Context: an optimization exercise on an open-source flow, tuned for small area and a short achievable clock period. The choices shown serve that exercise and are no tape-out recipe.
RTL that was checked went through simulation tests only; none was proved equivalent to the original.
The series may have gaps, and a smaller design here may also do less where the tests do not look.
No functional check of the RTL was part of runs 2 and 3.
No activity file was given, so power comes from the tool's default toggle rates.

===== flow/run.sh =====
#!/bin/bash
# synth_recipe.tcl (not shown) runs the flow's synth.tcl, then flattens the netlist and writes it again
# the make line also repeats each setting of config.mk as NAME=value (left out here)
make -C /OpenROAD-flow-scripts/flow DESIGN_CONFIG=/design/flow/config.mk WORK_HOME=/design/flow/orfs CLKGATE_MAP_FILE= SYNTH_SCRIPT=/design/flow/synth_recipe.tcl finish

===== flow/constraint.sdc =====
create_clock -name core_clock -period 10.0 [get_ports {clock}]
set_input_delay 2.0000 -clock core_clock [delete_from_list [all_inputs] [get_ports {clock}]]
set_output_delay 2.0000 -clock core_clock [all_outputs]
set_load 0.01 [all_outputs]

===== flow/config.mk =====
export PLATFORM = sky130hd
export DESIGN_NAME = SymbolsCounter
export DESIGN_NICKNAME = SymbolsCounter
export VERILOG_FILES = /design/flow/design.v
export SDC_FILE = /design/flow/constraint.sdc
export NUM_CORES = 4
export LEC_CHECK = 0
export CAP_MARGIN = 35
export CORE_MARGIN = 2
export CORE_UTILIZATION = 30
export PLACE_DENSITY = 0.45
export SLEW_MARGIN = 35

===== flow/design.v =====
`timescale 1ns / 1ps
module SingleCount
#(
    parameter S_WIDTH = 8  
)(
    input mode,  
    input [S_WIDTH-1:0]alphabet_symbol,  
    input [S_WIDTH-1:0]symbol_in,  
    input [7:0]symbol_cnt_in,  
    output [7:0]symbol_cnt_out  
);
assign symbol_cnt_out = mode && (alphabet_symbol == symbol_in) ? symbol_cnt_in + 1 : symbol_cnt_in;
endmodule
`timescale 1ns / 1ps
module SymbolsCounter
#(
    parameter S_WIDTH = 8  
)(
    input clock,  
    input reset,  
    input start,  
    input mode,  
    input end_flag,  
    input [S_WIDTH-1:0]symbol_in,  
    output reg [7:0]count_array,  
    output reg [S_WIDTH-1:0]symbol_out,  
    output ready_out  
);
reg [S_WIDTH-1:0]alphabet_memory[255:0];  
reg [7:0]alphabet_counter;  
reg ready;
reg [7:0]result_memory[255:0];  
reg [7:0]result_counter;
reg [7:0]output_counter;
parameter S1 = 4'h01, S2 = 4'h02, S3 = 4'h03, S4 = 4'h04;
reg [2:0] state;
wire [S_WIDTH-1:0]memory_write;  
wire [7:0]result_write[255:0];  
assign memory_write = symbol_in;
integer i;
always @(posedge clock)
begin
    if(reset == 1'b1)  
    begin
        result_counter <= 0;
        alphabet_counter <= 0;
        output_counter <= 0;
        ready <= 0;
        state <= S1;
        count_array <= 0;
        symbol_out <= 0;
        for(i = 0; i < 256; i = i + 1)
        begin
            result_memory[i] <= 0;
            alphabet_memory[i] <= 0;
        end
    end
    else  
    begin
        case(state)
        S1:
            begin
                if(start == 1'b1) state <= S2; else state <= S1;
            end
        S2:
            begin
                ready <= 0;
                state <= S3;
            end        
        S3:
            begin
                if (end_flag != 1'b1)
                begin
                    case(mode)
                        0: 
                        begin  
                            alphabet_memory[alphabet_counter] <= memory_write;
                            alphabet_counter <= alphabet_counter + 1;
                            result_counter <= alphabet_counter + 1;
                        end
                        1: 
                        begin  
                            for(i = 0; i < 256; i = i + 1)
                            begin
                                if(i < result_counter) result_memory[i] <= result_write[i];
                            end
                        end
                    endcase
                end
                else  
                begin
                    if(result_counter > 0)
                    begin
                        count_array <= result_memory[output_counter];
                        symbol_out <= alphabet_memory[output_counter];
                        result_counter <= result_counter - 1;
                        output_counter <= output_counter + 1;
                    end
                    else
                    begin
                        result_counter <= output_counter;
                        output_counter <= 0;
                    end
                end
                ready <= 1;
                state <= S4;
            end
        S4:
            begin
                if(start == 1'b0) state <= S1; else state <= S4;
            end
        endcase
    end
end
assign ready_out = ready;  
genvar j;
generate for (j=0; j<256; j=j+1)
    begin: counter_loop
    SingleCount #(.S_WIDTH(S_WIDTH)) counter_step_0 (
        .mode(mode),
        .alphabet_symbol(alphabet_memory[j]),
        .symbol_in(symbol_in),
        .symbol_cnt_in(result_memory[j]),
        .symbol_cnt_out(result_write[j])
    );
    end
endgenerate
endmodule

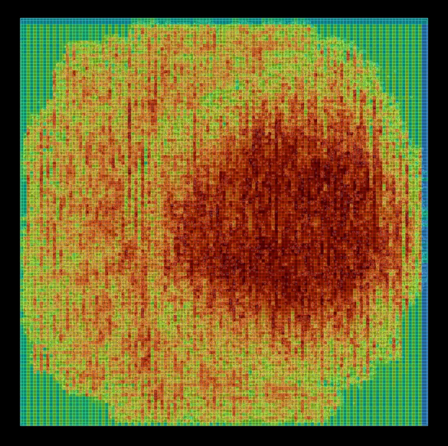
run_1/congestion_map.png
wire per inst: 45.7 um
gr usage total: 37.4%

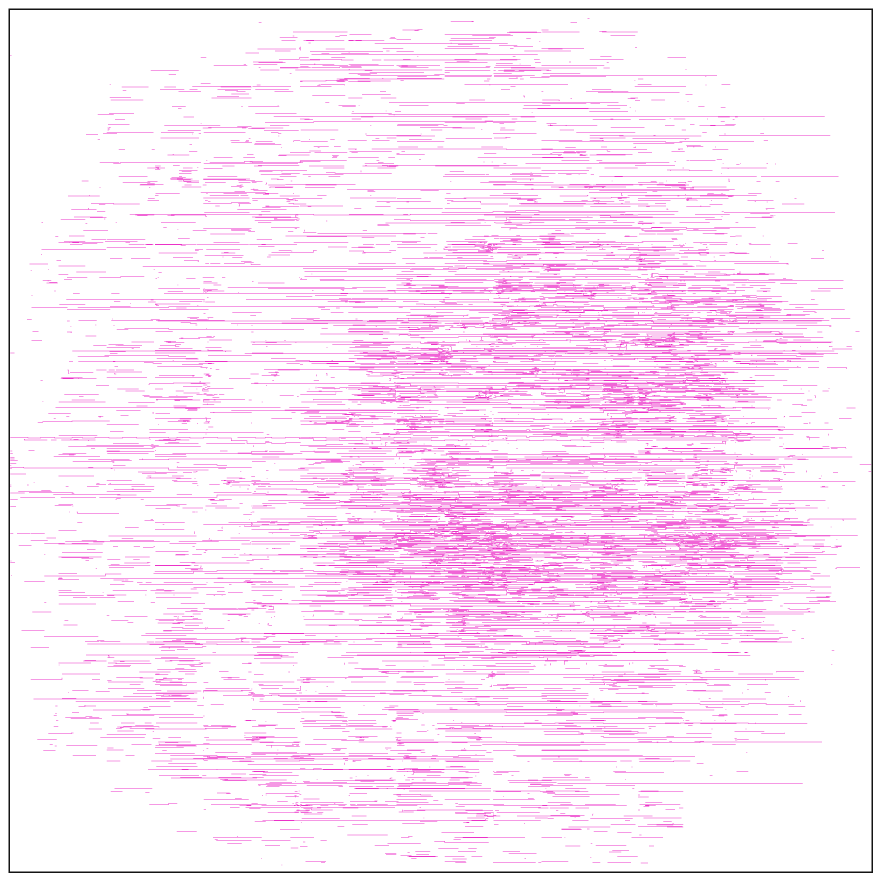
run_1/m3.png
Drawn at 1 px/um.
nets with wire on the layer = 3,057
longest straight run = 551 um
met3 Track Usage GR: 13.6%
Via Count: 189,039
total routed wirelength: 1440 mm

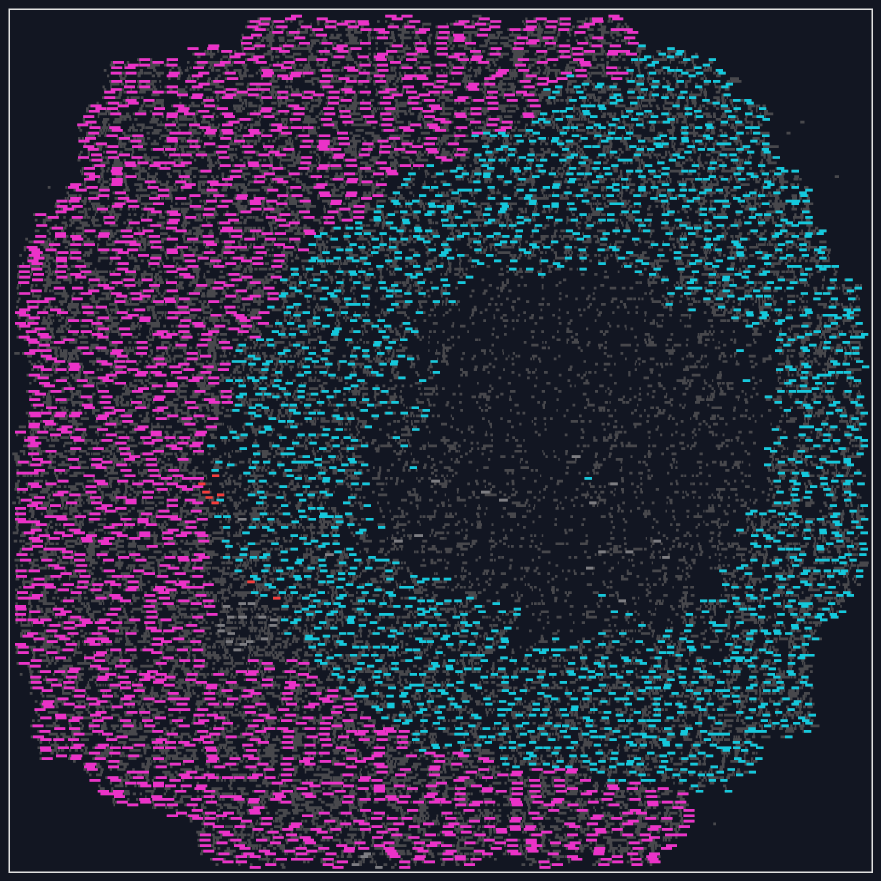
run_1/ff_map.png
Drawn at 1 px/um. Other sequential cells in the stronger grey, the rest of the logic in the fainter grey.
red -> symbol_out  # sequential cells 8, where left middle
cyan -> result_memory  # sequential cells 2,040
magenta -> alphabet_memory  # sequential cells 2,048
Layout Utilization: 35.0%
Sequential Area: 103,000 um2

## run 1: report_power, final
part           total (uW)  switching (uW)  internal, uW
clock network       19200            8280         10900
logic                2680            1840           843
registers           18500             335         18100
total               40300           10500         29900
## run 1: layout by cell type (no fill, tap or decap), types with 532 or more instances in the layout
| cell | count |
|---|---|
| a21oi_1 | 573 |
| a22oi_1 | 604 |
| and3_1 | 2303 |
| buf_4 | 869 |
| clkbuf_16 | 532 |
| dfxtp_1 | 2041 |
| edfxtp_1 | 2048 |
| mux4_2 | 644 |
| nand2_1 | 1284 |
| nand3_1 | 656 |
| nand4_1 | 711 |
| nor2_1 | 1850 |
| xnor2_1 | 1686 |
| xor2_1 | 1713 |
## run 1: worst register-to-register path, stage by stage, from the launching register on
cell and delay [ns]:
dfxtp_4 0.40, buf_4 0.36, buf_4 0.55, nand3_1 0.42
buf_4 0.31, buf_4 0.46, nor2_1 0.09, buf_4 0.22
a32o_1 0.29, a221oi_1 0.68, nand3_1 0.96, nor4_1 0.51
buf_4 0.26, nand4_1 0.14, or4_1 0.54, a22oi_1 0.17
nor2_1 0.06
## run 1: metrics by stage
stage	std cells	setup WS, ns	hold slack [ns]
2_1_floorplan	21117	5.27	0.455
3_3_place_gp	30146	2.64	0.466
3_5_place_dp	30220	2.68	0.476
4_1_cts	31150	3.93	0.483
5_1_grt	31239	3.71	0.498
6_report	31436	3.43	0.484
## run 1: worst paths after layout
path | cells after the start | slack [ns] | startpoint | end
worst max register to register | 16 | 3.43 | output_counter[2]$_SDFFE_PP0P_ | count_array[0]$_SDFFE_PP0P_
worst min register to register | 2 | 0.48 | result_memory[219][7]$_SDFFE_PP0P_ | result_memory[219][7]$_SDFFE_PP0P_
worst min-delay path | 2 | 0.48 | result_memory[219][7]$_SDFFE_PP0P_ | result_memory[219][7]$_SDFFE_PP0P_
worst max-delay path | 16 | 3.43 | output_counter[2]$_SDFFE_PP0P_ | count_array[0]$_SDFFE_PP0P_
## run 1: flip-flops by register name, indices dropped and copies added (netlist names)
name and flops:
alphabet_memory 2048, result_memory 2040, alphabet_counter 8, count_array 8, output_counter 8, result_counter 8, symbol_out 8, state 3
ready 1
## run 1: kinds of logic (layout without fill, tap and decap cells)
| logic type | Yosys count | after routing | synth area share, % |
|---|---|---|---|
| multiplexers | 944 | 944 | 7.94 |
| AND/OR/NAND/NOR | 8253 | 8253 | 20.0 |
| buffers and inverters | 1754 | 2028 | 3.21 |
| AO/OA/AOI/OAI | 2369 | 2369 | 7.06 |
| flip-flops | 4132 | 4132 | 46.8 |
| XOR/XNOR | 3399 | 3399 | 13.5 |
| other | 0 | 249 | 0 |
| adder cells (fa/ha/maj) | 266 | 266 | 1.51 |
## run 1: per-layer routing
metal / GRT usage [%] / vias up / part of all wire (%)
li1: - / 77211 / -
met4: 27.8 / 74 / 8.8
met5: 1.02 / - / 0.092
met1: 48.1 / 97398 / 41
met3: 13.6 / 2954 / 11
met2: 50.9 / 11402 / 40
## run 1: cell type report
cell class,instances,area [um2]
diodes,249,623
clock buffers,745,14800
clock inverters,185,2080
fillers,73165,476000
inverters,60,233
multi-input cells,15231,113000
flip-flops and latches,4132,103000
well taps,9796,12300
repair buffers,1038,9200
==> impl_results.md, run 1 <==
- WP buf/inv: 6
- CP most frequent cell: buf_4
- DIE AREA: about 740,000 um2
- Root Buffer: clkbuf_16
- Top FF cell, synth: dfxtp_1
- Post-Syn Area: 221,000 um2
- Worst Path Arrival: 7.58 ns
- Antenna violations before repair: 330
- Crit start category: flip-flop
- GRT overflow: 0
- Post-CTS Setup Inserts: 0
- Design area: ~260,000 um2
- Syn. warnings: 3
- Netlist cell types: 96
- DR DRC count: 0
- Worst-path clk slew: 0.07 ns
- CTS buffer count: 524
- Sequential area share after synthesis: a little under half
- Critical-path cell list: buf_4 > buf_4 > nand3_1 > buf_4 > buf_4 > nor2_1 > buf_4 > a32o_1 > a221oi_1 > nand3_1 > nor4_1 > buf_4 > nand4_1 > or4_1 > a22oi_1 > nor2_1
- RSZ-0062 raised after global routing: false
- DRT iter0 DRCs: 28,732
- CTS tree: built
- Die W: 861 um
- Crit share post-route: 65.7%
- Static Leakage: a little over 0.09 uW
- Worst Hold Class: flip-flop to flip-flop
- Outcome: no timing/DRC/antenna violations
- Synth top area share: 27.9%
- Worst setup path category: flip-flop to flip-flop
- Post-cts gate resize count: 0
- Critical Path Max Stage Delay: between 0.9 and 1 ns
- DPL Wire Length: 1130 mm
- Final Setup Violations: 0
- Syn Nets: 21,396
## Run 2: files that changed since run 1, shown whole
==> flow/design.v <==
`timescale 1ns / 1ps
module SingleCount
#(
    parameter S_WIDTH = 8
)(
    input clock,
    input reset,
    input we,                        
    input tv,                        
    input [S_WIDTH-1:0] wsym,        
    output reg [S_WIDTH-1:0] sym,    
    output reg [7:0] cnt             
);
wire hit = tv && (sym == wsym);
wire [7:0] cnt_nxt = {~cnt[6:0], cnt[7] ^ (~cnt[0] & ~cnt[4]) ^ (cnt[6:0] == 7'h2a)};
always @(posedge clock)
begin
    if (reset | we) sym <= reset ? {S_WIDTH{1'b0}} : wsym;
    if (reset | hit) cnt <= reset ? 8'd0 : cnt_nxt;
end
endmodule
`timescale 1ns / 1ps
module SymbolsCounter
#(
    parameter S_WIDTH = 8
)(
    input clock,
    input reset,
    input start,
    input mode,
    input end_flag,
    input [S_WIDTH-1:0] symbol_in,
    output reg [7:0] count_array,
    output reg [S_WIDTH-1:0] symbol_out,
    output ready_out
);
localparam S1 = 2'd0, S2 = 2'd1, S3 = 2'd2, S4 = 2'd3;
reg [1:0] state;
reg ready;
reg [7:0] alphabet_counter;
reg [7:0] result_counter;
reg [7:0] output_counter;
reg [S_WIDTH-1:0] psym;    
reg pw;                    
reg pt;                    
wire [S_WIDTH-1:0] sym_mem [0:255];
wire [7:0] cnt_mem [0:255];
reg [S_WIDTH-1:0] rd_sym;
reg [7:0] rd_cnt;
always @(posedge clock)
begin
    rd_sym <= sym_mem[output_counter];
    rd_cnt <= cnt_mem[output_counter];
    if (state == S3) psym <= symbol_in;
end
reg [7:0] cnt_dec;
always @*
begin
    case (rd_cnt)
        8'h00: cnt_dec = 8'd0;
        8'hff: cnt_dec = 8'd1;
        8'h01: cnt_dec = 8'd2;
        8'hfc: cnt_dec = 8'd3;
        8'h07: cnt_dec = 8'd4;
        8'hf0: cnt_dec = 8'd5;
        8'h1f: cnt_dec = 8'd6;
        8'hc0: cnt_dec = 8'd7;
        8'h7e: cnt_dec = 8'd8;
        8'h02: cnt_dec = 8'd9;
        8'hfb: cnt_dec = 8'd10;
        8'h09: cnt_dec = 8'd11;
        8'hec: cnt_dec = 8'd12;
        8'h26: cnt_dec = 8'd13;
        8'hb3: cnt_dec = 8'd14;
        8'h99: cnt_dec = 8'd15;
        8'hcd: cnt_dec = 8'd16;
        8'h65: cnt_dec = 8'd17;
        8'h34: cnt_dec = 8'd18;
        8'h96: cnt_dec = 8'd19;
        8'hd3: cnt_dec = 8'd20;
        8'h59: cnt_dec = 8'd21;
        8'h4c: cnt_dec = 8'd22;
        8'h67: cnt_dec = 8'd23;
        8'h30: cnt_dec = 8'd24;
        8'h9e: cnt_dec = 8'd25;
        8'hc3: cnt_dec = 8'd26;
        8'h79: cnt_dec = 8'd27;
        8'h0c: cnt_dec = 8'd28;
        8'he7: cnt_dec = 8'd29;
        8'h31: cnt_dec = 8'd30;
        8'h9c: cnt_dec = 8'd31;
        8'hc7: cnt_dec = 8'd32;
        8'h71: cnt_dec = 8'd33;
        8'h1c: cnt_dec = 8'd34;
        8'hc6: cnt_dec = 8'd35;
        8'h72: cnt_dec = 8'd36;
        8'h1a: cnt_dec = 8'd37;
        8'hca: cnt_dec = 8'd38;
        8'h6a: cnt_dec = 8'd39;
        8'h2b: cnt_dec = 8'd40;
        8'ha8: cnt_dec = 8'd41;
        8'hae: cnt_dec = 8'd42;
        8'ha2: cnt_dec = 8'd43;
        8'hba: cnt_dec = 8'd44;
        8'h8b: cnt_dec = 8'd45;
        8'he9: cnt_dec = 8'd46;
        8'h2d: cnt_dec = 8'd47;
        8'ha4: cnt_dec = 8'd48;
        8'hb6: cnt_dec = 8'd49;
        8'h93: cnt_dec = 8'd50;
        8'hd9: cnt_dec = 8'd51;
        8'h4d: cnt_dec = 8'd52;
        8'h64: cnt_dec = 8'd53;
        8'h37: cnt_dec = 8'd54;
        8'h90: cnt_dec = 8'd55;
        8'hdf: cnt_dec = 8'd56;
        8'h41: cnt_dec = 8'd57;
        8'h7c: cnt_dec = 8'd58;
        8'h06: cnt_dec = 8'd59;
        8'hf3: cnt_dec = 8'd60;
        8'h19: cnt_dec = 8'd61;
        8'hcc: cnt_dec = 8'd62;
        8'h66: cnt_dec = 8'd63;
        8'h33: cnt_dec = 8'd64;
        8'h98: cnt_dec = 8'd65;
        8'hcf: cnt_dec = 8'd66;
        8'h61: cnt_dec = 8'd67;
        8'h3c: cnt_dec = 8'd68;
        8'h86: cnt_dec = 8'd69;
        8'hf2: cnt_dec = 8'd70;
        8'h1b: cnt_dec = 8'd71;
        8'hc8: cnt_dec = 8'd72;
        8'h6e: cnt_dec = 8'd73;
        8'h23: cnt_dec = 8'd74;
        8'hb8: cnt_dec = 8'd75;
        8'h8f: cnt_dec = 8'd76;
        8'he1: cnt_dec = 8'd77;
        8'h3d: cnt_dec = 8'd78;
        8'h84: cnt_dec = 8'd79;
        8'hf6: cnt_dec = 8'd80;
        8'h13: cnt_dec = 8'd81;
        8'hd8: cnt_dec = 8'd82;
        8'h4f: cnt_dec = 8'd83;
        8'h60: cnt_dec = 8'd84;
        8'h3f: cnt_dec = 8'd85;
        8'h80: cnt_dec = 8'd86;
        8'hfe: cnt_dec = 8'd87;
        8'h03: cnt_dec = 8'd88;
        8'hf8: cnt_dec = 8'd89;
        8'h0f: cnt_dec = 8'd90;
        8'he0: cnt_dec = 8'd91;
        8'h3e: cnt_dec = 8'd92;
        8'h82: cnt_dec = 8'd93;
        8'hfa: cnt_dec = 8'd94;
        8'h0b: cnt_dec = 8'd95;
        8'he8: cnt_dec = 8'd96;
        8'h2e: cnt_dec = 8'd97;
        8'ha3: cnt_dec = 8'd98;
        8'hb9: cnt_dec = 8'd99;
        8'h8d: cnt_dec = 8'd100;
        8'he5: cnt_dec = 8'd101;
        8'h35: cnt_dec = 8'd102;
        8'h94: cnt_dec = 8'd103;
        8'hd7: cnt_dec = 8'd104;
        8'h51: cnt_dec = 8'd105;
        8'h5c: cnt_dec = 8'd106;
        8'h46: cnt_dec = 8'd107;
        8'h73: cnt_dec = 8'd108;
        8'h18: cnt_dec = 8'd109;
        8'hce: cnt_dec = 8'd110;
        8'h62: cnt_dec = 8'd111;
        8'h3b: cnt_dec = 8'd112;
        8'h88: cnt_dec = 8'd113;
        8'hee: cnt_dec = 8'd114;
        8'h22: cnt_dec = 8'd115;
        8'hbb: cnt_dec = 8'd116;
        8'h89: cnt_dec = 8'd117;
        8'hed: cnt_dec = 8'd118;
        8'h25: cnt_dec = 8'd119;
        8'hb4: cnt_dec = 8'd120;
        8'h97: cnt_dec = 8'd121;
        8'hd1: cnt_dec = 8'd122;
        8'h5d: cnt_dec = 8'd123;
        8'h44: cnt_dec = 8'd124;
        8'h77: cnt_dec = 8'd125;
        8'h10: cnt_dec = 8'd126;
        8'hde: cnt_dec = 8'd127;
        8'h43: cnt_dec = 8'd128;
        8'h78: cnt_dec = 8'd129;
        8'h0e: cnt_dec = 8'd130;
        8'he3: cnt_dec = 8'd131;
        8'h39: cnt_dec = 8'd132;
        8'h8c: cnt_dec = 8'd133;
        8'he6: cnt_dec = 8'd134;
        8'h32: cnt_dec = 8'd135;
        8'h9a: cnt_dec = 8'd136;
        8'hcb: cnt_dec = 8'd137;
        8'h69: cnt_dec = 8'd138;
        8'h2c: cnt_dec = 8'd139;
        8'ha7: cnt_dec = 8'd140;
        8'hb1: cnt_dec = 8'd141;
        8'h9d: cnt_dec = 8'd142;
        8'hc5: cnt_dec = 8'd143;
        8'h75: cnt_dec = 8'd144;
        8'h14: cnt_dec = 8'd145;
        8'hd6: cnt_dec = 8'd146;
        8'h53: cnt_dec = 8'd147;
        8'h58: cnt_dec = 8'd148;
        8'h4e: cnt_dec = 8'd149;
        8'h63: cnt_dec = 8'd150;
        8'h38: cnt_dec = 8'd151;
        8'h8e: cnt_dec = 8'd152;
        8'he2: cnt_dec = 8'd153;
        8'h3a: cnt_dec = 8'd154;
        8'h8a: cnt_dec = 8'd155;
        8'hea: cnt_dec = 8'd156;
        8'h2a: cnt_dec = 8'd157;
        8'haa: cnt_dec = 8'd158;
        8'hab: cnt_dec = 8'd159;
        8'ha9: cnt_dec = 8'd160;
        8'had: cnt_dec = 8'd161;
        8'ha5: cnt_dec = 8'd162;
        8'hb5: cnt_dec = 8'd163;
        8'h95: cnt_dec = 8'd164;
        8'hd5: cnt_dec = 8'd165;
        8'h55: cnt_dec = 8'd166;
        8'h54: cnt_dec = 8'd167;
        8'h56: cnt_dec = 8'd168;
        8'h52: cnt_dec = 8'd169;
        8'h5a: cnt_dec = 8'd170;
        8'h4a: cnt_dec = 8'd171;
        8'h6b: cnt_dec = 8'd172;
        8'h28: cnt_dec = 8'd173;
        8'haf: cnt_dec = 8'd174;
        8'ha1: cnt_dec = 8'd175;
        8'hbd: cnt_dec = 8'd176;
        8'h85: cnt_dec = 8'd177;
        8'hf5: cnt_dec = 8'd178;
        8'h15: cnt_dec = 8'd179;
        8'hd4: cnt_dec = 8'd180;
        8'h57: cnt_dec = 8'd181;
        8'h50: cnt_dec = 8'd182;
        8'h5e: cnt_dec = 8'd183;
        8'h42: cnt_dec = 8'd184;
        8'h7b: cnt_dec = 8'd185;
        8'h08: cnt_dec = 8'd186;
        8'hef: cnt_dec = 8'd187;
        8'h21: cnt_dec = 8'd188;
        8'hbc: cnt_dec = 8'd189;
        8'h87: cnt_dec = 8'd190;
        8'hf1: cnt_dec = 8'd191;
        8'h1d: cnt_dec = 8'd192;
        8'hc4: cnt_dec = 8'd193;
        8'h76: cnt_dec = 8'd194;
        8'h12: cnt_dec = 8'd195;
        8'hda: cnt_dec = 8'd196;
        8'h4b: cnt_dec = 8'd197;
        8'h68: cnt_dec = 8'd198;
        8'h2f: cnt_dec = 8'd199;
        8'ha0: cnt_dec = 8'd200;
        8'hbe: cnt_dec = 8'd201;
        8'h83: cnt_dec = 8'd202;
        8'hf9: cnt_dec = 8'd203;
        8'h0d: cnt_dec = 8'd204;
        8'he4: cnt_dec = 8'd205;
        8'h36: cnt_dec = 8'd206;
        8'h92: cnt_dec = 8'd207;
        8'hdb: cnt_dec = 8'd208;
        8'h49: cnt_dec = 8'd209;
        8'h6c: cnt_dec = 8'd210;
        8'h27: cnt_dec = 8'd211;
        8'hb0: cnt_dec = 8'd212;
        8'h9f: cnt_dec = 8'd213;
        8'hc1: cnt_dec = 8'd214;
        8'h7d: cnt_dec = 8'd215;
        8'h04: cnt_dec = 8'd216;
        8'hf7: cnt_dec = 8'd217;
        8'h11: cnt_dec = 8'd218;
        8'hdc: cnt_dec = 8'd219;
        8'h47: cnt_dec = 8'd220;
        8'h70: cnt_dec = 8'd221;
        8'h1e: cnt_dec = 8'd222;
        8'hc2: cnt_dec = 8'd223;
        8'h7a: cnt_dec = 8'd224;
        8'h0a: cnt_dec = 8'd225;
        8'heb: cnt_dec = 8'd226;
        8'h29: cnt_dec = 8'd227;
        8'hac: cnt_dec = 8'd228;
        8'ha6: cnt_dec = 8'd229;
        8'hb2: cnt_dec = 8'd230;
        8'h9b: cnt_dec = 8'd231;
        8'hc9: cnt_dec = 8'd232;
        8'h6d: cnt_dec = 8'd233;
        8'h24: cnt_dec = 8'd234;
        8'hb7: cnt_dec = 8'd235;
        8'h91: cnt_dec = 8'd236;
        8'hdd: cnt_dec = 8'd237;
        8'h45: cnt_dec = 8'd238;
        8'h74: cnt_dec = 8'd239;
        8'h16: cnt_dec = 8'd240;
        8'hd2: cnt_dec = 8'd241;
        8'h5b: cnt_dec = 8'd242;
        8'h48: cnt_dec = 8'd243;
        8'h6f: cnt_dec = 8'd244;
        8'h20: cnt_dec = 8'd245;
        8'hbf: cnt_dec = 8'd246;
        8'h81: cnt_dec = 8'd247;
        8'hfd: cnt_dec = 8'd248;
        8'h05: cnt_dec = 8'd249;
        8'hf4: cnt_dec = 8'd250;
        8'h17: cnt_dec = 8'd251;
        8'hd0: cnt_dec = 8'd252;
        8'h5f: cnt_dec = 8'd253;
        8'h40: cnt_dec = 8'd254;
        8'h7f: cnt_dec = 8'd255;
        default: cnt_dec = 8'd0;
    endcase
end
always @(posedge clock)
begin
    if (reset == 1'b1)
    begin
        state <= S1;
        ready <= 1'b0;
        alphabet_counter <= 8'd0;
        result_counter <= 8'd0;
        output_counter <= 8'd0;
        count_array <= 8'd0;
        symbol_out <= {S_WIDTH{1'b0}};
        pw <= 1'b0;
        pt <= 1'b0;
    end
    else
    begin
        pw <= 1'b0;
        pt <= 1'b0;
        if (pw) alphabet_counter <= alphabet_counter + 8'd1;
        case (state)
        S1: if (start == 1'b1) state <= S2;
        S2:
            begin
                ready <= 1'b0;
                state <= S3;
            end
        S3:
            begin
                if (end_flag != 1'b1)
                begin
                    if (mode == 1'b0)
                    begin
                        pw <= 1'b1;
                        result_counter <= alphabet_counter + 8'd1;
                    end
                    else
                        pt <= 1'b1;
                end
                else if (result_counter != 8'd0)
                begin
                    count_array <= cnt_dec;
                    symbol_out <= rd_sym;
                    result_counter <= result_counter - 8'd1;
                    output_counter <= output_counter + 8'd1;
                end
                else
                begin
                    result_counter <= output_counter;
                    output_counter <= 8'd0;
                end
                ready <= 1'b1;
                state <= S4;
            end
        S4: if (start == 1'b0) state <= S1;
        endcase
    end
end
assign ready_out = ready;
wire [15:0] tv_gt_hi, tv_eq_hi, gt_lo, we_hi, we_lo;
genvar h;
generate for (h = 0; h < 16; h = h + 1)
    begin: nib
    assign tv_gt_hi[h] = pt && (result_counter[7:4] > h);
    assign tv_eq_hi[h] = pt && (result_counter[7:4] == h);
    assign gt_lo[h] = (result_counter[3:0] > h);
    assign we_hi[h] = pw && (alphabet_counter[7:4] == h);
    assign we_lo[h] = (alphabet_counter[3:0] == h);
    end
endgenerate
genvar j;
generate for (j = 0; j < 256; j = j + 1)
    begin: entry
    SingleCount #(.S_WIDTH(S_WIDTH)) e (
        .clock(clock),
        .reset(reset),
        .we(we_hi[j / 16] && we_lo[j % 16]),
        .tv(tv_gt_hi[j / 16] || (tv_eq_hi[j / 16] && gt_lo[j % 16])),
        .wsym(psym),
        .sym(sym_mem[j]),
        .cnt(cnt_mem[j])
    );
    end
endgenerate
endmodule
==> flow/config.mk <==
export PLATFORM = sky130hd
export DESIGN_NAME = SymbolsCounter
export DESIGN_NICKNAME = SymbolsCounter
export VERILOG_FILES = /design/flow/design.v
export SDC_FILE = /design/flow/constraint.sdc
export NUM_CORES = 4
export LEC_CHECK = 0
export CAP_MARGIN = 35
export CORE_MARGIN = 2
export CORE_UTILIZATION = 50
export PLACE_DENSITY = 0.6
export SETUP_SLACK_MARGIN = 5
export SLEW_MARGIN = 35
==> impl_results.md, run 2 <==
- Largest net degree at the start of global routing: ~220
- CTS buffer count: 448 (-15%)
- Row count: between 200 and 250
- Vias in the first global route: 214,402
- Exit stage: 5_1_grt
- Syn Nets: 16,782 (-22%)
- I/O Buffers: 29
- I/O pin count: 30
- Syn avg cell area: 12.0 um2
- DPL Wire Length: 1330 mm (+18%)
- Commonest cells post-synth: edfxtp_1 (4,104), nor2_1 (2,435), xor2_1 (1,571)
- Total clock sinks: about 4,200
- Post-synth EDFFs: about 4,100
- Cell count after synthesis: 16,734
- Cts hold-fix bufs: 0
- Post-Syn Area: 200,000 um2 (-9.2%)
- Register bit total from synthesis: 4,165
- First-pass GRT wire length: 2620 mm
- Initial Utilization: approximately half
- RePlAce Congestion: 1.52
- Largest cells by area after synthesis: edfxtp_1 (62%), xor2_1 (6.9%), nor2_1 (4.6%)
- Top-count cell post-synth: edfxtp_1
- Area leader, netlist: edfxtp_1
- Inst Count DP: 21,710 (-28%)
- Async S/R FF share, synth: 0%
- Gr usage total: 96.9%
- First error: [ERROR GRT-0116] Global routing finished with congestion. Check the congestion regions in the DRC Viewer.
- Synth top area share: 61.5% (+34 points)
- Outcome: did not finish
- H-tree lvl count: 5
- Clk buf depth: 4
- DP Worst Slack: 4.45 ns (+1.76 ns)
- Sequential area share after synthesis: 62.1% (+15 points)
- Die Ht: 637 um
- Root Buffer: clkbuf_16
- Top FF cell, synth: edfxtp_1
- Netlist cell types: 92 (-4.2%)
- Syn. warnings: 2 (-1)
- Die W: 637 um (-26%)
- GRT overflow: ~23,000
## run 2: cell count changes after synthesis, moves of 354 or more
| cell | change |
|---|---|
| nor3_1 | +501 |
| nand4_1 | -354 |
| clkbuf_1 | -371 |
| dfxtp_1 | -2023 |
| edfxtp_1 | +2056 |
| or3_1 | -434 |
| a21oi_1 | -388 |
| nor2_1 | +472 |
| mux4_2 | -634 |
| xnor2_1 | -944 |
| and3_1 | -1989 |
| nand2_1 | -678 |
| a22oi_1 | +568 |
## run 2: metal layers
layer | track usage [%] | GRT overflow
met3 | 86.3 | 1405
met2 | 112 | 15189
met1 | 94.3 | 1861
met4 | 93.3 | 4650
met5 | 73.8 | 196
## run 2: power by group through the flow
stage	logic [uW]	registers, uW	clock network, uW
2_1_floorplan	4140	22200	0
3_3_place_gp	6970	24400	0
3_5_place_dp	7090	24400	0
4_1_cts	7130	24100	17200
## run 2: worst max path at each step
stage	from	end	slack (ns)	cells after the start
after detailed placement	output_counter[4]$_SDFFE_PP0P_	rd_cnt[3]$_DFF_P_	4.45	10
after floorplan	reset	entry[0].e.sym[4]$_DFFE_PP_	4.85	4
after global placement	output_counter[4]$_SDFFE_PP0P_	rd_cnt[6]$_DFF_P_	4.09	9
after CTS	output_counter[0]$_SDFFE_PP0P_	rd_cnt[3]$_DFF_P_	4.97	12
## run 2: cell families after synthesis
group           synth area share (%)
xor+xnor                        10.1
flops                           62.1
compound gates                  10.2
buf+inv                         2.48
fa+ha+maj                      0.224
mux                            0.279
simple gates                    14.5
## run 2: timing repair
| item | in CTS |
|---|---|
| resized for setup | 24 |
| buffers inserted | 6 |
| pin swaps | 1 |
| endpoints found under the setup margin | 16 |
## run 2: metrics by stage
stage / area (um2) / utilization, %
2_1_floorplan: 200000 / -
3_3_place_gp: 211000 / 52.9
3_5_place_dp: 212000 / 53.2
4_1_cts: 227000 / 57.0
--- run 3 (diff from run 2) ---
--- a/flow/design.v
+++ b/flow/design.v
@@ -4,7 +4,7 @@
     parameter S_WIDTH = 8
 )(
     input clock,
-    input reset,
+    input reset,                     
     input we,                        
     input tv,                        
     input [S_WIDTH-1:0] wsym,        
@@ -37,26 +37,27 @@
 localparam S1 = 2'd0, S2 = 2'd1, S3 = 2'd2, S4 = 2'd3;
 reg [1:0] state;
 reg ready;
+reg reset_d;
 reg [7:0] alphabet_counter;
 reg [7:0] result_counter;
 reg [7:0] output_counter;
-reg [S_WIDTH-1:0] psym;    
-reg pw;                    
-reg pt;                    
+reg cmd;
+reg cmd_end;
+reg cmd_mode;
+reg [S_WIDTH-1:0] cmd_sym;
+wire pw = cmd && !cmd_end && !cmd_mode;    
+wire pt = cmd && !cmd_end && cmd_mode;     
+wire pr = cmd && cmd_end;                  
 wire [S_WIDTH-1:0] sym_mem [0:255];
 wire [7:0] cnt_mem [0:255];
-reg [S_WIDTH-1:0] rd_sym;
-reg [7:0] rd_cnt;
-always @(posedge clock)
-begin
-    rd_sym <= sym_mem[output_counter];
-    rd_cnt <= cnt_mem[output_counter];
-    if (state == S3) psym <= symbol_in;
-end
+reg [S_WIDTH-1:0] rd_a_sym [0:3];
+reg [7:0] rd_a_cnt [0:3];
+reg [S_WIDTH-1:0] rd_b_sym;
+reg [7:0] rd_b_cnt;
 reg [7:0] cnt_dec;
 always @*
 begin
-    case (rd_cnt)
+    case (rd_a_cnt[output_counter[1:0]])
         8'h00: cnt_dec = 8'd0;
         8'hff: cnt_dec = 8'd1;
         8'h01: cnt_dec = 8'd2;
@@ -316,25 +317,34 @@
         default: cnt_dec = 8'd0;
     endcase
 end
+integer k;
+always @(posedge clock)
+begin
+    for (k = 0; k < 4; k = k + 1)
+    begin
+        rd_a_sym[k] <= reset_d ? {S_WIDTH{1'b0}} : sym_mem[{output_counter[7:2], k[1:0]}];
+        rd_a_cnt[k] <= reset_d ? 8'd0 : cnt_mem[{output_counter[7:2], k[1:0]}];
+    end
+    rd_b_sym <= reset_d ? {S_WIDTH{1'b0}} : rd_a_sym[output_counter[1:0]];
+    rd_b_cnt <= reset_d ? 8'd0 : cnt_dec;
+    cmd_end <= end_flag;
+    cmd_mode <= mode;
+    cmd_sym <= symbol_in;
+    reset_d <= reset;
+end
 always @(posedge clock)
 begin
     if (reset == 1'b1)
     begin
         state <= S1;
         ready <= 1'b0;
-        alphabet_counter <= 8'd0;
-        result_counter <= 8'd0;
-        output_counter <= 8'd0;
+        cmd <= 1'b0;
         count_array <= 8'd0;
         symbol_out <= {S_WIDTH{1'b0}};
-        pw <= 1'b0;
-        pt <= 1'b0;
     end
     else
     begin
-        pw <= 1'b0;
-        pt <= 1'b0;
-        if (pw) alphabet_counter <= alphabet_counter + 8'd1;
+        cmd <= (state == S3);
         case (state)
         S1: if (start == 1'b1) state <= S2;
         S2:
@@ -344,27 +354,10 @@
             end
         S3:
             begin
-                if (end_flag != 1'b1)
-                begin
-                    if (mode == 1'b0)
-                    begin
-                        pw <= 1'b1;
-                        result_counter <= alphabet_counter + 8'd1;
-                    end
-                    else
-                        pt <= 1'b1;
-                end
-                else if (result_counter != 8'd0)
+                if (end_flag == 1'b1 && result_counter != 8'd0)
                 begin
-                    count_array <= cnt_dec;
-                    symbol_out <= rd_sym;
-                    result_counter <= result_counter - 8'd1;
-                    output_counter <= output_counter + 8'd1;
-                end
-                else
-                begin
-                    result_counter <= output_counter;
-                    output_counter <= 8'd0;
+                    count_array <= rd_b_cnt;
+                    symbol_out <= rd_b_sym;
                 end
                 ready <= 1'b1;
                 state <= S4;
@@ -373,6 +366,33 @@
         endcase
     end
 end
+always @(posedge clock)
+begin
+    if (reset_d == 1'b1)
+    begin
+        alphabet_counter <= 8'd0;
+        result_counter <= 8'd0;
+        output_counter <= 8'd0;
+    end
+    else if (pw)
+    begin
+        alphabet_counter <= alphabet_counter + 8'd1;
+        result_counter <= alphabet_counter + 8'd1;
+    end
+    else if (pr)
+    begin
+        if (result_counter != 8'd0)
+        begin
+            result_counter <= result_counter - 8'd1;
+            output_counter <= output_counter + 8'd1;
+        end
+        else
+        begin
+            result_counter <= output_counter;
+            output_counter <= 8'd0;
+        end
+    end
+end
 assign ready_out = ready;
 wire [15:0] tv_gt_hi, tv_eq_hi, gt_lo, we_hi, we_lo;
 genvar h;
@@ -390,10 +410,10 @@
     begin: entry
     SingleCount #(.S_WIDTH(S_WIDTH)) e (
         .clock(clock),
-        .reset(reset),
+        .reset(reset_d),
         .we(we_hi[j / 16] && we_lo[j % 16]),
         .tv(tv_gt_hi[j / 16] || (tv_eq_hi[j / 16] && gt_lo[j % 16])),
-        .wsym(psym),
+        .wsym(cmd_sym),
         .sym(sym_mem[j]),
         .cnt(cnt_mem[j])
     );
--- a/flow/config.mk
+++ b/flow/config.mk
@@ -7,7 +7,7 @@
 export LEC_CHECK = 0
 export CAP_MARGIN = 35
 export CORE_MARGIN = 2
-export CORE_UTILIZATION = 50
-export PLACE_DENSITY = 0.6
+export CORE_UTILIZATION = 40
+export PLACE_DENSITY = 0.55
 export SETUP_SLACK_MARGIN = 5
 export SLEW_MARGIN = 35
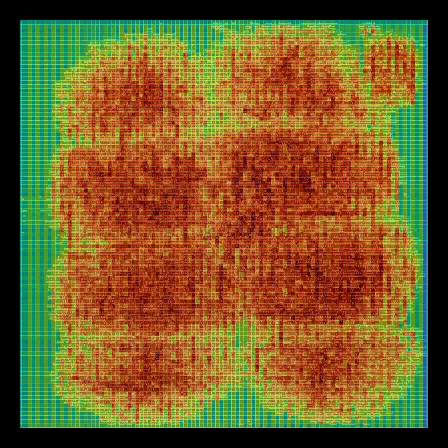
run_3/congestion_map.png
global route hottest layer: met2
met1 Use GR: 53.7%
Layout Utilization: 45.6%

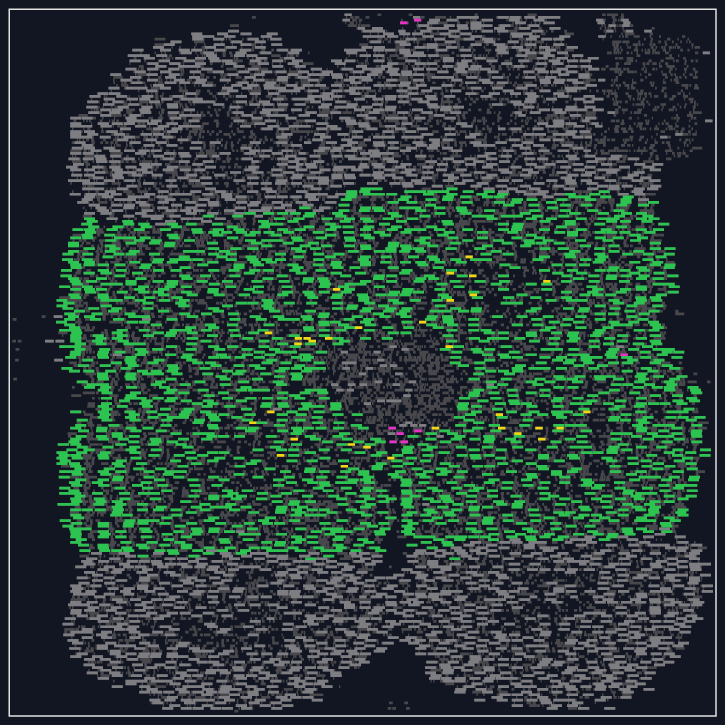
run_3/ff_map.png
Drawn at 1 px/um. Other sequential cells in the stronger grey, the rest of the logic in the fainter grey.
green -> entry.e.sym  # sequential cells 2,048
magenta -> symbol_out  # sequential cells 8
yellow -> rd_a_sym  # sequential cells 32
not coloured = 2,143
P_seq: 22,800 uW
Sequential Area: 126,000 um2
fraction of area in registers: 56.3%

==> impl_results.md, run 3 <==
- I/O pin count: 30 (unchanged)
- Cell count after synthesis: 15,611 (-6.7%)
- Netlist cell types: 81 (-12%)
- Final ANT Viol Nets: 0
- Die W: 705 um (+11%)
- Root Buffer: clkbuf_16
- Crit-path slowest cell: a22oi_1
- I/O Buffers: 29 (unchanged)
- Post-synth EDFFs: 4,096 (-0.19%)
- Row count: 257 (+11%)
- Drt first pass iters: 9
- Largest cells by area after synthesis: edfxtp_1 (63%), xor2_1 (8.2%), nor2_1 (4.6%)
- Largest net degree at the start of global routing: 223
- Post-Syn Area: 197,000 um2 (-1.8%)
- DPL Wire Length: 745 mm (-44%)
- Area leader, netlist: edfxtp_1
- RePlAce Congestion: 1.08 (-29%)
- Initial Utilization: 40.2% (-10 points)
- Vias in the first global route: 143,215
- Final min period: 5.02 ns
- Final Setup Violations: 0
- Total clock sinks: 4,231 (+1.6%)
- Inst Count DP: 21,606 (-0.48%)
- Worst Path Required: 10.94 ns
- Gr usage total: 41.2%
- Top-count cell post-synth: edfxtp_1
- Worst slew pin tran: around 1.2 ns
- H-tree lvl count: 5 (unchanged)
- Commonest cells post-synth: edfxtp_1 (4,096), nor2_1 (2,428), xor2_1 (1,842)
- Syn Nets: 15,653 (-6.7%)
- Sequential area share after synthesis: 63.9% (+1.8 points)
- Syn avg cell area: 12.6 um2 (+5.2%)
- Finished Layout Cells: 22,613
- Setup TNS: 0 ns
- Worst Path Arrival: 5.96 ns
- Cts hold-fix bufs: 0 (unchanged)
- Via/cell ratio: 7.23
- Share of layout cells above drive strength 1: 10.1%
- Async S/R FF share, synth: 0% (unchanged)
- Top FF cell, synth: edfxtp_1
- Die Ht: 705 um (+11%)
- WP buf/inv: 4
- Register bit total from synthesis: 4,231 (+1.6%)
- Synth top area share: 62.5% (+1.0 points)
- Clk buf depth: 4 (unchanged)
- CTS buffer count: 457 (+2.0%)
- Syn. warnings: 6 (+4)
- CP Max Fanout: 18
- Outcome: no timing/DRC/antenna violations
- Post-CTS Setup Inserts: 0 (-6)
- GRT overflow: 0
- First-pass GRT wire length: 1380 mm
- RSZ-0062 raised after global routing: false
[run 3: cell count changes after synthesis, sizes merged, moves of 106 or more]
cell	delta
o22ai	-150
nor3	-345
o31ai	+121
a2111oi	-113
xnor2	-271
a22o	+289
o21ai	+106
and3	-300
clkbuf	-196
a221oi	+388
nand2	-177
xor2	+271
nand3	-583
nand4b	+178
[run 3: timing repair]
| action | in CTS | in global routing |
|---|---|---|
| endpoints found under the hold margin | 0 | 0 |
| cloned | 0 | 0 |
| setup endpoints to repair | 4 | 2 |
| gates resized for setup | 2 | 1 |
[run 3: final cells by class]
class | instances | area (um2) | share of cell area [%]
diodes | 141 | 353 | 0.158
clock buffers | 550 | 12100 | 5.41
clock inverters | 295 | 2970 | 1.33
inverters | 27 | 115 | 0.0516
multi-input cells | 10227 | 67800 | 30.4
flip-flops and latches | 4231 | 126000 | 56.3
well taps | 6475 | 8100 | 3.63
repair buffers | 667 | 6040 | 2.71
[run 3: cell families (layout without fill, tap and decap cells)]
logic type | count (synthesis) | count (layout) | share of synthesized area (%)
AO/OA/AOI/OAI | 3173 | 3173 | 11.9
XOR/XNOR | 2313 | 2313 | 10.3
adder cells (fa/ha/maj) | 29 | 29 | 0.185
buffers and inverters | 1153 | 1539 | 2.48
flip-flops | 4231 | 4231 | 63.9
multiplexers | 10 | 10 | 0.0522
other | 0 | 141 | 0
AND/OR/NAND/NOR | 4702 | 4702 | 11.2
[run 3: through the flow]
stage,cell area [um2],setup WS (ns)
after global routing,223000,5.02
after global placement,206000,4.73
after detailed placement,207000,4.87
final,223000,4.98
after floorplan,197000,5.61
after CTS,222000,5.18
[run 3: per-layer routing]
metal | GRT usage, % | wire (um) | vias to the layer above
met5 | 0.346 | 900 | -
met4 | 22.9 | 77400 | 74
met1 | 53.7 | 382000 | 83030
li1 | - | - | 59825
met3 | 22.0 | 199000 | 3473
met2 | 53.9 | 410000 | 17203
[run 3: final timing paths]
kind	start	endpoint	slack, ns	cells past startpoint
worst max register to register	output_counter[0]$_SDFFE_PP0P_	rd_b_cnt[6]$_SDFF_PP0_	4.98	13
worst min-delay path	rd_b_sym[6]$_SDFF_PP0_	symbol_out[6]$_SDFFE_PP0P_	0.44	2
worst max-delay path	output_counter[0]$_SDFFE_PP0P_	rd_b_cnt[6]$_SDFF_PP0_	4.98	13
worst min register to register	rd_b_sym[6]$_SDFF_PP0_	symbol_out[6]$_SDFFE_PP0P_	0.44	2
[run 3: report_power, final]
| group | switching (uW) | total [uW] | internal (uW) | leakage (uW) |
|---|---|---|---|---|
| logic | 2490 | 3580 | 1080 | 0.0263 |
| clock network | 7780 | 17700 | 9920 | 0.00731 |
| registers | 1830 | 22800 | 21000 | 0.0416 |
[run 3: worst register-to-register path: cells and delay by family, from the launching register on]
family / cells / cell delay (ns)
flip-flops: 1 / 0.48
AND/OR/NAND/NOR: 2 / 0.40
adder cells (fa/ha/maj): 2 / 0.94
AO/OA/AOI/OAI: 5 / 1.84
buffers and inverters: 4 / 1.20
--- run 4 (diff from run 3) ---
--- a/flow/design.v
+++ b/flow/design.v
@@ -8,14 +8,15 @@
     input we,                        
     input tv,                        
     input [S_WIDTH-1:0] wsym,        
+    input [S_WIDTH-1:0] csym,        
     output reg [S_WIDTH-1:0] sym,    
     output reg [7:0] cnt             
 );
-wire hit = tv && (sym == wsym);
+wire hit = tv && (sym == csym);
 wire [7:0] cnt_nxt = {~cnt[6:0], cnt[7] ^ (~cnt[0] & ~cnt[4]) ^ (cnt[6:0] == 7'h2a)};
 always @(posedge clock)
 begin
-    if (reset | we) sym <= reset ? {S_WIDTH{1'b0}} : wsym;
+    if (reset | we) sym <= wsym;
     if (reset | hit) cnt <= reset ? 8'd0 : cnt_nxt;
 end
 endmodule
@@ -41,23 +42,49 @@
 reg [7:0] alphabet_counter;
 reg [7:0] result_counter;
 reg [7:0] output_counter;
-reg cmd;
-reg cmd_end;
-reg cmd_mode;
-reg [S_WIDTH-1:0] cmd_sym;
-wire pw = cmd && !cmd_end && !cmd_mode;    
-wire pt = cmd && !cmd_end && cmd_mode;     
-wire pr = cmd && cmd_end;                  
+wire [7:0] oc_inc = output_counter + 8'd1;
+reg pw;                    
+reg pt;                    
+reg pr;                    
+reg [S_WIDTH-1:0] cmd_sym;   
+reg [S_WIDTH-1:0] wsym;      
 wire [S_WIDTH-1:0] sym_mem [0:255];
 wire [7:0] cnt_mem [0:255];
-reg [S_WIDTH-1:0] rd_a_sym [0:3];
-reg [7:0] rd_a_cnt [0:3];
-reg [S_WIDTH-1:0] rd_b_sym;
-reg [7:0] rd_b_cnt;
+reg [3:0] oc_1h0, oc_1h1, oc_1h2, oc_1h3;
+reg [S_WIDTH-1:0] rd_sym;
+reg [7:0] rd_cnt;
+wire [255:0] ent_sel;
+genvar g;
+generate for (g = 0; g < 256; g = g + 1)
+    begin: esel
+    assign ent_sel[g] = oc_1h0[g % 4] & oc_1h1[(g / 4) % 4] & oc_1h2[(g / 16) % 4] & oc_1h3[g / 64];
+    end
+endgenerate
+reg [S_WIDTH-1:0] mux_sym;
+reg [7:0] mux_cnt;
+integer m;
+always @*
+begin
+    mux_sym = {S_WIDTH{1'b0}};
+    mux_cnt = 8'd0;
+    for (m = 0; m < 256; m = m + 1)
+    begin
+        mux_sym = mux_sym | ({S_WIDTH{ent_sel[m]}} & sym_mem[m]);
+        mux_cnt = mux_cnt | ({8{ent_sel[m]}} & cnt_mem[m]);
+    end
+end
+always @(posedge clock)
+begin
+    rd_sym <= mux_sym;
+    rd_cnt <= mux_cnt;
+    cmd_sym <= symbol_in;
+    wsym <= reset ? {S_WIDTH{1'b0}} : symbol_in;
+    reset_d <= reset;
+end
 reg [7:0] cnt_dec;
 always @*
 begin
-    case (rd_a_cnt[output_counter[1:0]])
+    case (rd_cnt)
         8'h00: cnt_dec = 8'd0;
         8'hff: cnt_dec = 8'd1;
         8'h01: cnt_dec = 8'd2;
@@ -317,20 +344,29 @@
         default: cnt_dec = 8'd0;
     endcase
 end
-integer k;
 always @(posedge clock)
 begin
-    for (k = 0; k < 4; k = k + 1)
+    if (reset == 1'b1)
     begin
-        rd_a_sym[k] <= reset_d ? {S_WIDTH{1'b0}} : sym_mem[{output_counter[7:2], k[1:0]}];
-        rd_a_cnt[k] <= reset_d ? 8'd0 : cnt_mem[{output_counter[7:2], k[1:0]}];
+        oc_1h0 <= 4'b0000;
+        oc_1h1 <= 4'b0000;
+        oc_1h2 <= 4'b0000;
+        oc_1h3 <= 4'b0000;
+    end
+    else if (reset_d == 1'b1 || (pr && result_counter == 8'd0))
+    begin
+        oc_1h0 <= 4'b0001;
+        oc_1h1 <= 4'b0001;
+        oc_1h2 <= 4'b0001;
+        oc_1h3 <= 4'b0001;
+    end
+    else if (pr)
+    begin
+        oc_1h0 <= 4'b0001 << oc_inc[1:0];
+        oc_1h1 <= 4'b0001 << oc_inc[3:2];
+        oc_1h2 <= 4'b0001 << oc_inc[5:4];
+        oc_1h3 <= 4'b0001 << oc_inc[7:6];
     end
-    rd_b_sym <= reset_d ? {S_WIDTH{1'b0}} : rd_a_sym[output_counter[1:0]];
-    rd_b_cnt <= reset_d ? 8'd0 : cnt_dec;
-    cmd_end <= end_flag;
-    cmd_mode <= mode;
-    cmd_sym <= symbol_in;
-    reset_d <= reset;
 end
 always @(posedge clock)
 begin
@@ -338,13 +374,17 @@
     begin
         state <= S1;
         ready <= 1'b0;
-        cmd <= 1'b0;
+        pw <= 1'b0;
+        pt <= 1'b0;
+        pr <= 1'b0;
         count_array <= 8'd0;
         symbol_out <= {S_WIDTH{1'b0}};
     end
     else
     begin
-        cmd <= (state == S3);
+        pw <= (state == S3) && !end_flag && !mode;
+        pt <= (state == S3) && !end_flag && mode;
+        pr <= (state == S3) && end_flag;
         case (state)
         S1: if (start == 1'b1) state <= S2;
         S2:
@@ -356,8 +396,8 @@
             begin
                 if (end_flag == 1'b1 && result_counter != 8'd0)
                 begin
-                    count_array <= rd_b_cnt;
-                    symbol_out <= rd_b_sym;
+                    count_array <= cnt_dec;
+                    symbol_out <= rd_sym;
                 end
                 ready <= 1'b1;
                 state <= S4;
@@ -384,7 +424,7 @@
         if (result_counter != 8'd0)
         begin
             result_counter <= result_counter - 8'd1;
-            output_counter <= output_counter + 8'd1;
+            output_counter <= oc_inc;
         end
         else
         begin
@@ -413,7 +453,8 @@
         .reset(reset_d),
         .we(we_hi[j / 16] && we_lo[j % 16]),
         .tv(tv_gt_hi[j / 16] || (tv_eq_hi[j / 16] && gt_lo[j % 16])),
-        .wsym(cmd_sym),
+        .wsym(wsym),
+        .csym(cmd_sym),
         .sym(sym_mem[j]),
         .cnt(cnt_mem[j])
     );
==> flow/flow/run.sh (new file) <==
#!/bin/bash
# Own flow: the standard layout (standard.sh, standard synthesis unchanged),
# with a setup-repair target of 6.5 ns slack at the design's 10 ns clock and
# clock-tree synthesis with fixed sink clusters and no dummy loads.
# The make output goes to standard_make.log; each tool's log is under orfs/logs.
set -euo pipefail
bash standard.sh SETUP_SLACK_MARGIN=6.5 \
  "CTS_ARGS=-sink_clustering_enable -repair_clock_nets -sink_clustering_size 30 -sink_clustering_max_diameter 80 -dont_use_dummy_load" \
  finish > standard_make.log 2>&1
==> flow/standard.sh (new file) <==
#!/bin/bash
# synth_recipe.tcl (not shown) runs the flow's synth.tcl, then flattens the netlist and writes it again
# the make line also repeats each setting of config.mk as NAME=value (left out here)
make -C /OpenROAD-flow-scripts/flow DESIGN_CONFIG=/design/flow/config.mk WORK_HOME=/design/flow/orfs CLKGATE_MAP_FILE= SYNTH_SCRIPT=/design/flow/synth_recipe.tcl "${@:-finish}"
--- a/flow/config.mk
+++ b/flow/config.mk
@@ -7,7 +7,7 @@
 export LEC_CHECK = 0
 export CAP_MARGIN = 35
 export CORE_MARGIN = 2
-export CORE_UTILIZATION = 40
-export PLACE_DENSITY = 0.55
+export CORE_UTILIZATION = 55
+export PLACE_DENSITY = 0.65
 export SETUP_SLACK_MARGIN = 5
 export SLEW_MARGIN = 35
removed: flow/run.sh
==> impl_results.md, run 4 <==
- Largest net degree at the start of global routing: 229
- Gr usage total: 96.8%
- Post-synth EDFFs: 4,096 (unchanged)
- Outcome: did not finish
- Exit stage: 5_1_grt
- DPL Wire Length: 1190 mm (+60%)
- Top FF cell, synth: edfxtp_1
- Area leader, netlist: edfxtp_1
- Cell count after synthesis: 15,532 (-0.51%)
- First-pass GRT wire length: 2330 mm
- Top-count cell post-synth: edfxtp_1
- CTS buffer count: 200 (-56%)
- Post-Syn Area: 198,000 um2 (+0.72%)
- Register bit total from synthesis: 4,191 (-0.95%)
- Total clock sinks: 4,191 (-0.95%)
- Die W: 604 um (-14%)
- First error: [ERROR GRT-0116] Global routing finished with congestion. Check the congestion regions in the DRC Viewer.
- Die Ht: 604 um (-14%)
- GRT overflow: 30,160
- DP Worst Slack: 5.27 ns (+0.397 ns)
- I/O Buffers: 29 (unchanged)
- Syn avg cell area: 12.8 um2 (+1.2%)
- RePlAce Congestion: 1.76 (+62%)
- Sequential area share after synthesis: 63.1% (-0.86 points)
- Commonest cells post-synth: edfxtp_1 (4,096), nor2_1 (2,211), xor2_1 (1,710)
- Vias in the first global route: between 150k and 200k
- H-tree lvl count: 4 (-1)
- Largest cells by area after synthesis: edfxtp_1 (62%), xor2_1 (7.6%), nor2_1 (4.2%)
- Async S/R FF share, synth: 0% (unchanged)
- Netlist cell types: 83 (+2.5%)
- Initial Utilization: 55.2% (+15 points)
- Syn. warnings: 2 (-4)
- Syn Nets: 15,580 (-0.47%)
- Root Buffer: clkbuf_16
- Area after DPL: 206,000 um2 (-0.62%)
- Inst Count DP: 19,788 (-8.4%)
- Row count: 220 (-14%)
==> run 4: changes by cell type after synthesis, sizes merged, moves of 110 or more <==
cell and change:
a22oi -940, a221oi +497, a22o +496, nor2 -266, and4 +256, buf +140, nor3 +136, xnor2 +136
xor2 -132, o31ai -123, nand4b -114, nand2 -110
==> run 4: cells by family after synthesis <==
family | Yosys count | share of synthesized area [%]
XOR/XNOR | 2317 | 10.2
multiplexers | 12 | 0.0866
buffers and inverters | 1351 | 3.07
adder cells (fa/ha/maj) | 35 | 0.221
AND/OR/NAND/NOR | 4608 | 11.3
flip-flops | 4191 | 63.1
AO/OA/AOI/OAI | 3018 | 12.0
==> run 4: layer usage <==
metal | track usage, % | GRT overflow
met1 | 93.9 | 3788
met2 | 117 | 19014
met3 | 82.2 | 2434
met4 | 90.3 | 4614
met5 | 69.4 | 310
==> run 4: worst min path at each step <==
stage                     cells past startpoint                          to                  startpoint  slack [ns]
after detailed placement                      2  symbol_out[1]$_SDFFE_PP0P_  symbol_out[1]$_SDFFE_PP0P_        0.45
after floorplan                               2  symbol_out[0]$_SDFFE_PP0P_           rd_sym[0]$_DFF_P_        0.42
after global placement                        2  symbol_out[1]$_SDFFE_PP0P_  symbol_out[1]$_SDFFE_PP0P_        0.45
after CTS                                     2  symbol_out[1]$_SDFFE_PP0P_  symbol_out[1]$_SDFFE_PP0P_        0.46
==> run 4: repair_timing <==
action | in CTS
gates resized for setup | 317
endpoints found under the setup margin | 2055
gates cloned | 5
setup buffers | 33
hold buffers | 0
pin swaps | 12
==> run 4: stage by stage <==
stage | utilization (%) | hold WS (ns) | power (uW)
2_1_floorplan | - | 0.417 | 23800
4_1_cts | 59.3 | 0.461 | 36000
3_5_place_dp | 57.5 | 0.451 | 27200
3_3_place_gp | 57.2 | 0.446 | 27100
==> run 4: power groups by stage <==
stage	combinational, uW	clock [uW]	sequential [uW]
2_1_floorplan	1920	0	21900
3_3_place_gp	3090	0	24000
3_5_place_dp	3210	0	24000
4_1_cts	3310	9130	23600
--- run 5 (diff from run 4) ---
--- a/flow/design.v
+++ b/flow/design.v
@@ -46,31 +46,45 @@
 reg pw;                    
 reg pt;                    
 reg pr;                    
-reg [S_WIDTH-1:0] cmd_sym;   
+reg [S_WIDTH-1:0] cmd_sym;
+reg [S_WIDTH-1:0] cmd_sym_s3;
 reg [S_WIDTH-1:0] wsym;      
 wire [S_WIDTH-1:0] sym_mem [0:255];
 wire [7:0] cnt_mem [0:255];
-reg [3:0] oc_1h0, oc_1h1, oc_1h2, oc_1h3;
+reg [15:0] oc_1h10;
+reg [3:0] oc_1h2, oc_1h3;
 reg [S_WIDTH-1:0] rd_sym;
 reg [7:0] rd_cnt;
-wire [255:0] ent_sel;
+wire [15:0] blk_sel;
 genvar g;
-generate for (g = 0; g < 256; g = g + 1)
-    begin: esel
-    assign ent_sel[g] = oc_1h0[g % 4] & oc_1h1[(g / 4) % 4] & oc_1h2[(g / 16) % 4] & oc_1h3[g / 64];
+generate for (g = 0; g < 16; g = g + 1)
+    begin: bsel
+    assign blk_sel[g] = oc_1h2[g % 4] & oc_1h3[g / 4];
     end
 endgenerate
+reg [S_WIDTH-1:0] blk_sym [0:15];
+reg [7:0] blk_cnt [0:15];
 reg [S_WIDTH-1:0] mux_sym;
 reg [7:0] mux_cnt;
-integer m;
+integer m, n;
 always @*
 begin
+    for (m = 0; m < 16; m = m + 1)
+    begin
+        blk_sym[m] = {S_WIDTH{1'b0}};
+        blk_cnt[m] = 8'd0;
+        for (n = 0; n < 16; n = n + 1)
+        begin
+            blk_sym[m] = blk_sym[m] | ({S_WIDTH{oc_1h10[n]}} & sym_mem[16 * m + n]);
+            blk_cnt[m] = blk_cnt[m] | ({8{oc_1h10[n]}} & cnt_mem[16 * m + n]);
+        end
+    end
     mux_sym = {S_WIDTH{1'b0}};
     mux_cnt = 8'd0;
-    for (m = 0; m < 256; m = m + 1)
+    for (m = 0; m < 16; m = m + 1)
     begin
-        mux_sym = mux_sym | ({S_WIDTH{ent_sel[m]}} & sym_mem[m]);
-        mux_cnt = mux_cnt | ({8{ent_sel[m]}} & cnt_mem[m]);
+        mux_sym = mux_sym | ({S_WIDTH{blk_sel[m]}} & blk_sym[m]);
+        mux_cnt = mux_cnt | ({8{blk_sel[m]}} & blk_cnt[m]);
     end
 end
 always @(posedge clock)
@@ -78,6 +92,7 @@
     rd_sym <= mux_sym;
     rd_cnt <= mux_cnt;
     cmd_sym <= symbol_in;
+    if (state == S3) cmd_sym_s3 <= symbol_in;
     wsym <= reset ? {S_WIDTH{1'b0}} : symbol_in;
     reset_d <= reset;
 end
@@ -348,22 +363,19 @@
 begin
     if (reset == 1'b1)
     begin
-        oc_1h0 <= 4'b0000;
-        oc_1h1 <= 4'b0000;
+        oc_1h10 <= 16'd0;
         oc_1h2 <= 4'b0000;
         oc_1h3 <= 4'b0000;
     end
     else if (reset_d == 1'b1 || (pr && result_counter == 8'd0))
     begin
-        oc_1h0 <= 4'b0001;
-        oc_1h1 <= 4'b0001;
+        oc_1h10 <= 16'd1;
         oc_1h2 <= 4'b0001;
         oc_1h3 <= 4'b0001;
     end
     else if (pr)
     begin
-        oc_1h0 <= 4'b0001 << oc_inc[1:0];
-        oc_1h1 <= 4'b0001 << oc_inc[3:2];
+        oc_1h10 <= 16'd1 << oc_inc[3:0];
         oc_1h2 <= 4'b0001 << oc_inc[5:4];
         oc_1h3 <= 4'b0001 << oc_inc[7:6];
     end
@@ -454,7 +466,7 @@
         .we(we_hi[j / 16] && we_lo[j % 16]),
         .tv(tv_gt_hi[j / 16] || (tv_eq_hi[j / 16] && gt_lo[j % 16])),
         .wsym(wsym),
-        .csym(cmd_sym),
+        .csym(j < 128 ? cmd_sym : cmd_sym_s3),
         .sym(sym_mem[j]),
         .cnt(cnt_mem[j])
     );
--- a/flow/flow/run.sh
+++ b/flow/flow/run.sh
@@ -5,5 +5,5 @@
 # The make output goes to standard_make.log; each tool's log is under orfs/logs.
 set -euo pipefail
 bash standard.sh SETUP_SLACK_MARGIN=6.5 \
-  "CTS_ARGS=-sink_clustering_enable -repair_clock_nets -sink_clustering_size 30 -sink_clustering_max_diameter 80 -dont_use_dummy_load" \
+  "CTS_ARGS=-sink_clustering_enable -repair_clock_nets -sink_clustering_size 20 -sink_clustering_max_diameter 80 -dont_use_dummy_load" \
   finish > standard_make.log 2>&1
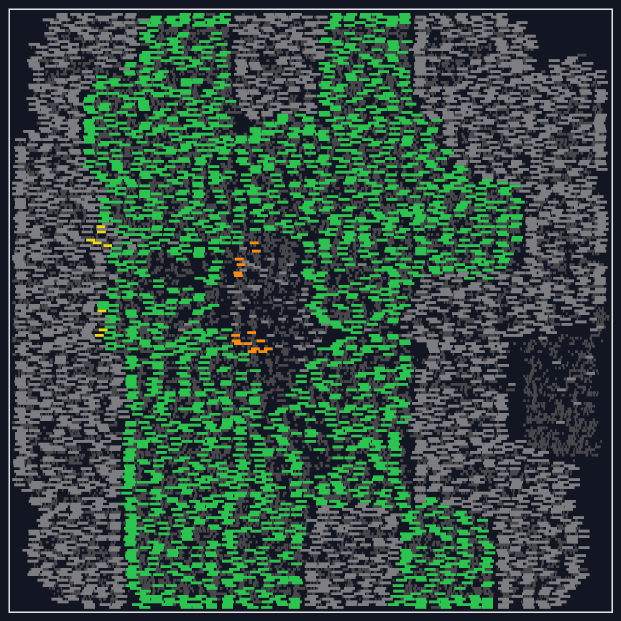
run_5/ff_map.png
Drawn at 1 px/um. Other sequential cells in the stronger grey, the rest of the logic in the fainter grey.
green -> entry.e.sym  # sequential cells 2,048
yellow -> wsym  # sequential cells 8, where left middle
orange -> oc_1h10  # sequential cells 16, where middle
fraction of area in registers: 59.5%
Sequential Area: 125,000 um2

==> impl_results.md, run 5 <==
- Inst Count DP: 19,468 (-1.6%)
- Gr usage total: 41.8%
- Syn avg cell area: 12.7 um2 (-0.39%)
- Slew Viols, Final: 0
- Row count: 219 (-0.45%)
- Die Ht: 601 um (-0.44%)
- Layout area overhead: 7.37%
- Core footprint: roughly 360,000 um2
- Top-count cell post-synth: edfxtp_1
- Top FF cell, synth: edfxtp_1
- Post-synth EDFFs: 4,104 (+0.20%)
- Layout Utilization: 59.3%
- Largest net degree at the start of global routing: 243
- I/O Buffers: 29 (unchanged)
- Area leader, netlist: edfxtp_1
- Async S/R FF share, synth: 0% (unchanged)
- Share of layout cells above drive strength 1: 7.32%
- Root Buffer: clkbuf_16
- Cts hold-fix bufs: 0 (unchanged)
- Worst-path clk slew: 0.09 ns
- Largest cells by area after synthesis: edfxtp_1 (63%), xor2_1 (7.4%), nor2_1 (4.2%)
- Sequential area share after synthesis: 63.8% (+0.76 points)
- GRT overflow: 0
- Cell count after synthesis: 15,456 (-0.49%)
- Post-Syn Area: 196,000 um2 (-0.87%)
- Final hold vios: 0
- H-tree lvl count: 4 (unchanged)
- Die W: 601 um (-0.44%)
- RePlAce Congestion: 1.02 (-42%)
- Outcome: no timing/DRC/antenna violations
- Syn. warnings: 6 (+4)
- First-pass GRT wire length: about 1100 mm
- Initial Utilization: 55.2% (about the same)
- Syn Nets: 15,505 (-0.48%)
- CTS buffer count: 241 (+21%)
- Total clock sinks: 4,207 (+0.38%)
- Register bit total from synthesis: 4,207 (+0.38%)
- Crit share post-route: 37.4%
- Vias in the first global route: 135,902
- Setup TNS: 0 ns
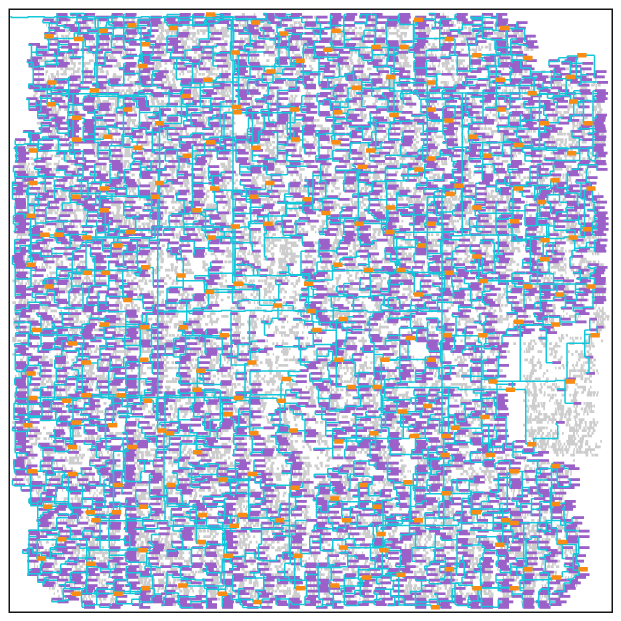
run_5/clock_wires.png
Drawn at 1 px/um.
purple -> flip-flops  # count 4,207
cyan -> clock wires  # length 47.8 mm
orange -> clock-net drivers  # count 241
routed clock nets = 242
Worst Skew: 0.112 ns
Clock net power: 10,100 uW

[run 5: cell count changes after synthesis, sizes merged, moves of 34 or more]
cell    delta
nand4    -264
a22o     -164
buf      -191
and3     +254
a31oi    +251
and4     -256
xnor2     +49
clkbuf    +51
xor2      -48
a221oi   -168
nand3     +34
a22oi    +331
[run 5: through the flow]
stage	instance area [um2]	worst slack [ns]
global route	211000	6.40
global placement	202000	4.57
CTS	210000	6.22
detailed placement	203000	5.19
finish	211000	6.26
floorplan	196000	6.88
[run 5: worst paths after layout]
check | from | end | slack (ns) | depth (start not counted)
setup / recovery | oc_1h10[12]$_SDFFE_PP0P_ | rd_cnt[6]$_DFF_P_ | 6.26 | 7
hold / removal | rd_sym[1]$_DFF_P_ | symbol_out[1]$_SDFFE_PP0P_ | 0.44 | 2
setup reg to reg | oc_1h10[12]$_SDFFE_PP0P_ | rd_cnt[6]$_DFF_P_ | 6.26 | 7
hold reg to reg | rd_sym[1]$_DFF_P_ | symbol_out[1]$_SDFFE_PP0P_ | 0.44 | 2
[run 5: logic make-up (layout without fill, tap and decap cells)]
kind of cell | count (synthesis) | after routing | synth area share, %
buffers and inverters | 1208 | 743 | 2.51
AOI/OAI and AO/OA | 3301 | 3301 | 12.7
adders and majority gates | 36 | 36 | 0.229
xor gates and xnor gates | 2318 | 2318 | 10.3
and+or+nand+nor | 4378 | 4378 | 10.3
muxes | 8 | 8 | 0.0427
DFF | 4207 | 4207 | 63.8
other | 0 | 90 | 0
[run 5: layout make-up]
| type | instances | area, um2 |
|---|---|---|
| antenna | 90 | 225 |
| clock buffer | 241 | 6030 |
| fill | 28373 | 145000 |
| inverter | 25 | 110 |
| multi-input combinational | 10041 | 68100 |
| sequential | 4207 | 125000 |
| tap | 4751 | 5940 |
| timing repair buffer | 476 | 4830 |
| timing repair inverter | 1 | 5.00 |
[run 5: where the power goes]
group / leakage, uW / total [uW] / switching [uW] / internal [uW]
combinational: 0.0241 / 4500 / 3020 / 1480
clock: 0.00297 / 10100 / 5790 / 4260
sequential: 0.0415 / 22200 / 1300 / 20900
[run 5: critical path, delay by kind of cell, from the launching register on]
family	cells	cell delay [ns]
and+or+nand+nor	3	0.72
AOI/OAI and AO/OA	2	0.90
buffers and inverters	2	1.05
DFF	1	0.71
[run 5: metal layers]
metal,up-vias,share of wire [%],track usage (%)
li1,58018,-,-
met1,73516,35,55.7
met2,13200,42,59.2
met3,2493,16,14.6
met4,46,6.9,24.9
met5,-,0.038,0.330
[run 5: repair_timing]
item / in CTS / in global routing
cloned: 3 / 3
gates resized for setup: 217 / 65
buffers inserted: 17 / 1
setup endpoints to repair: 1941 / 627
pin swaps: 4 / 2
run_5/congestion_map.png
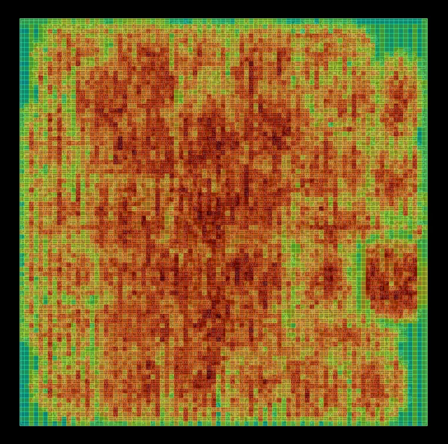

--- run 6 (diff from run 5) ---
--- a/flow/design.v
+++ b/flow/design.v
@@ -55,15 +55,12 @@
 reg [3:0] oc_1h2, oc_1h3;
 reg [S_WIDTH-1:0] rd_sym;
 reg [7:0] rd_cnt;
-wire [15:0] blk_sel;
-genvar g;
-generate for (g = 0; g < 16; g = g + 1)
-    begin: bsel
-    assign blk_sel[g] = oc_1h2[g % 4] & oc_1h3[g / 4];
-    end
-endgenerate
 reg [S_WIDTH-1:0] blk_sym [0:15];
 reg [7:0] blk_cnt [0:15];
+reg [S_WIDTH-1:0] q_sym [0:3];
+reg [7:0] q_cnt [0:3];
+reg [S_WIDTH-1:0] rd_q_sym [0:3];
+reg [7:0] rd_q_cnt [0:3];
 reg [S_WIDTH-1:0] mux_sym;
 reg [7:0] mux_cnt;
 integer m, n;
@@ -79,16 +76,31 @@
             blk_cnt[m] = blk_cnt[m] | ({8{oc_1h10[n]}} & cnt_mem[16 * m + n]);
         end
     end
+    for (m = 0; m < 4; m = m + 1)
+    begin
+        q_sym[m] = {S_WIDTH{1'b0}};
+        q_cnt[m] = 8'd0;
+        for (n = 0; n < 4; n = n + 1)
+        begin
+            q_sym[m] = q_sym[m] | ({S_WIDTH{oc_1h2[n]}} & blk_sym[4 * m + n]);
+            q_cnt[m] = q_cnt[m] | ({8{oc_1h2[n]}} & blk_cnt[4 * m + n]);
+        end
+    end
     mux_sym = {S_WIDTH{1'b0}};
     mux_cnt = 8'd0;
-    for (m = 0; m < 16; m = m + 1)
+    for (m = 0; m < 4; m = m + 1)
     begin
-        mux_sym = mux_sym | ({S_WIDTH{blk_sel[m]}} & blk_sym[m]);
-        mux_cnt = mux_cnt | ({8{blk_sel[m]}} & blk_cnt[m]);
+        mux_sym = mux_sym | ({S_WIDTH{oc_1h3[m]}} & rd_q_sym[m]);
+        mux_cnt = mux_cnt | ({8{oc_1h3[m]}} & rd_q_cnt[m]);
     end
 end
 always @(posedge clock)
 begin
+    for (m = 0; m < 4; m = m + 1)
+    begin
+        rd_q_sym[m] <= q_sym[m];
+        rd_q_cnt[m] <= q_cnt[m];
+    end
     rd_sym <= mux_sym;
     rd_cnt <= mux_cnt;
     cmd_sym <= symbol_in;
@@ -446,13 +458,19 @@
     end
 end
 assign ready_out = ready;
-wire [15:0] tv_gt_hi, tv_eq_hi, gt_lo, we_hi, we_lo;
+reg [15:0] rc_gt_hi, rc_eq_hi, rc_gt_lo;
+wire [15:0] tv_gt_hi, tv_eq_hi, we_hi, we_lo;
 genvar h;
 generate for (h = 0; h < 16; h = h + 1)
     begin: nib
-    assign tv_gt_hi[h] = pt && (result_counter[7:4] > h);
-    assign tv_eq_hi[h] = pt && (result_counter[7:4] == h);
-    assign gt_lo[h] = (result_counter[3:0] > h);
+    always @(posedge clock)
+    begin
+        rc_gt_hi[h] <= (result_counter[7:4] > h);
+        rc_eq_hi[h] <= (result_counter[7:4] == h);
+        rc_gt_lo[h] <= (result_counter[3:0] > h);
+    end
+    assign tv_gt_hi[h] = pt && rc_gt_hi[h];
+    assign tv_eq_hi[h] = pt && rc_eq_hi[h];
     assign we_hi[h] = pw && (alphabet_counter[7:4] == h);
     assign we_lo[h] = (alphabet_counter[3:0] == h);
     end
@@ -464,7 +482,7 @@
         .clock(clock),
         .reset(reset_d),
         .we(we_hi[j / 16] && we_lo[j % 16]),
-        .tv(tv_gt_hi[j / 16] || (tv_eq_hi[j / 16] && gt_lo[j % 16])),
+        .tv(tv_gt_hi[j / 16] || (tv_eq_hi[j / 16] && rc_gt_lo[j % 16])),
         .wsym(wsym),
         .csym(j < 128 ? cmd_sym : cmd_sym_s3),
         .sym(sym_mem[j]),
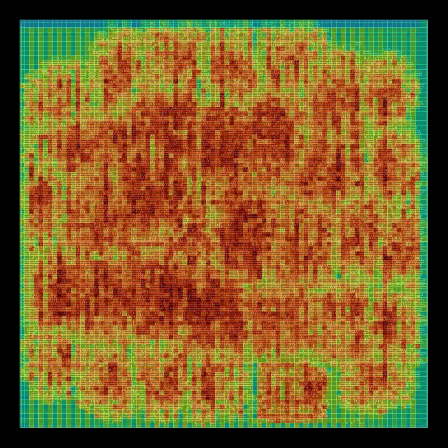
run_6/congestion_map.png
Layout Utilization: 59.2%
GR Util met2: 57.8%
met3 Track Usage GR: 9.81%
gr usage total: 39.1%

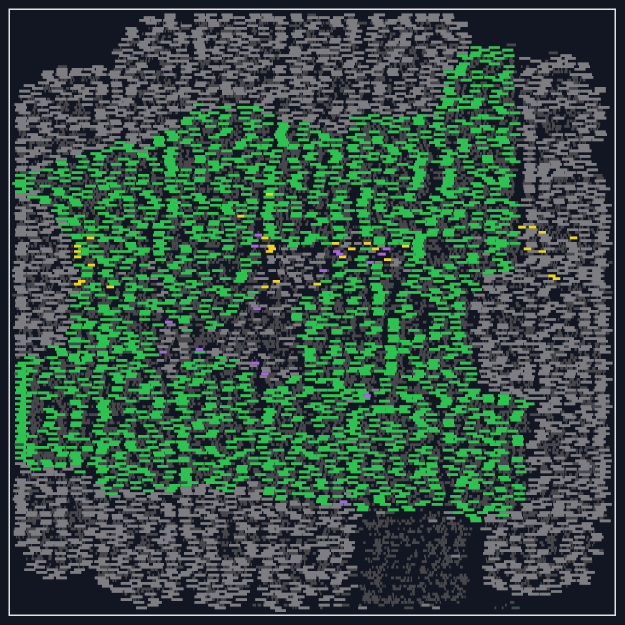
run_6/ff_map.png
Drawn at 1 px/um. Other sequential cells in the stronger grey, the rest of the logic in the fainter grey.
purple -> rc_eq_hi  # sequential cells 16, where middle
green -> entry.e.sym  # sequential cells 2,048
yellow -> rd_q_cnt  # sequential cells 32, where a horizontal strip, middle
not coloured = 2,221
fraction of area in registers: 60.1%
Sequential Area: 128,000 um2
P_seq: 22,600 uW

==> impl_results.md, run 6 <==
- Largest cells by area after synthesis: edfxtp_1 (62%), xnor2_1 (9.0%), nor2_1 (4.2%)
- Core footprint: 359,000 um2 (+1.0%)
- Outcome: no timing/DRC/antenna violations
- Top-count cell post-synth: edfxtp_1
- Worst r2r path cells: 6 (-1)
- Met2 WL: 320 mm (-2.0%)
- Root Buffer: clkbuf_16
- CTS buffer count: 242 (+0.41%)
- Min-delay src: rd_sym[1]$_DFF_P_
- Crit share post-route: 38.4% (+0.98 points)
- Total clock sinks: 4,317 (+2.6%)
- Async S/R FF share, synth: 0% (unchanged)
- I/O Buffers: 29 (unchanged)
- Wire length on met3: 98.6 mm (-20%)
- Worst Path Required: 10.72 ns
- R2R setup slack: 6.16 ns (-0.10 ns)
- Slew Viols, Final: 0 (unchanged)
- Top FF cell, synth: edfxtp_1
- Worst Hold Class: flip-flop to flip-flop
- Initial Utilization: 55.2% (about the same)
- Register bit total from synthesis: 4,317 (+2.6%)
- Syn Nets: 15,622 (+0.75%)
- Sequential area share after synthesis: 64.3% (+0.44 points)
- Design area: 213,000 um2 (+0.88%)
- Layout area overhead: 7.18%
- Setup TNS: 0 ns (unchanged)
- Cell count after synthesis: 15,573 (+0.76%)
- CP delay by family, top: compound AO/OA/AOI/OAI gates
- Syn. warnings: 14 (+8)
- Worst Skew: 0.121 ns (+0.00958 ns)
- Min-Delay Path Depth: 2 (unchanged)
- Final hold vios: 0 (unchanged)
- Worst-path clk slew: 0.09 ns (about the same)
- Die W: 605 um (+0.53%)
- RePlAce Congestion: 0.986 (-2.9%)
- WP buf/inv: 2 (unchanged)
- H-tree lvl count: 4 (unchanged)
- Highest metal used: met5
- Row count: 220 (+0.46%)
- Area leader, netlist: edfxtp_1
- WHS Endpoint: symbol_out[1]$_SDFFE_PP0P_
- Area after DPL: 206,000 um2 (+1.1%)
- Fillcell total: 28,419 (+0.16%)
- Die Ht: 605 um (+0.53%)
## run 6: timing repair
item	CTS	global route
hold endpoints to repair	0	0
setup buffers	2	3
setup endpoints to repair	1533	724
pin swaps	0	2
gates cloned	2	3
gates resized for setup	164	15
## run 6: worst max path at each step
stage                                     from                               end  slack (ns)  depth (start not counted)
floorplan                             end_flag       count_array[5]$_SDFFE_PP0P_        6.91                          4
detailed placement             reset_d$_DFF_P_  entry[52].e.cnt[0]$_SDFFCE_PP0P_        5.42                          5
global placement               reset_d$_DFF_P_  entry[48].e.cnt[0]$_SDFFCE_PP0P_        5.25                          5
finish                 oc_1h10[6]$_SDFFE_PP0P_            rd_q_sym[0][4]$_DFF_P_        6.16                          6
CTS                              pw$_SDFF_PP0_     entry[190].e.sym[7]$_DFFE_PP_        6.32                          5
global route        symbol_out[0]$_SDFFE_PP0P_                     symbol_out[0]        6.39                          1
## run 6: stage by stage
stage	cells	hold slack (ns)	setup slack (ns)	total power [uW]	utilization, %
CTS	19896	0.434	6.32	37200	59.0
global placement	19632	0.435	5.25	27300	57.0
finish	19991	0.435	6.16	37400	59.2
global route	19931	0.450	6.39	38300	59.2
floorplan	15573	0.412	6.91	25500	-
detailed placement	19650	0.426	5.42	27500	57.2
## run 6: worst min-delay path: cells and delay by family, from the launching register on
kind / cells / cell delay, ns
AO/OA/AOI/OAI: 1 / 0.05
flip-flops: 1 / 0.30
AND/OR/NAND/NOR: 1 / 0.05
## run 6: layout make-up
cell class	count	area [um2]	share of cell area (%)
Inverter	29	123	0.0577
Sequential cell	4317	128000	60.1
Multi-Input combinational cell	9981	67100	31.6
Timing Repair Buffer	570	5440	2.56
Antenna cell	79	198	0.0930
Clock buffer	242	6060	2.85
Tap cell	4773	5970	2.81
## run 6: power by group
group	internal (uW)	switching (uW)	total (uW)
sequential	21300	1320	22600
combinational	1720	2970	4690
clock	4280	5820	10100
## run 6: kinds of logic after synthesis
logic type | Yosys count | share of synthesized area (%)
XOR/XNOR | 2321 | 10.2
multiplexers | 10 | 0.0700
buffers and inverters | 1275 | 2.53
adder cells (fa/ha/maj) | 36 | 0.227
flip-flops | 4317 | 64.3
AND/OR/NAND/NOR | 4197 | 9.79
AO/OA/AOI/OAI | 3417 | 12.9
## run 6: routing by layer
layer  track usage, %  up-vias
met5                0        -
met4             26.0       16
met3             9.81     2384
met2             57.8    12164
met1             51.4    72572
li1                 -    58415
run_6/clock_wires.png
Drawn at 1 px/um.
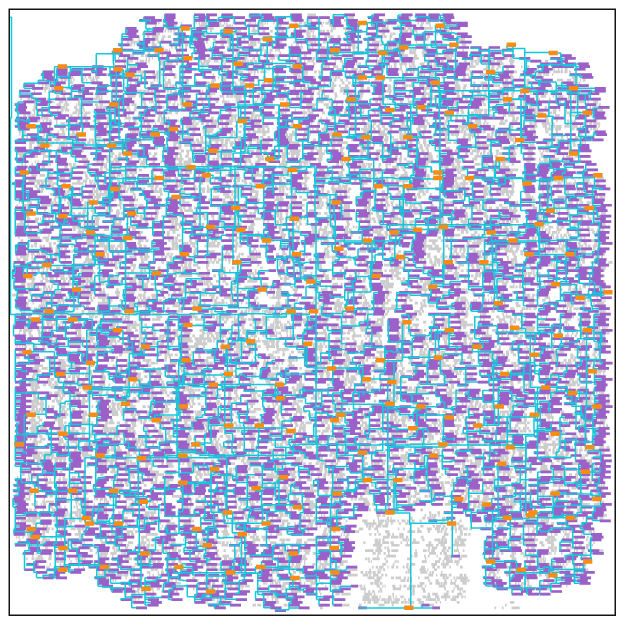

--- run 7 (diff from run 6) ---
==> flow/flow/run.sh (replaced) <==
#!/bin/bash
# Own flow: the standard layout (standard.sh, standard synthesis unchanged),
# with a setup-repair target of 6.5 ns slack at the design's 10 ns clock,
# clock-tree synthesis with fixed sink clusters and no dummy loads, and the
# ports placed together in the middle of the bottom edge (flow/io.tcl).
# The make output goes to standard_make.log; each tool's log is under orfs/logs.
set -euo pipefail
here=$(pwd)
bash standard.sh SETUP_SLACK_MARGIN=6.5 \
  "CTS_ARGS=-sink_clustering_enable -repair_clock_nets -sink_clustering_size 20 -sink_clustering_max_diameter 80 -dont_use_dummy_load" \
  "IO_CONSTRAINTS=$here/flow/io.tcl" \
  finish > standard_make.log 2>&1
==> flow/flow/io.tcl (new file) <==
# All signal ports together in the middle of the bottom edge.
set die [ord::get_die_area]
set w [expr {[lindex $die 2] - [lindex $die 0]}]
set lo [expr {int($w * 0.42)}]
set hi [expr {int($w * 0.58)}]
set_io_pin_constraint -region bottom:$lo-$hi -pin_names [get_ports *]
--- a/flow/config.mk
+++ b/flow/config.mk
@@ -7,7 +7,7 @@
 export LEC_CHECK = 0
 export CAP_MARGIN = 35
 export CORE_MARGIN = 2
-export CORE_UTILIZATION = 55
-export PLACE_DENSITY = 0.65
+export CORE_UTILIZATION = 60
+export PLACE_DENSITY = 0.7
 export SETUP_SLACK_MARGIN = 5
 export SLEW_MARGIN = 35
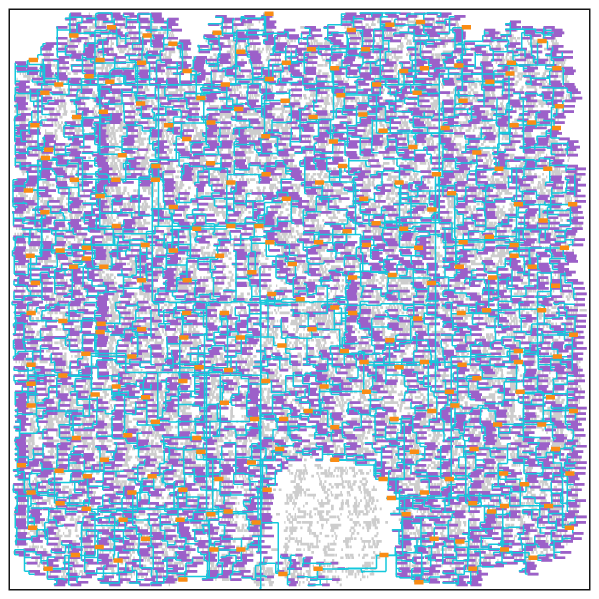
run_7/clock_wires.png
Drawn at 1 px/um.
purple -> flip-flops  # count 4,317
cyan -> clock wires  # length 46.4 mm
orange -> clock-net drivers  # count 241
routed clock nets = 242
flops lie = spread over the die
Worst-Skew Late Latency: 1.01 ns
Clock net power: 10,000 uW
Clk pwr share: 26.9%
Worst Skew: 0.0957 ns

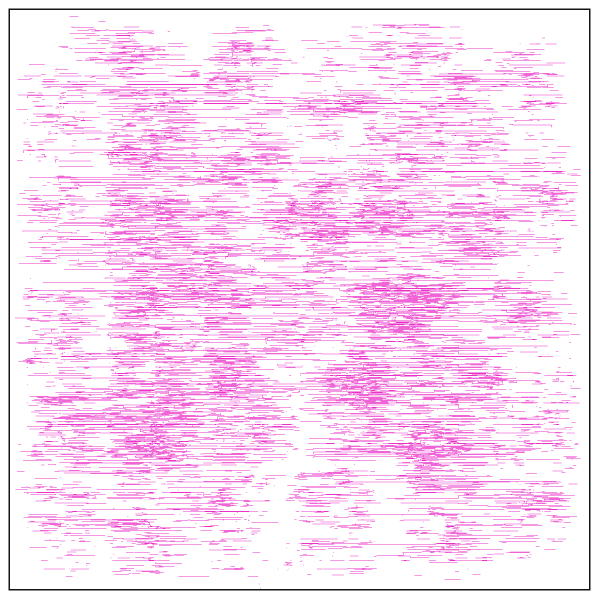
run_7/m3.png
Drawn at 1 px/um.
main direction = horizontal
nets with wire on the layer = 2,722
wire length on this layer = 102 mm
Via Count: 145,555
met3 Track Usage GR: 11.3%
total routed wirelength: 707 mm

==> impl_results.md, run 7 <==
- Outcome: no timing/DRC/antenna violations
- Core footprint: 330,000 um2 (-8.2%)
- R2R setup slack: 6.27 ns (+0.11 ns)
- Design area: 212,000 um2 (-0.52%)
- Gr usage total: 41.2% (+2.1 points)
- Die Ht: 579 um (-4.2%)
- Min-delay src: rd_sym[1]$_DFF_P_
- Syn. warnings: 14 (unchanged)
- Worst Path Required: 10.66 ns (-0.06 ns)
- Sequential area share after synthesis: 64.3% (unchanged)
- Worst-path clk slew: 0.09 ns (about the same)
- Overall power: 37,300 uW (-0.39%)
- Cell count after synthesis: 15,573 (unchanged)
- Row count: 211 (-4.1%)
- Slew Viols, Final: 0 (unchanged)
- Setup TNS: 0 ns (unchanged)
- Min-Delay Path Depth: 2 (unchanged)
- Largest cells by area after synthesis: edfxtp_1 (62%), xnor2_1 (9.0%), nor2_1 (4.2%)
- Syn Nets: 15,622 (unchanged)
- Die W: 579 um (-4.2%)
- WHS Endpoint: symbol_out[1]$_SDFFE_PP0P_
- CP delay by family, top: compound AO/OA/AOI/OAI gates
- DIE AREA: 335,000 um2
- Internal: 27,300 uW (about the same)
- Sequential power share: 60.7% (+0.2 points)
- I/O Buffers: 29 (unchanged)
- Setup ws final: 6.27 ns (+0.109 ns)
- Layout area overhead: 6.63%
- Final hold vios: 0 (unchanged)
- CP most frequent cell: nand3_1
- Area leader, netlist: edfxtp_1
- Sw frac: 26.8% (-0.24 points)
- Combinational share of power: 12.3% (-0.2 points)
- Async S/R FF share, synth: 0% (unchanged)
- Area of the multi-input gates: 67,000 um2 (-0.15%)
- Worst r2r path cells: 6 (unchanged)
- Area after DPL: 205,000 um2 (-0.46%)
- DP Worst Slack: 5.98 ns (+0.568 ns)
- Initial Utilization: 60.2% (+4.9 points)
- Sequential Area: 128,000 um2 (about the same)
- H-tree lvl count: 4 (unchanged)
- Top-count cell post-synth: edfxtp_1
- Layout Utilization: 64.2% (+5.0 points)
- Crit share post-route: 37.3% (-1.1 points)
- Worst Hold Class: flip-flop to flip-flop
[run 7: changes by cell type in the layout (fill, tap and decap cells not counted), moves of 9 or more]
cell	before	now
o31ai_2	39	28
o21ai_0	270	286
diode_2	79	51
dfxtp_1	140	149
o31ai_1	156	170
buf_4	453	431
buf_2	3	15
dfxtp_4	53	39
o21ai_1	230	209
[run 7: worst max path at each step]
stage / start / end / slack (ns) / depth (start not counted)
floorplan: end_flag / count_array[5]$_SDFFE_PP0P_ / 6.91 / 4
CTS: count_array[7]$_SDFFE_PP0P_ / count_array[7] / 6.49 / 1
global placement: reset_d$_DFF_P_ / entry[209].e.cnt[0]$_SDFFCE_PP0P_ / 5.23 / 5
finish: oc_1h10[13]$_SDFFE_PP0P_ / rd_q_cnt[0][1]$_DFF_P_ / 6.27 / 6
detailed placement: cmd_sym_s3[2]$_DFFE_PP_ / entry[143].e.cnt[7]$_SDFFCE_PP0P_ / 5.98 / 6
global route: pw$_SDFF_PP0_ / entry[10].e.sym[2]$_DFFE_PP_ / 6.33 / 4
[run 7: worst min-delay path, delay by kind of cell (launching register included)]
kind	cells	cell delay, ns
flip-flops	1	0.30
AND/OR/NAND/NOR	1	0.05
AO/OA/AOI/OAI	1	0.05
[run 7: layer usage]
| layer | global-route usage [%] | up-vias | share of wire, % |
|---|---|---|---|
| met3 | 11.3 | 2489 | 14 |
| met1 | 54.9 | 72131 | 35 |
| met5 | 0 | - | 0.031 |
| li1 | - | 58336 | - |
| met2 | 60.9 | 12569 | 44 |
| met4 | 23.8 | 30 | 6.7 |
[run 7: cell families after synthesis]
| group | after synthesis | synth area share, % |
|---|---|---|
| flip-flops | 4317 | 64.3 |
| AND/OR/NAND/NOR | 4197 | 9.79 |
| AO/OA/AOI/OAI | 3417 | 12.9 |
| XOR/XNOR | 2321 | 10.2 |
| buffers and inverters | 1275 | 2.53 |
| adder cells (fa/ha/maj) | 36 | 0.227 |
| multiplexers | 10 | 0.0700 |
[run 7: repair_timing]
action	4_1_cts	5_1_grt
setup endpoints to repair	1758	1140
gates resized for setup	107	32
setup buffers	4	12
gates cloned	3	3
hold buffers	0	0
[run 7: per-stage QoR]
stage          cells  hold WS [ns]
5_1_grt        19482         0.462
3_3_place_gp   19202         0.430
2_1_floorplan  15573         0.412
6_report       19532         0.442
3_5_place_dp   19210         0.439
4_1_cts        19458         0.443
[run 7: power by group through the flow]
stage	Sequential [uW]	Combinational, uW	Clock (uW)
final	22600	4600	10000
after global routing	22700	4830	10600
after CTS	22600	4440	10000
after detailed placement	23000	4360	0
after global placement	23000	4200	0
after floorplan	22500	3050	0
[run 7: cell type report]
type | count | area share, %
flip-flops and latches | 4317 | 60.4
clock buffers | 241 | 2.85
well taps | 4366 | 2.58
inverters | 29 | 0.0574
diodes | 51 | 0.0603
multi-input cells | 9981 | 31.7
repair buffers | 547 | 2.41
run_7/congestion_map.png
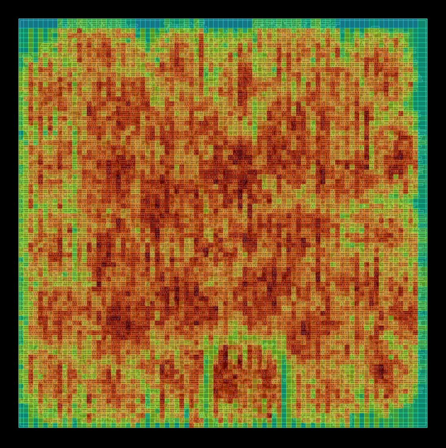

--- run 8 (diff from run 7) ---
--- a/flow/design.v
+++ b/flow/design.v
@@ -458,8 +458,8 @@
     end
 end
 assign ready_out = ready;
-reg [15:0] rc_gt_hi, rc_eq_hi, rc_gt_lo;
-wire [15:0] tv_gt_hi, tv_eq_hi, we_hi, we_lo;
+reg [15:0] rc_gt_hi, rc_eq_hi, rc_gt_lo, ac_eq_hi, ac_eq_lo;
+wire [15:0] tv_gt_hi, tv_eq_hi, we_hi;
 genvar h;
 generate for (h = 0; h < 16; h = h + 1)
     begin: nib
@@ -468,11 +468,12 @@
         rc_gt_hi[h] <= (result_counter[7:4] > h);
         rc_eq_hi[h] <= (result_counter[7:4] == h);
         rc_gt_lo[h] <= (result_counter[3:0] > h);
+        ac_eq_hi[h] <= (alphabet_counter[7:4] == h);
+        ac_eq_lo[h] <= (alphabet_counter[3:0] == h);
     end
     assign tv_gt_hi[h] = pt && rc_gt_hi[h];
     assign tv_eq_hi[h] = pt && rc_eq_hi[h];
-    assign we_hi[h] = pw && (alphabet_counter[7:4] == h);
-    assign we_lo[h] = (alphabet_counter[3:0] == h);
+    assign we_hi[h] = pw && ac_eq_hi[h];
     end
 endgenerate
 genvar j;
@@ -481,7 +482,7 @@
     SingleCount #(.S_WIDTH(S_WIDTH)) e (
         .clock(clock),
         .reset(reset_d),
-        .we(we_hi[j / 16] && we_lo[j % 16]),
+        .we(we_hi[j / 16] && ac_eq_lo[j % 16]),
         .tv(tv_gt_hi[j / 16] || (tv_eq_hi[j / 16] && rc_gt_lo[j % 16])),
         .wsym(wsym),
         .csym(j < 128 ? cmd_sym : cmd_sym_s3),
==> flow/flow/run.sh (replaced) <==
#!/bin/bash
# Own flow: the standard layout (standard.sh, standard synthesis unchanged),
# with a setup-repair target of 6.8 ns slack at the design's 10 ns clock,
# clock-tree synthesis with fixed sink clusters and no dummy loads, and the
# ports placed together in the middle of the bottom edge (flow/io.tcl).
# The make output goes to standard_make.log; each tool's log is under orfs/logs.
set -euo pipefail
here=$(pwd)
bash standard.sh SETUP_SLACK_MARGIN=6.8 \
  "CTS_ARGS=-sink_clustering_enable -repair_clock_nets -sink_clustering_size 20 -sink_clustering_max_diameter 80 -dont_use_dummy_load" \
  "IO_CONSTRAINTS=$here/flow/io.tcl" \
  finish > standard_make.log 2>&1
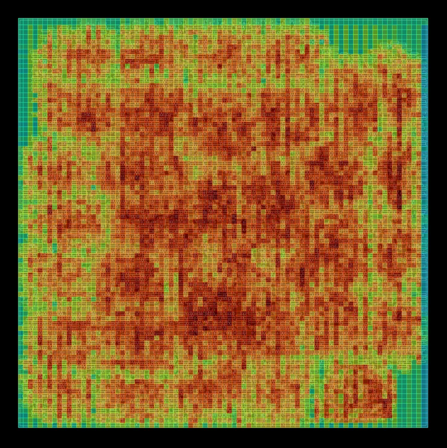
run_8/congestion_map.png
met1 Use GR: 55.0%
gr usage total: 40.8%
met3 Track Usage GR: 13.0%
wire per inst: 37.0 um

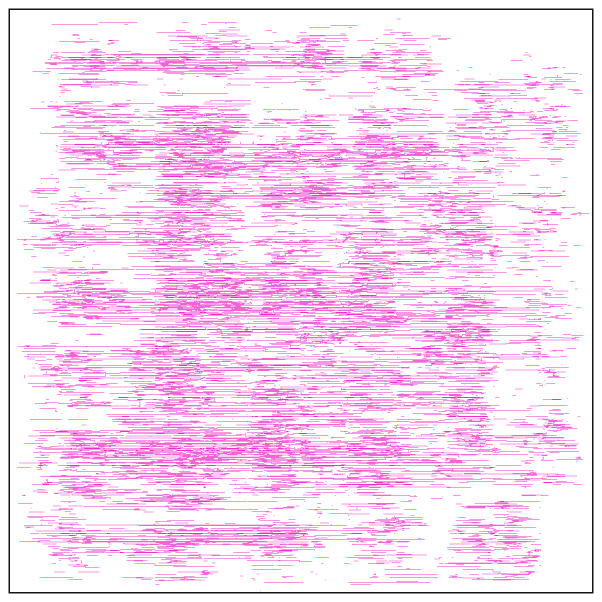
run_8/m3.png
Drawn at 1 px/um.
share of all routed wire = 16%
main direction = horizontal
wire length on this layer = 111 mm
longest straight run = 231 um
total routed wirelength: 716 mm
Via Count: 145,529

==> impl_results.md, run 8 <==
- Worst setup path category: flip-flop to primary output
- Area leader, netlist: edfxtp_1
- H-tree lvl count: 4 (unchanged)
- Sequential area share after synthesis: 63.9% (-0.33 points)
- Worst-Skew Late Latency: 1.02 ns (about the same)
- Outcome: no timing/DRC/antenna violations
- Min-delay src: rd_sym[7]$_DFF_P_
- Worst Hold Class: flip-flop to flip-flop
- Design area: 211,000 um2 (-0.35%)
- Largest cells by area after synthesis: edfxtp_1 (61%), xor2_1 (6.9%), nor2_1 (4.2%)
- Setup ws final: 6.48 ns (+0.213 ns)
- Critical-path cell list: buf_6
- Overall power: 37,200 uW (-0.30%)
- Worst Path Required: 8.00 ns (-2.66 ns)
- Syn avg cell area: around 13 um2
- Syn Nets: 15,711 (+0.57%)
- Area of the multi-input gates: 67,100 um2 (+0.13%)
- Largest net degree at the start of global routing: 224
- Layout area overhead: 5.18%
- Die Ht: 582 um (+0.50%)
- Setup TNS: 0 ns (unchanged)
- Cell count after synthesis: 15,661 (+0.57%)
- Area after DPL: 203,000 um2 (-0.59%)
- Fin nets: 14,962
- Drt first pass iters: 8
- R2R setup slack: 6.59 ns (+0.32 ns)
- Worst setup startpoint: count_array[7]$_SDFFE_PP0P_
- Finished Layout Cells: 19,351 (-0.93%)
- CP delay by family, top: flip-flops
- DP Worst Slack: 5.49 ns (-0.495 ns)
- Top-count cell post-synth: edfxtp_1
- DIE AREA: 339,000 um2 (+1.0%)
- Inst Count DP: 19,011 (-1.0%)
- Crit share post-route: 35.2% (-2.1 points)
- I/O Buffers: 29 (unchanged)
- Worst Skew: 0.0822 ns (-0.0136 ns)
- Slew Viols, Final: 0 (unchanged)
- Sequential Area: 128,000 um2 (+0.54%)
- Row count: 212 (+0.47%)
- Cts hold-fix bufs: 0 (unchanged)
- Final hold vios: 0 (unchanged)
- Async S/R FF share, synth: 0% (unchanged)
- First-pass GRT wire length: 1000 mm
- Worst-path clk slew: 0.08 ns (about the same)
- Die W: 582 um (+0.50%)
- CP endpoint kind: primary output
- Syn. warnings: 14 (unchanged)
- Total clock sinks: 4,349
- Crit start category: flip-flop
- Core footprint: 333,000 um2 (+0.96%)
- Cell Pwr Density: 176 nW/um2
## run 8: cell count changes after synthesis, sizes merged, moves of 225 or more
cell	change
a21o	+259
a41o	+254
nand4	-449
nor3	+259
nor4	+225
o21ai	-254
o31ai	-225
xnor2	-1308
xor2	+1308
## run 8: layout make-up
type / count / share of cell area, %
diodes: 54 / 0.0641
repair buffers: 288 / 1.67
clock buffers: 241 / 2.86
well taps: 4387 / 2.60
multi-input cells: 9997 / 31.8
flip-flops and latches: 4349 / 60.9
inverters: 35 / 0.0677
## run 8: layer usage
layer	global-route usage (%)	share of wire, %	vias up
met5	0.269	0.057	-
met4	22.5	6.6	38
met3	13.0	16	2429
met2	58.9	42	13001
met1	55.0	35	72115
li1	-	-	57946
## run 8: logic make-up (layout without fill, tap and decap cells)
| logic type | Yosys count | after routing | synth area share [%] |
|---|---|---|---|
| DFF | 4349 | 4349 | 63.9 |
| adders and majority gates | 37 | 37 | 0.231 |
| muxes | 12 | 12 | 0.0849 |
| other | 0 | 54 | 0 |
| xor gates and xnor gates | 2321 | 2321 | 10.1 |
| and+or+nand+nor | 4221 | 4221 | 9.65 |
| AOI/OAI and AO/OA | 3406 | 3406 | 13.3 |
| buffers and inverters | 1315 | 564 | 2.66 |
## run 8: worst paths after layout
kind	cells after the start	end
worst max-delay path	1	count_array[7]
worst min-delay path	2	symbol_out[7]$_SDFFE_PP0P_
worst max register to register	6	rd_q_sym[0][3]$_DFF_P_
worst min register to register	2	symbol_out[7]$_SDFFE_PP0P_
## run 8: timing repair
item                       in CTS  in global routing
resized for setup             185                 57
cloned                          1                  3
setup endpoints to repair    2538                959
buffers inserted               12                 19
pin swaps                       1                  9
## run 8: stage by stage
stage,hold WS [ns],util [%]
floorplan,0.412,-
global placement,0.426,61.0
detailed placement,0.435,61.1
CTS,0.440,63.1
global route,0.454,63.3
finish,0.435,63.3
## run 8: report_power, final
part / leakage [uW] / internal (uW) / switching [uW] / total (uW)
sequential: 0.0426 / 21500 / 1390 / 22800
combinational: 0.0269 / 1440 / 2840 / 4280
clock: 0.00297 / 4260 / 5790 / 10000
total: 0.0725 / 27200 / 10000 / 37200

## static timing again, ports no longer ideal
The flow's constraints put no driver on any port. The routed layouts listed below were extracted and timed again, unchanged, in two steps.
Step 1, drivers: a clkbuf_16 drives clock and a buf_2 each remaining input, both assumed.
Step 2 adds t to the input delays and takes it off the output delays; t is the mean of the earliest and latest rising clock arrival at the registers after step 1. Input paths then give back, and output paths get back, about the clock's delay inside the block.
a / b / c = no drivers / after step 1 / after step 2; a / b = the first two.
run | shift t [ns] | setup WS [ns] | hold slack, ns | latest minus earliest clock arrival (ns) | slew at the worst register clock pin (ns)
run 1 | 1.256 | 3.425 / 3.425 / 2.605 | 0.484 / 0.484 / 0.484 | 0.085 / 0.085 | 0.07 / 0.07
run 3 | 1.180 | 4.978 / 4.978 / 4.978 | 0.440 / 0.440 / 0.440 | 0.093 / 0.093 | 0.07 / 0.07
run 5 | 1.104 | 6.261 / 6.261 / 5.868 | 0.436 / 0.436 / 0.436 | 0.115 / 0.116 | 0.10 / 0.10
run 6 | 1.092 | 6.163 / 6.163 / 5.651 | 0.435 / 0.435 / 0.435 | 0.126 / 0.126 | 0.10 / 0.10
run 7 | 1.059 | 6.271 / 6.271 / 6.013 | 0.442 / 0.442 / 0.442 | 0.116 / 0.116 | 0.09 / 0.09
run 8 | 1.075 | 6.485 / 6.395 / 5.995 | 0.435 / 0.435 / 0.435 | 0.096 / 0.096 | 0.09 / 0.09
After both steps setup and hold are still met in every run listed. For run 1, which loses most, drivers alone change the setup slack by 0.000 ns; drivers and shift together by -0.820 ns.
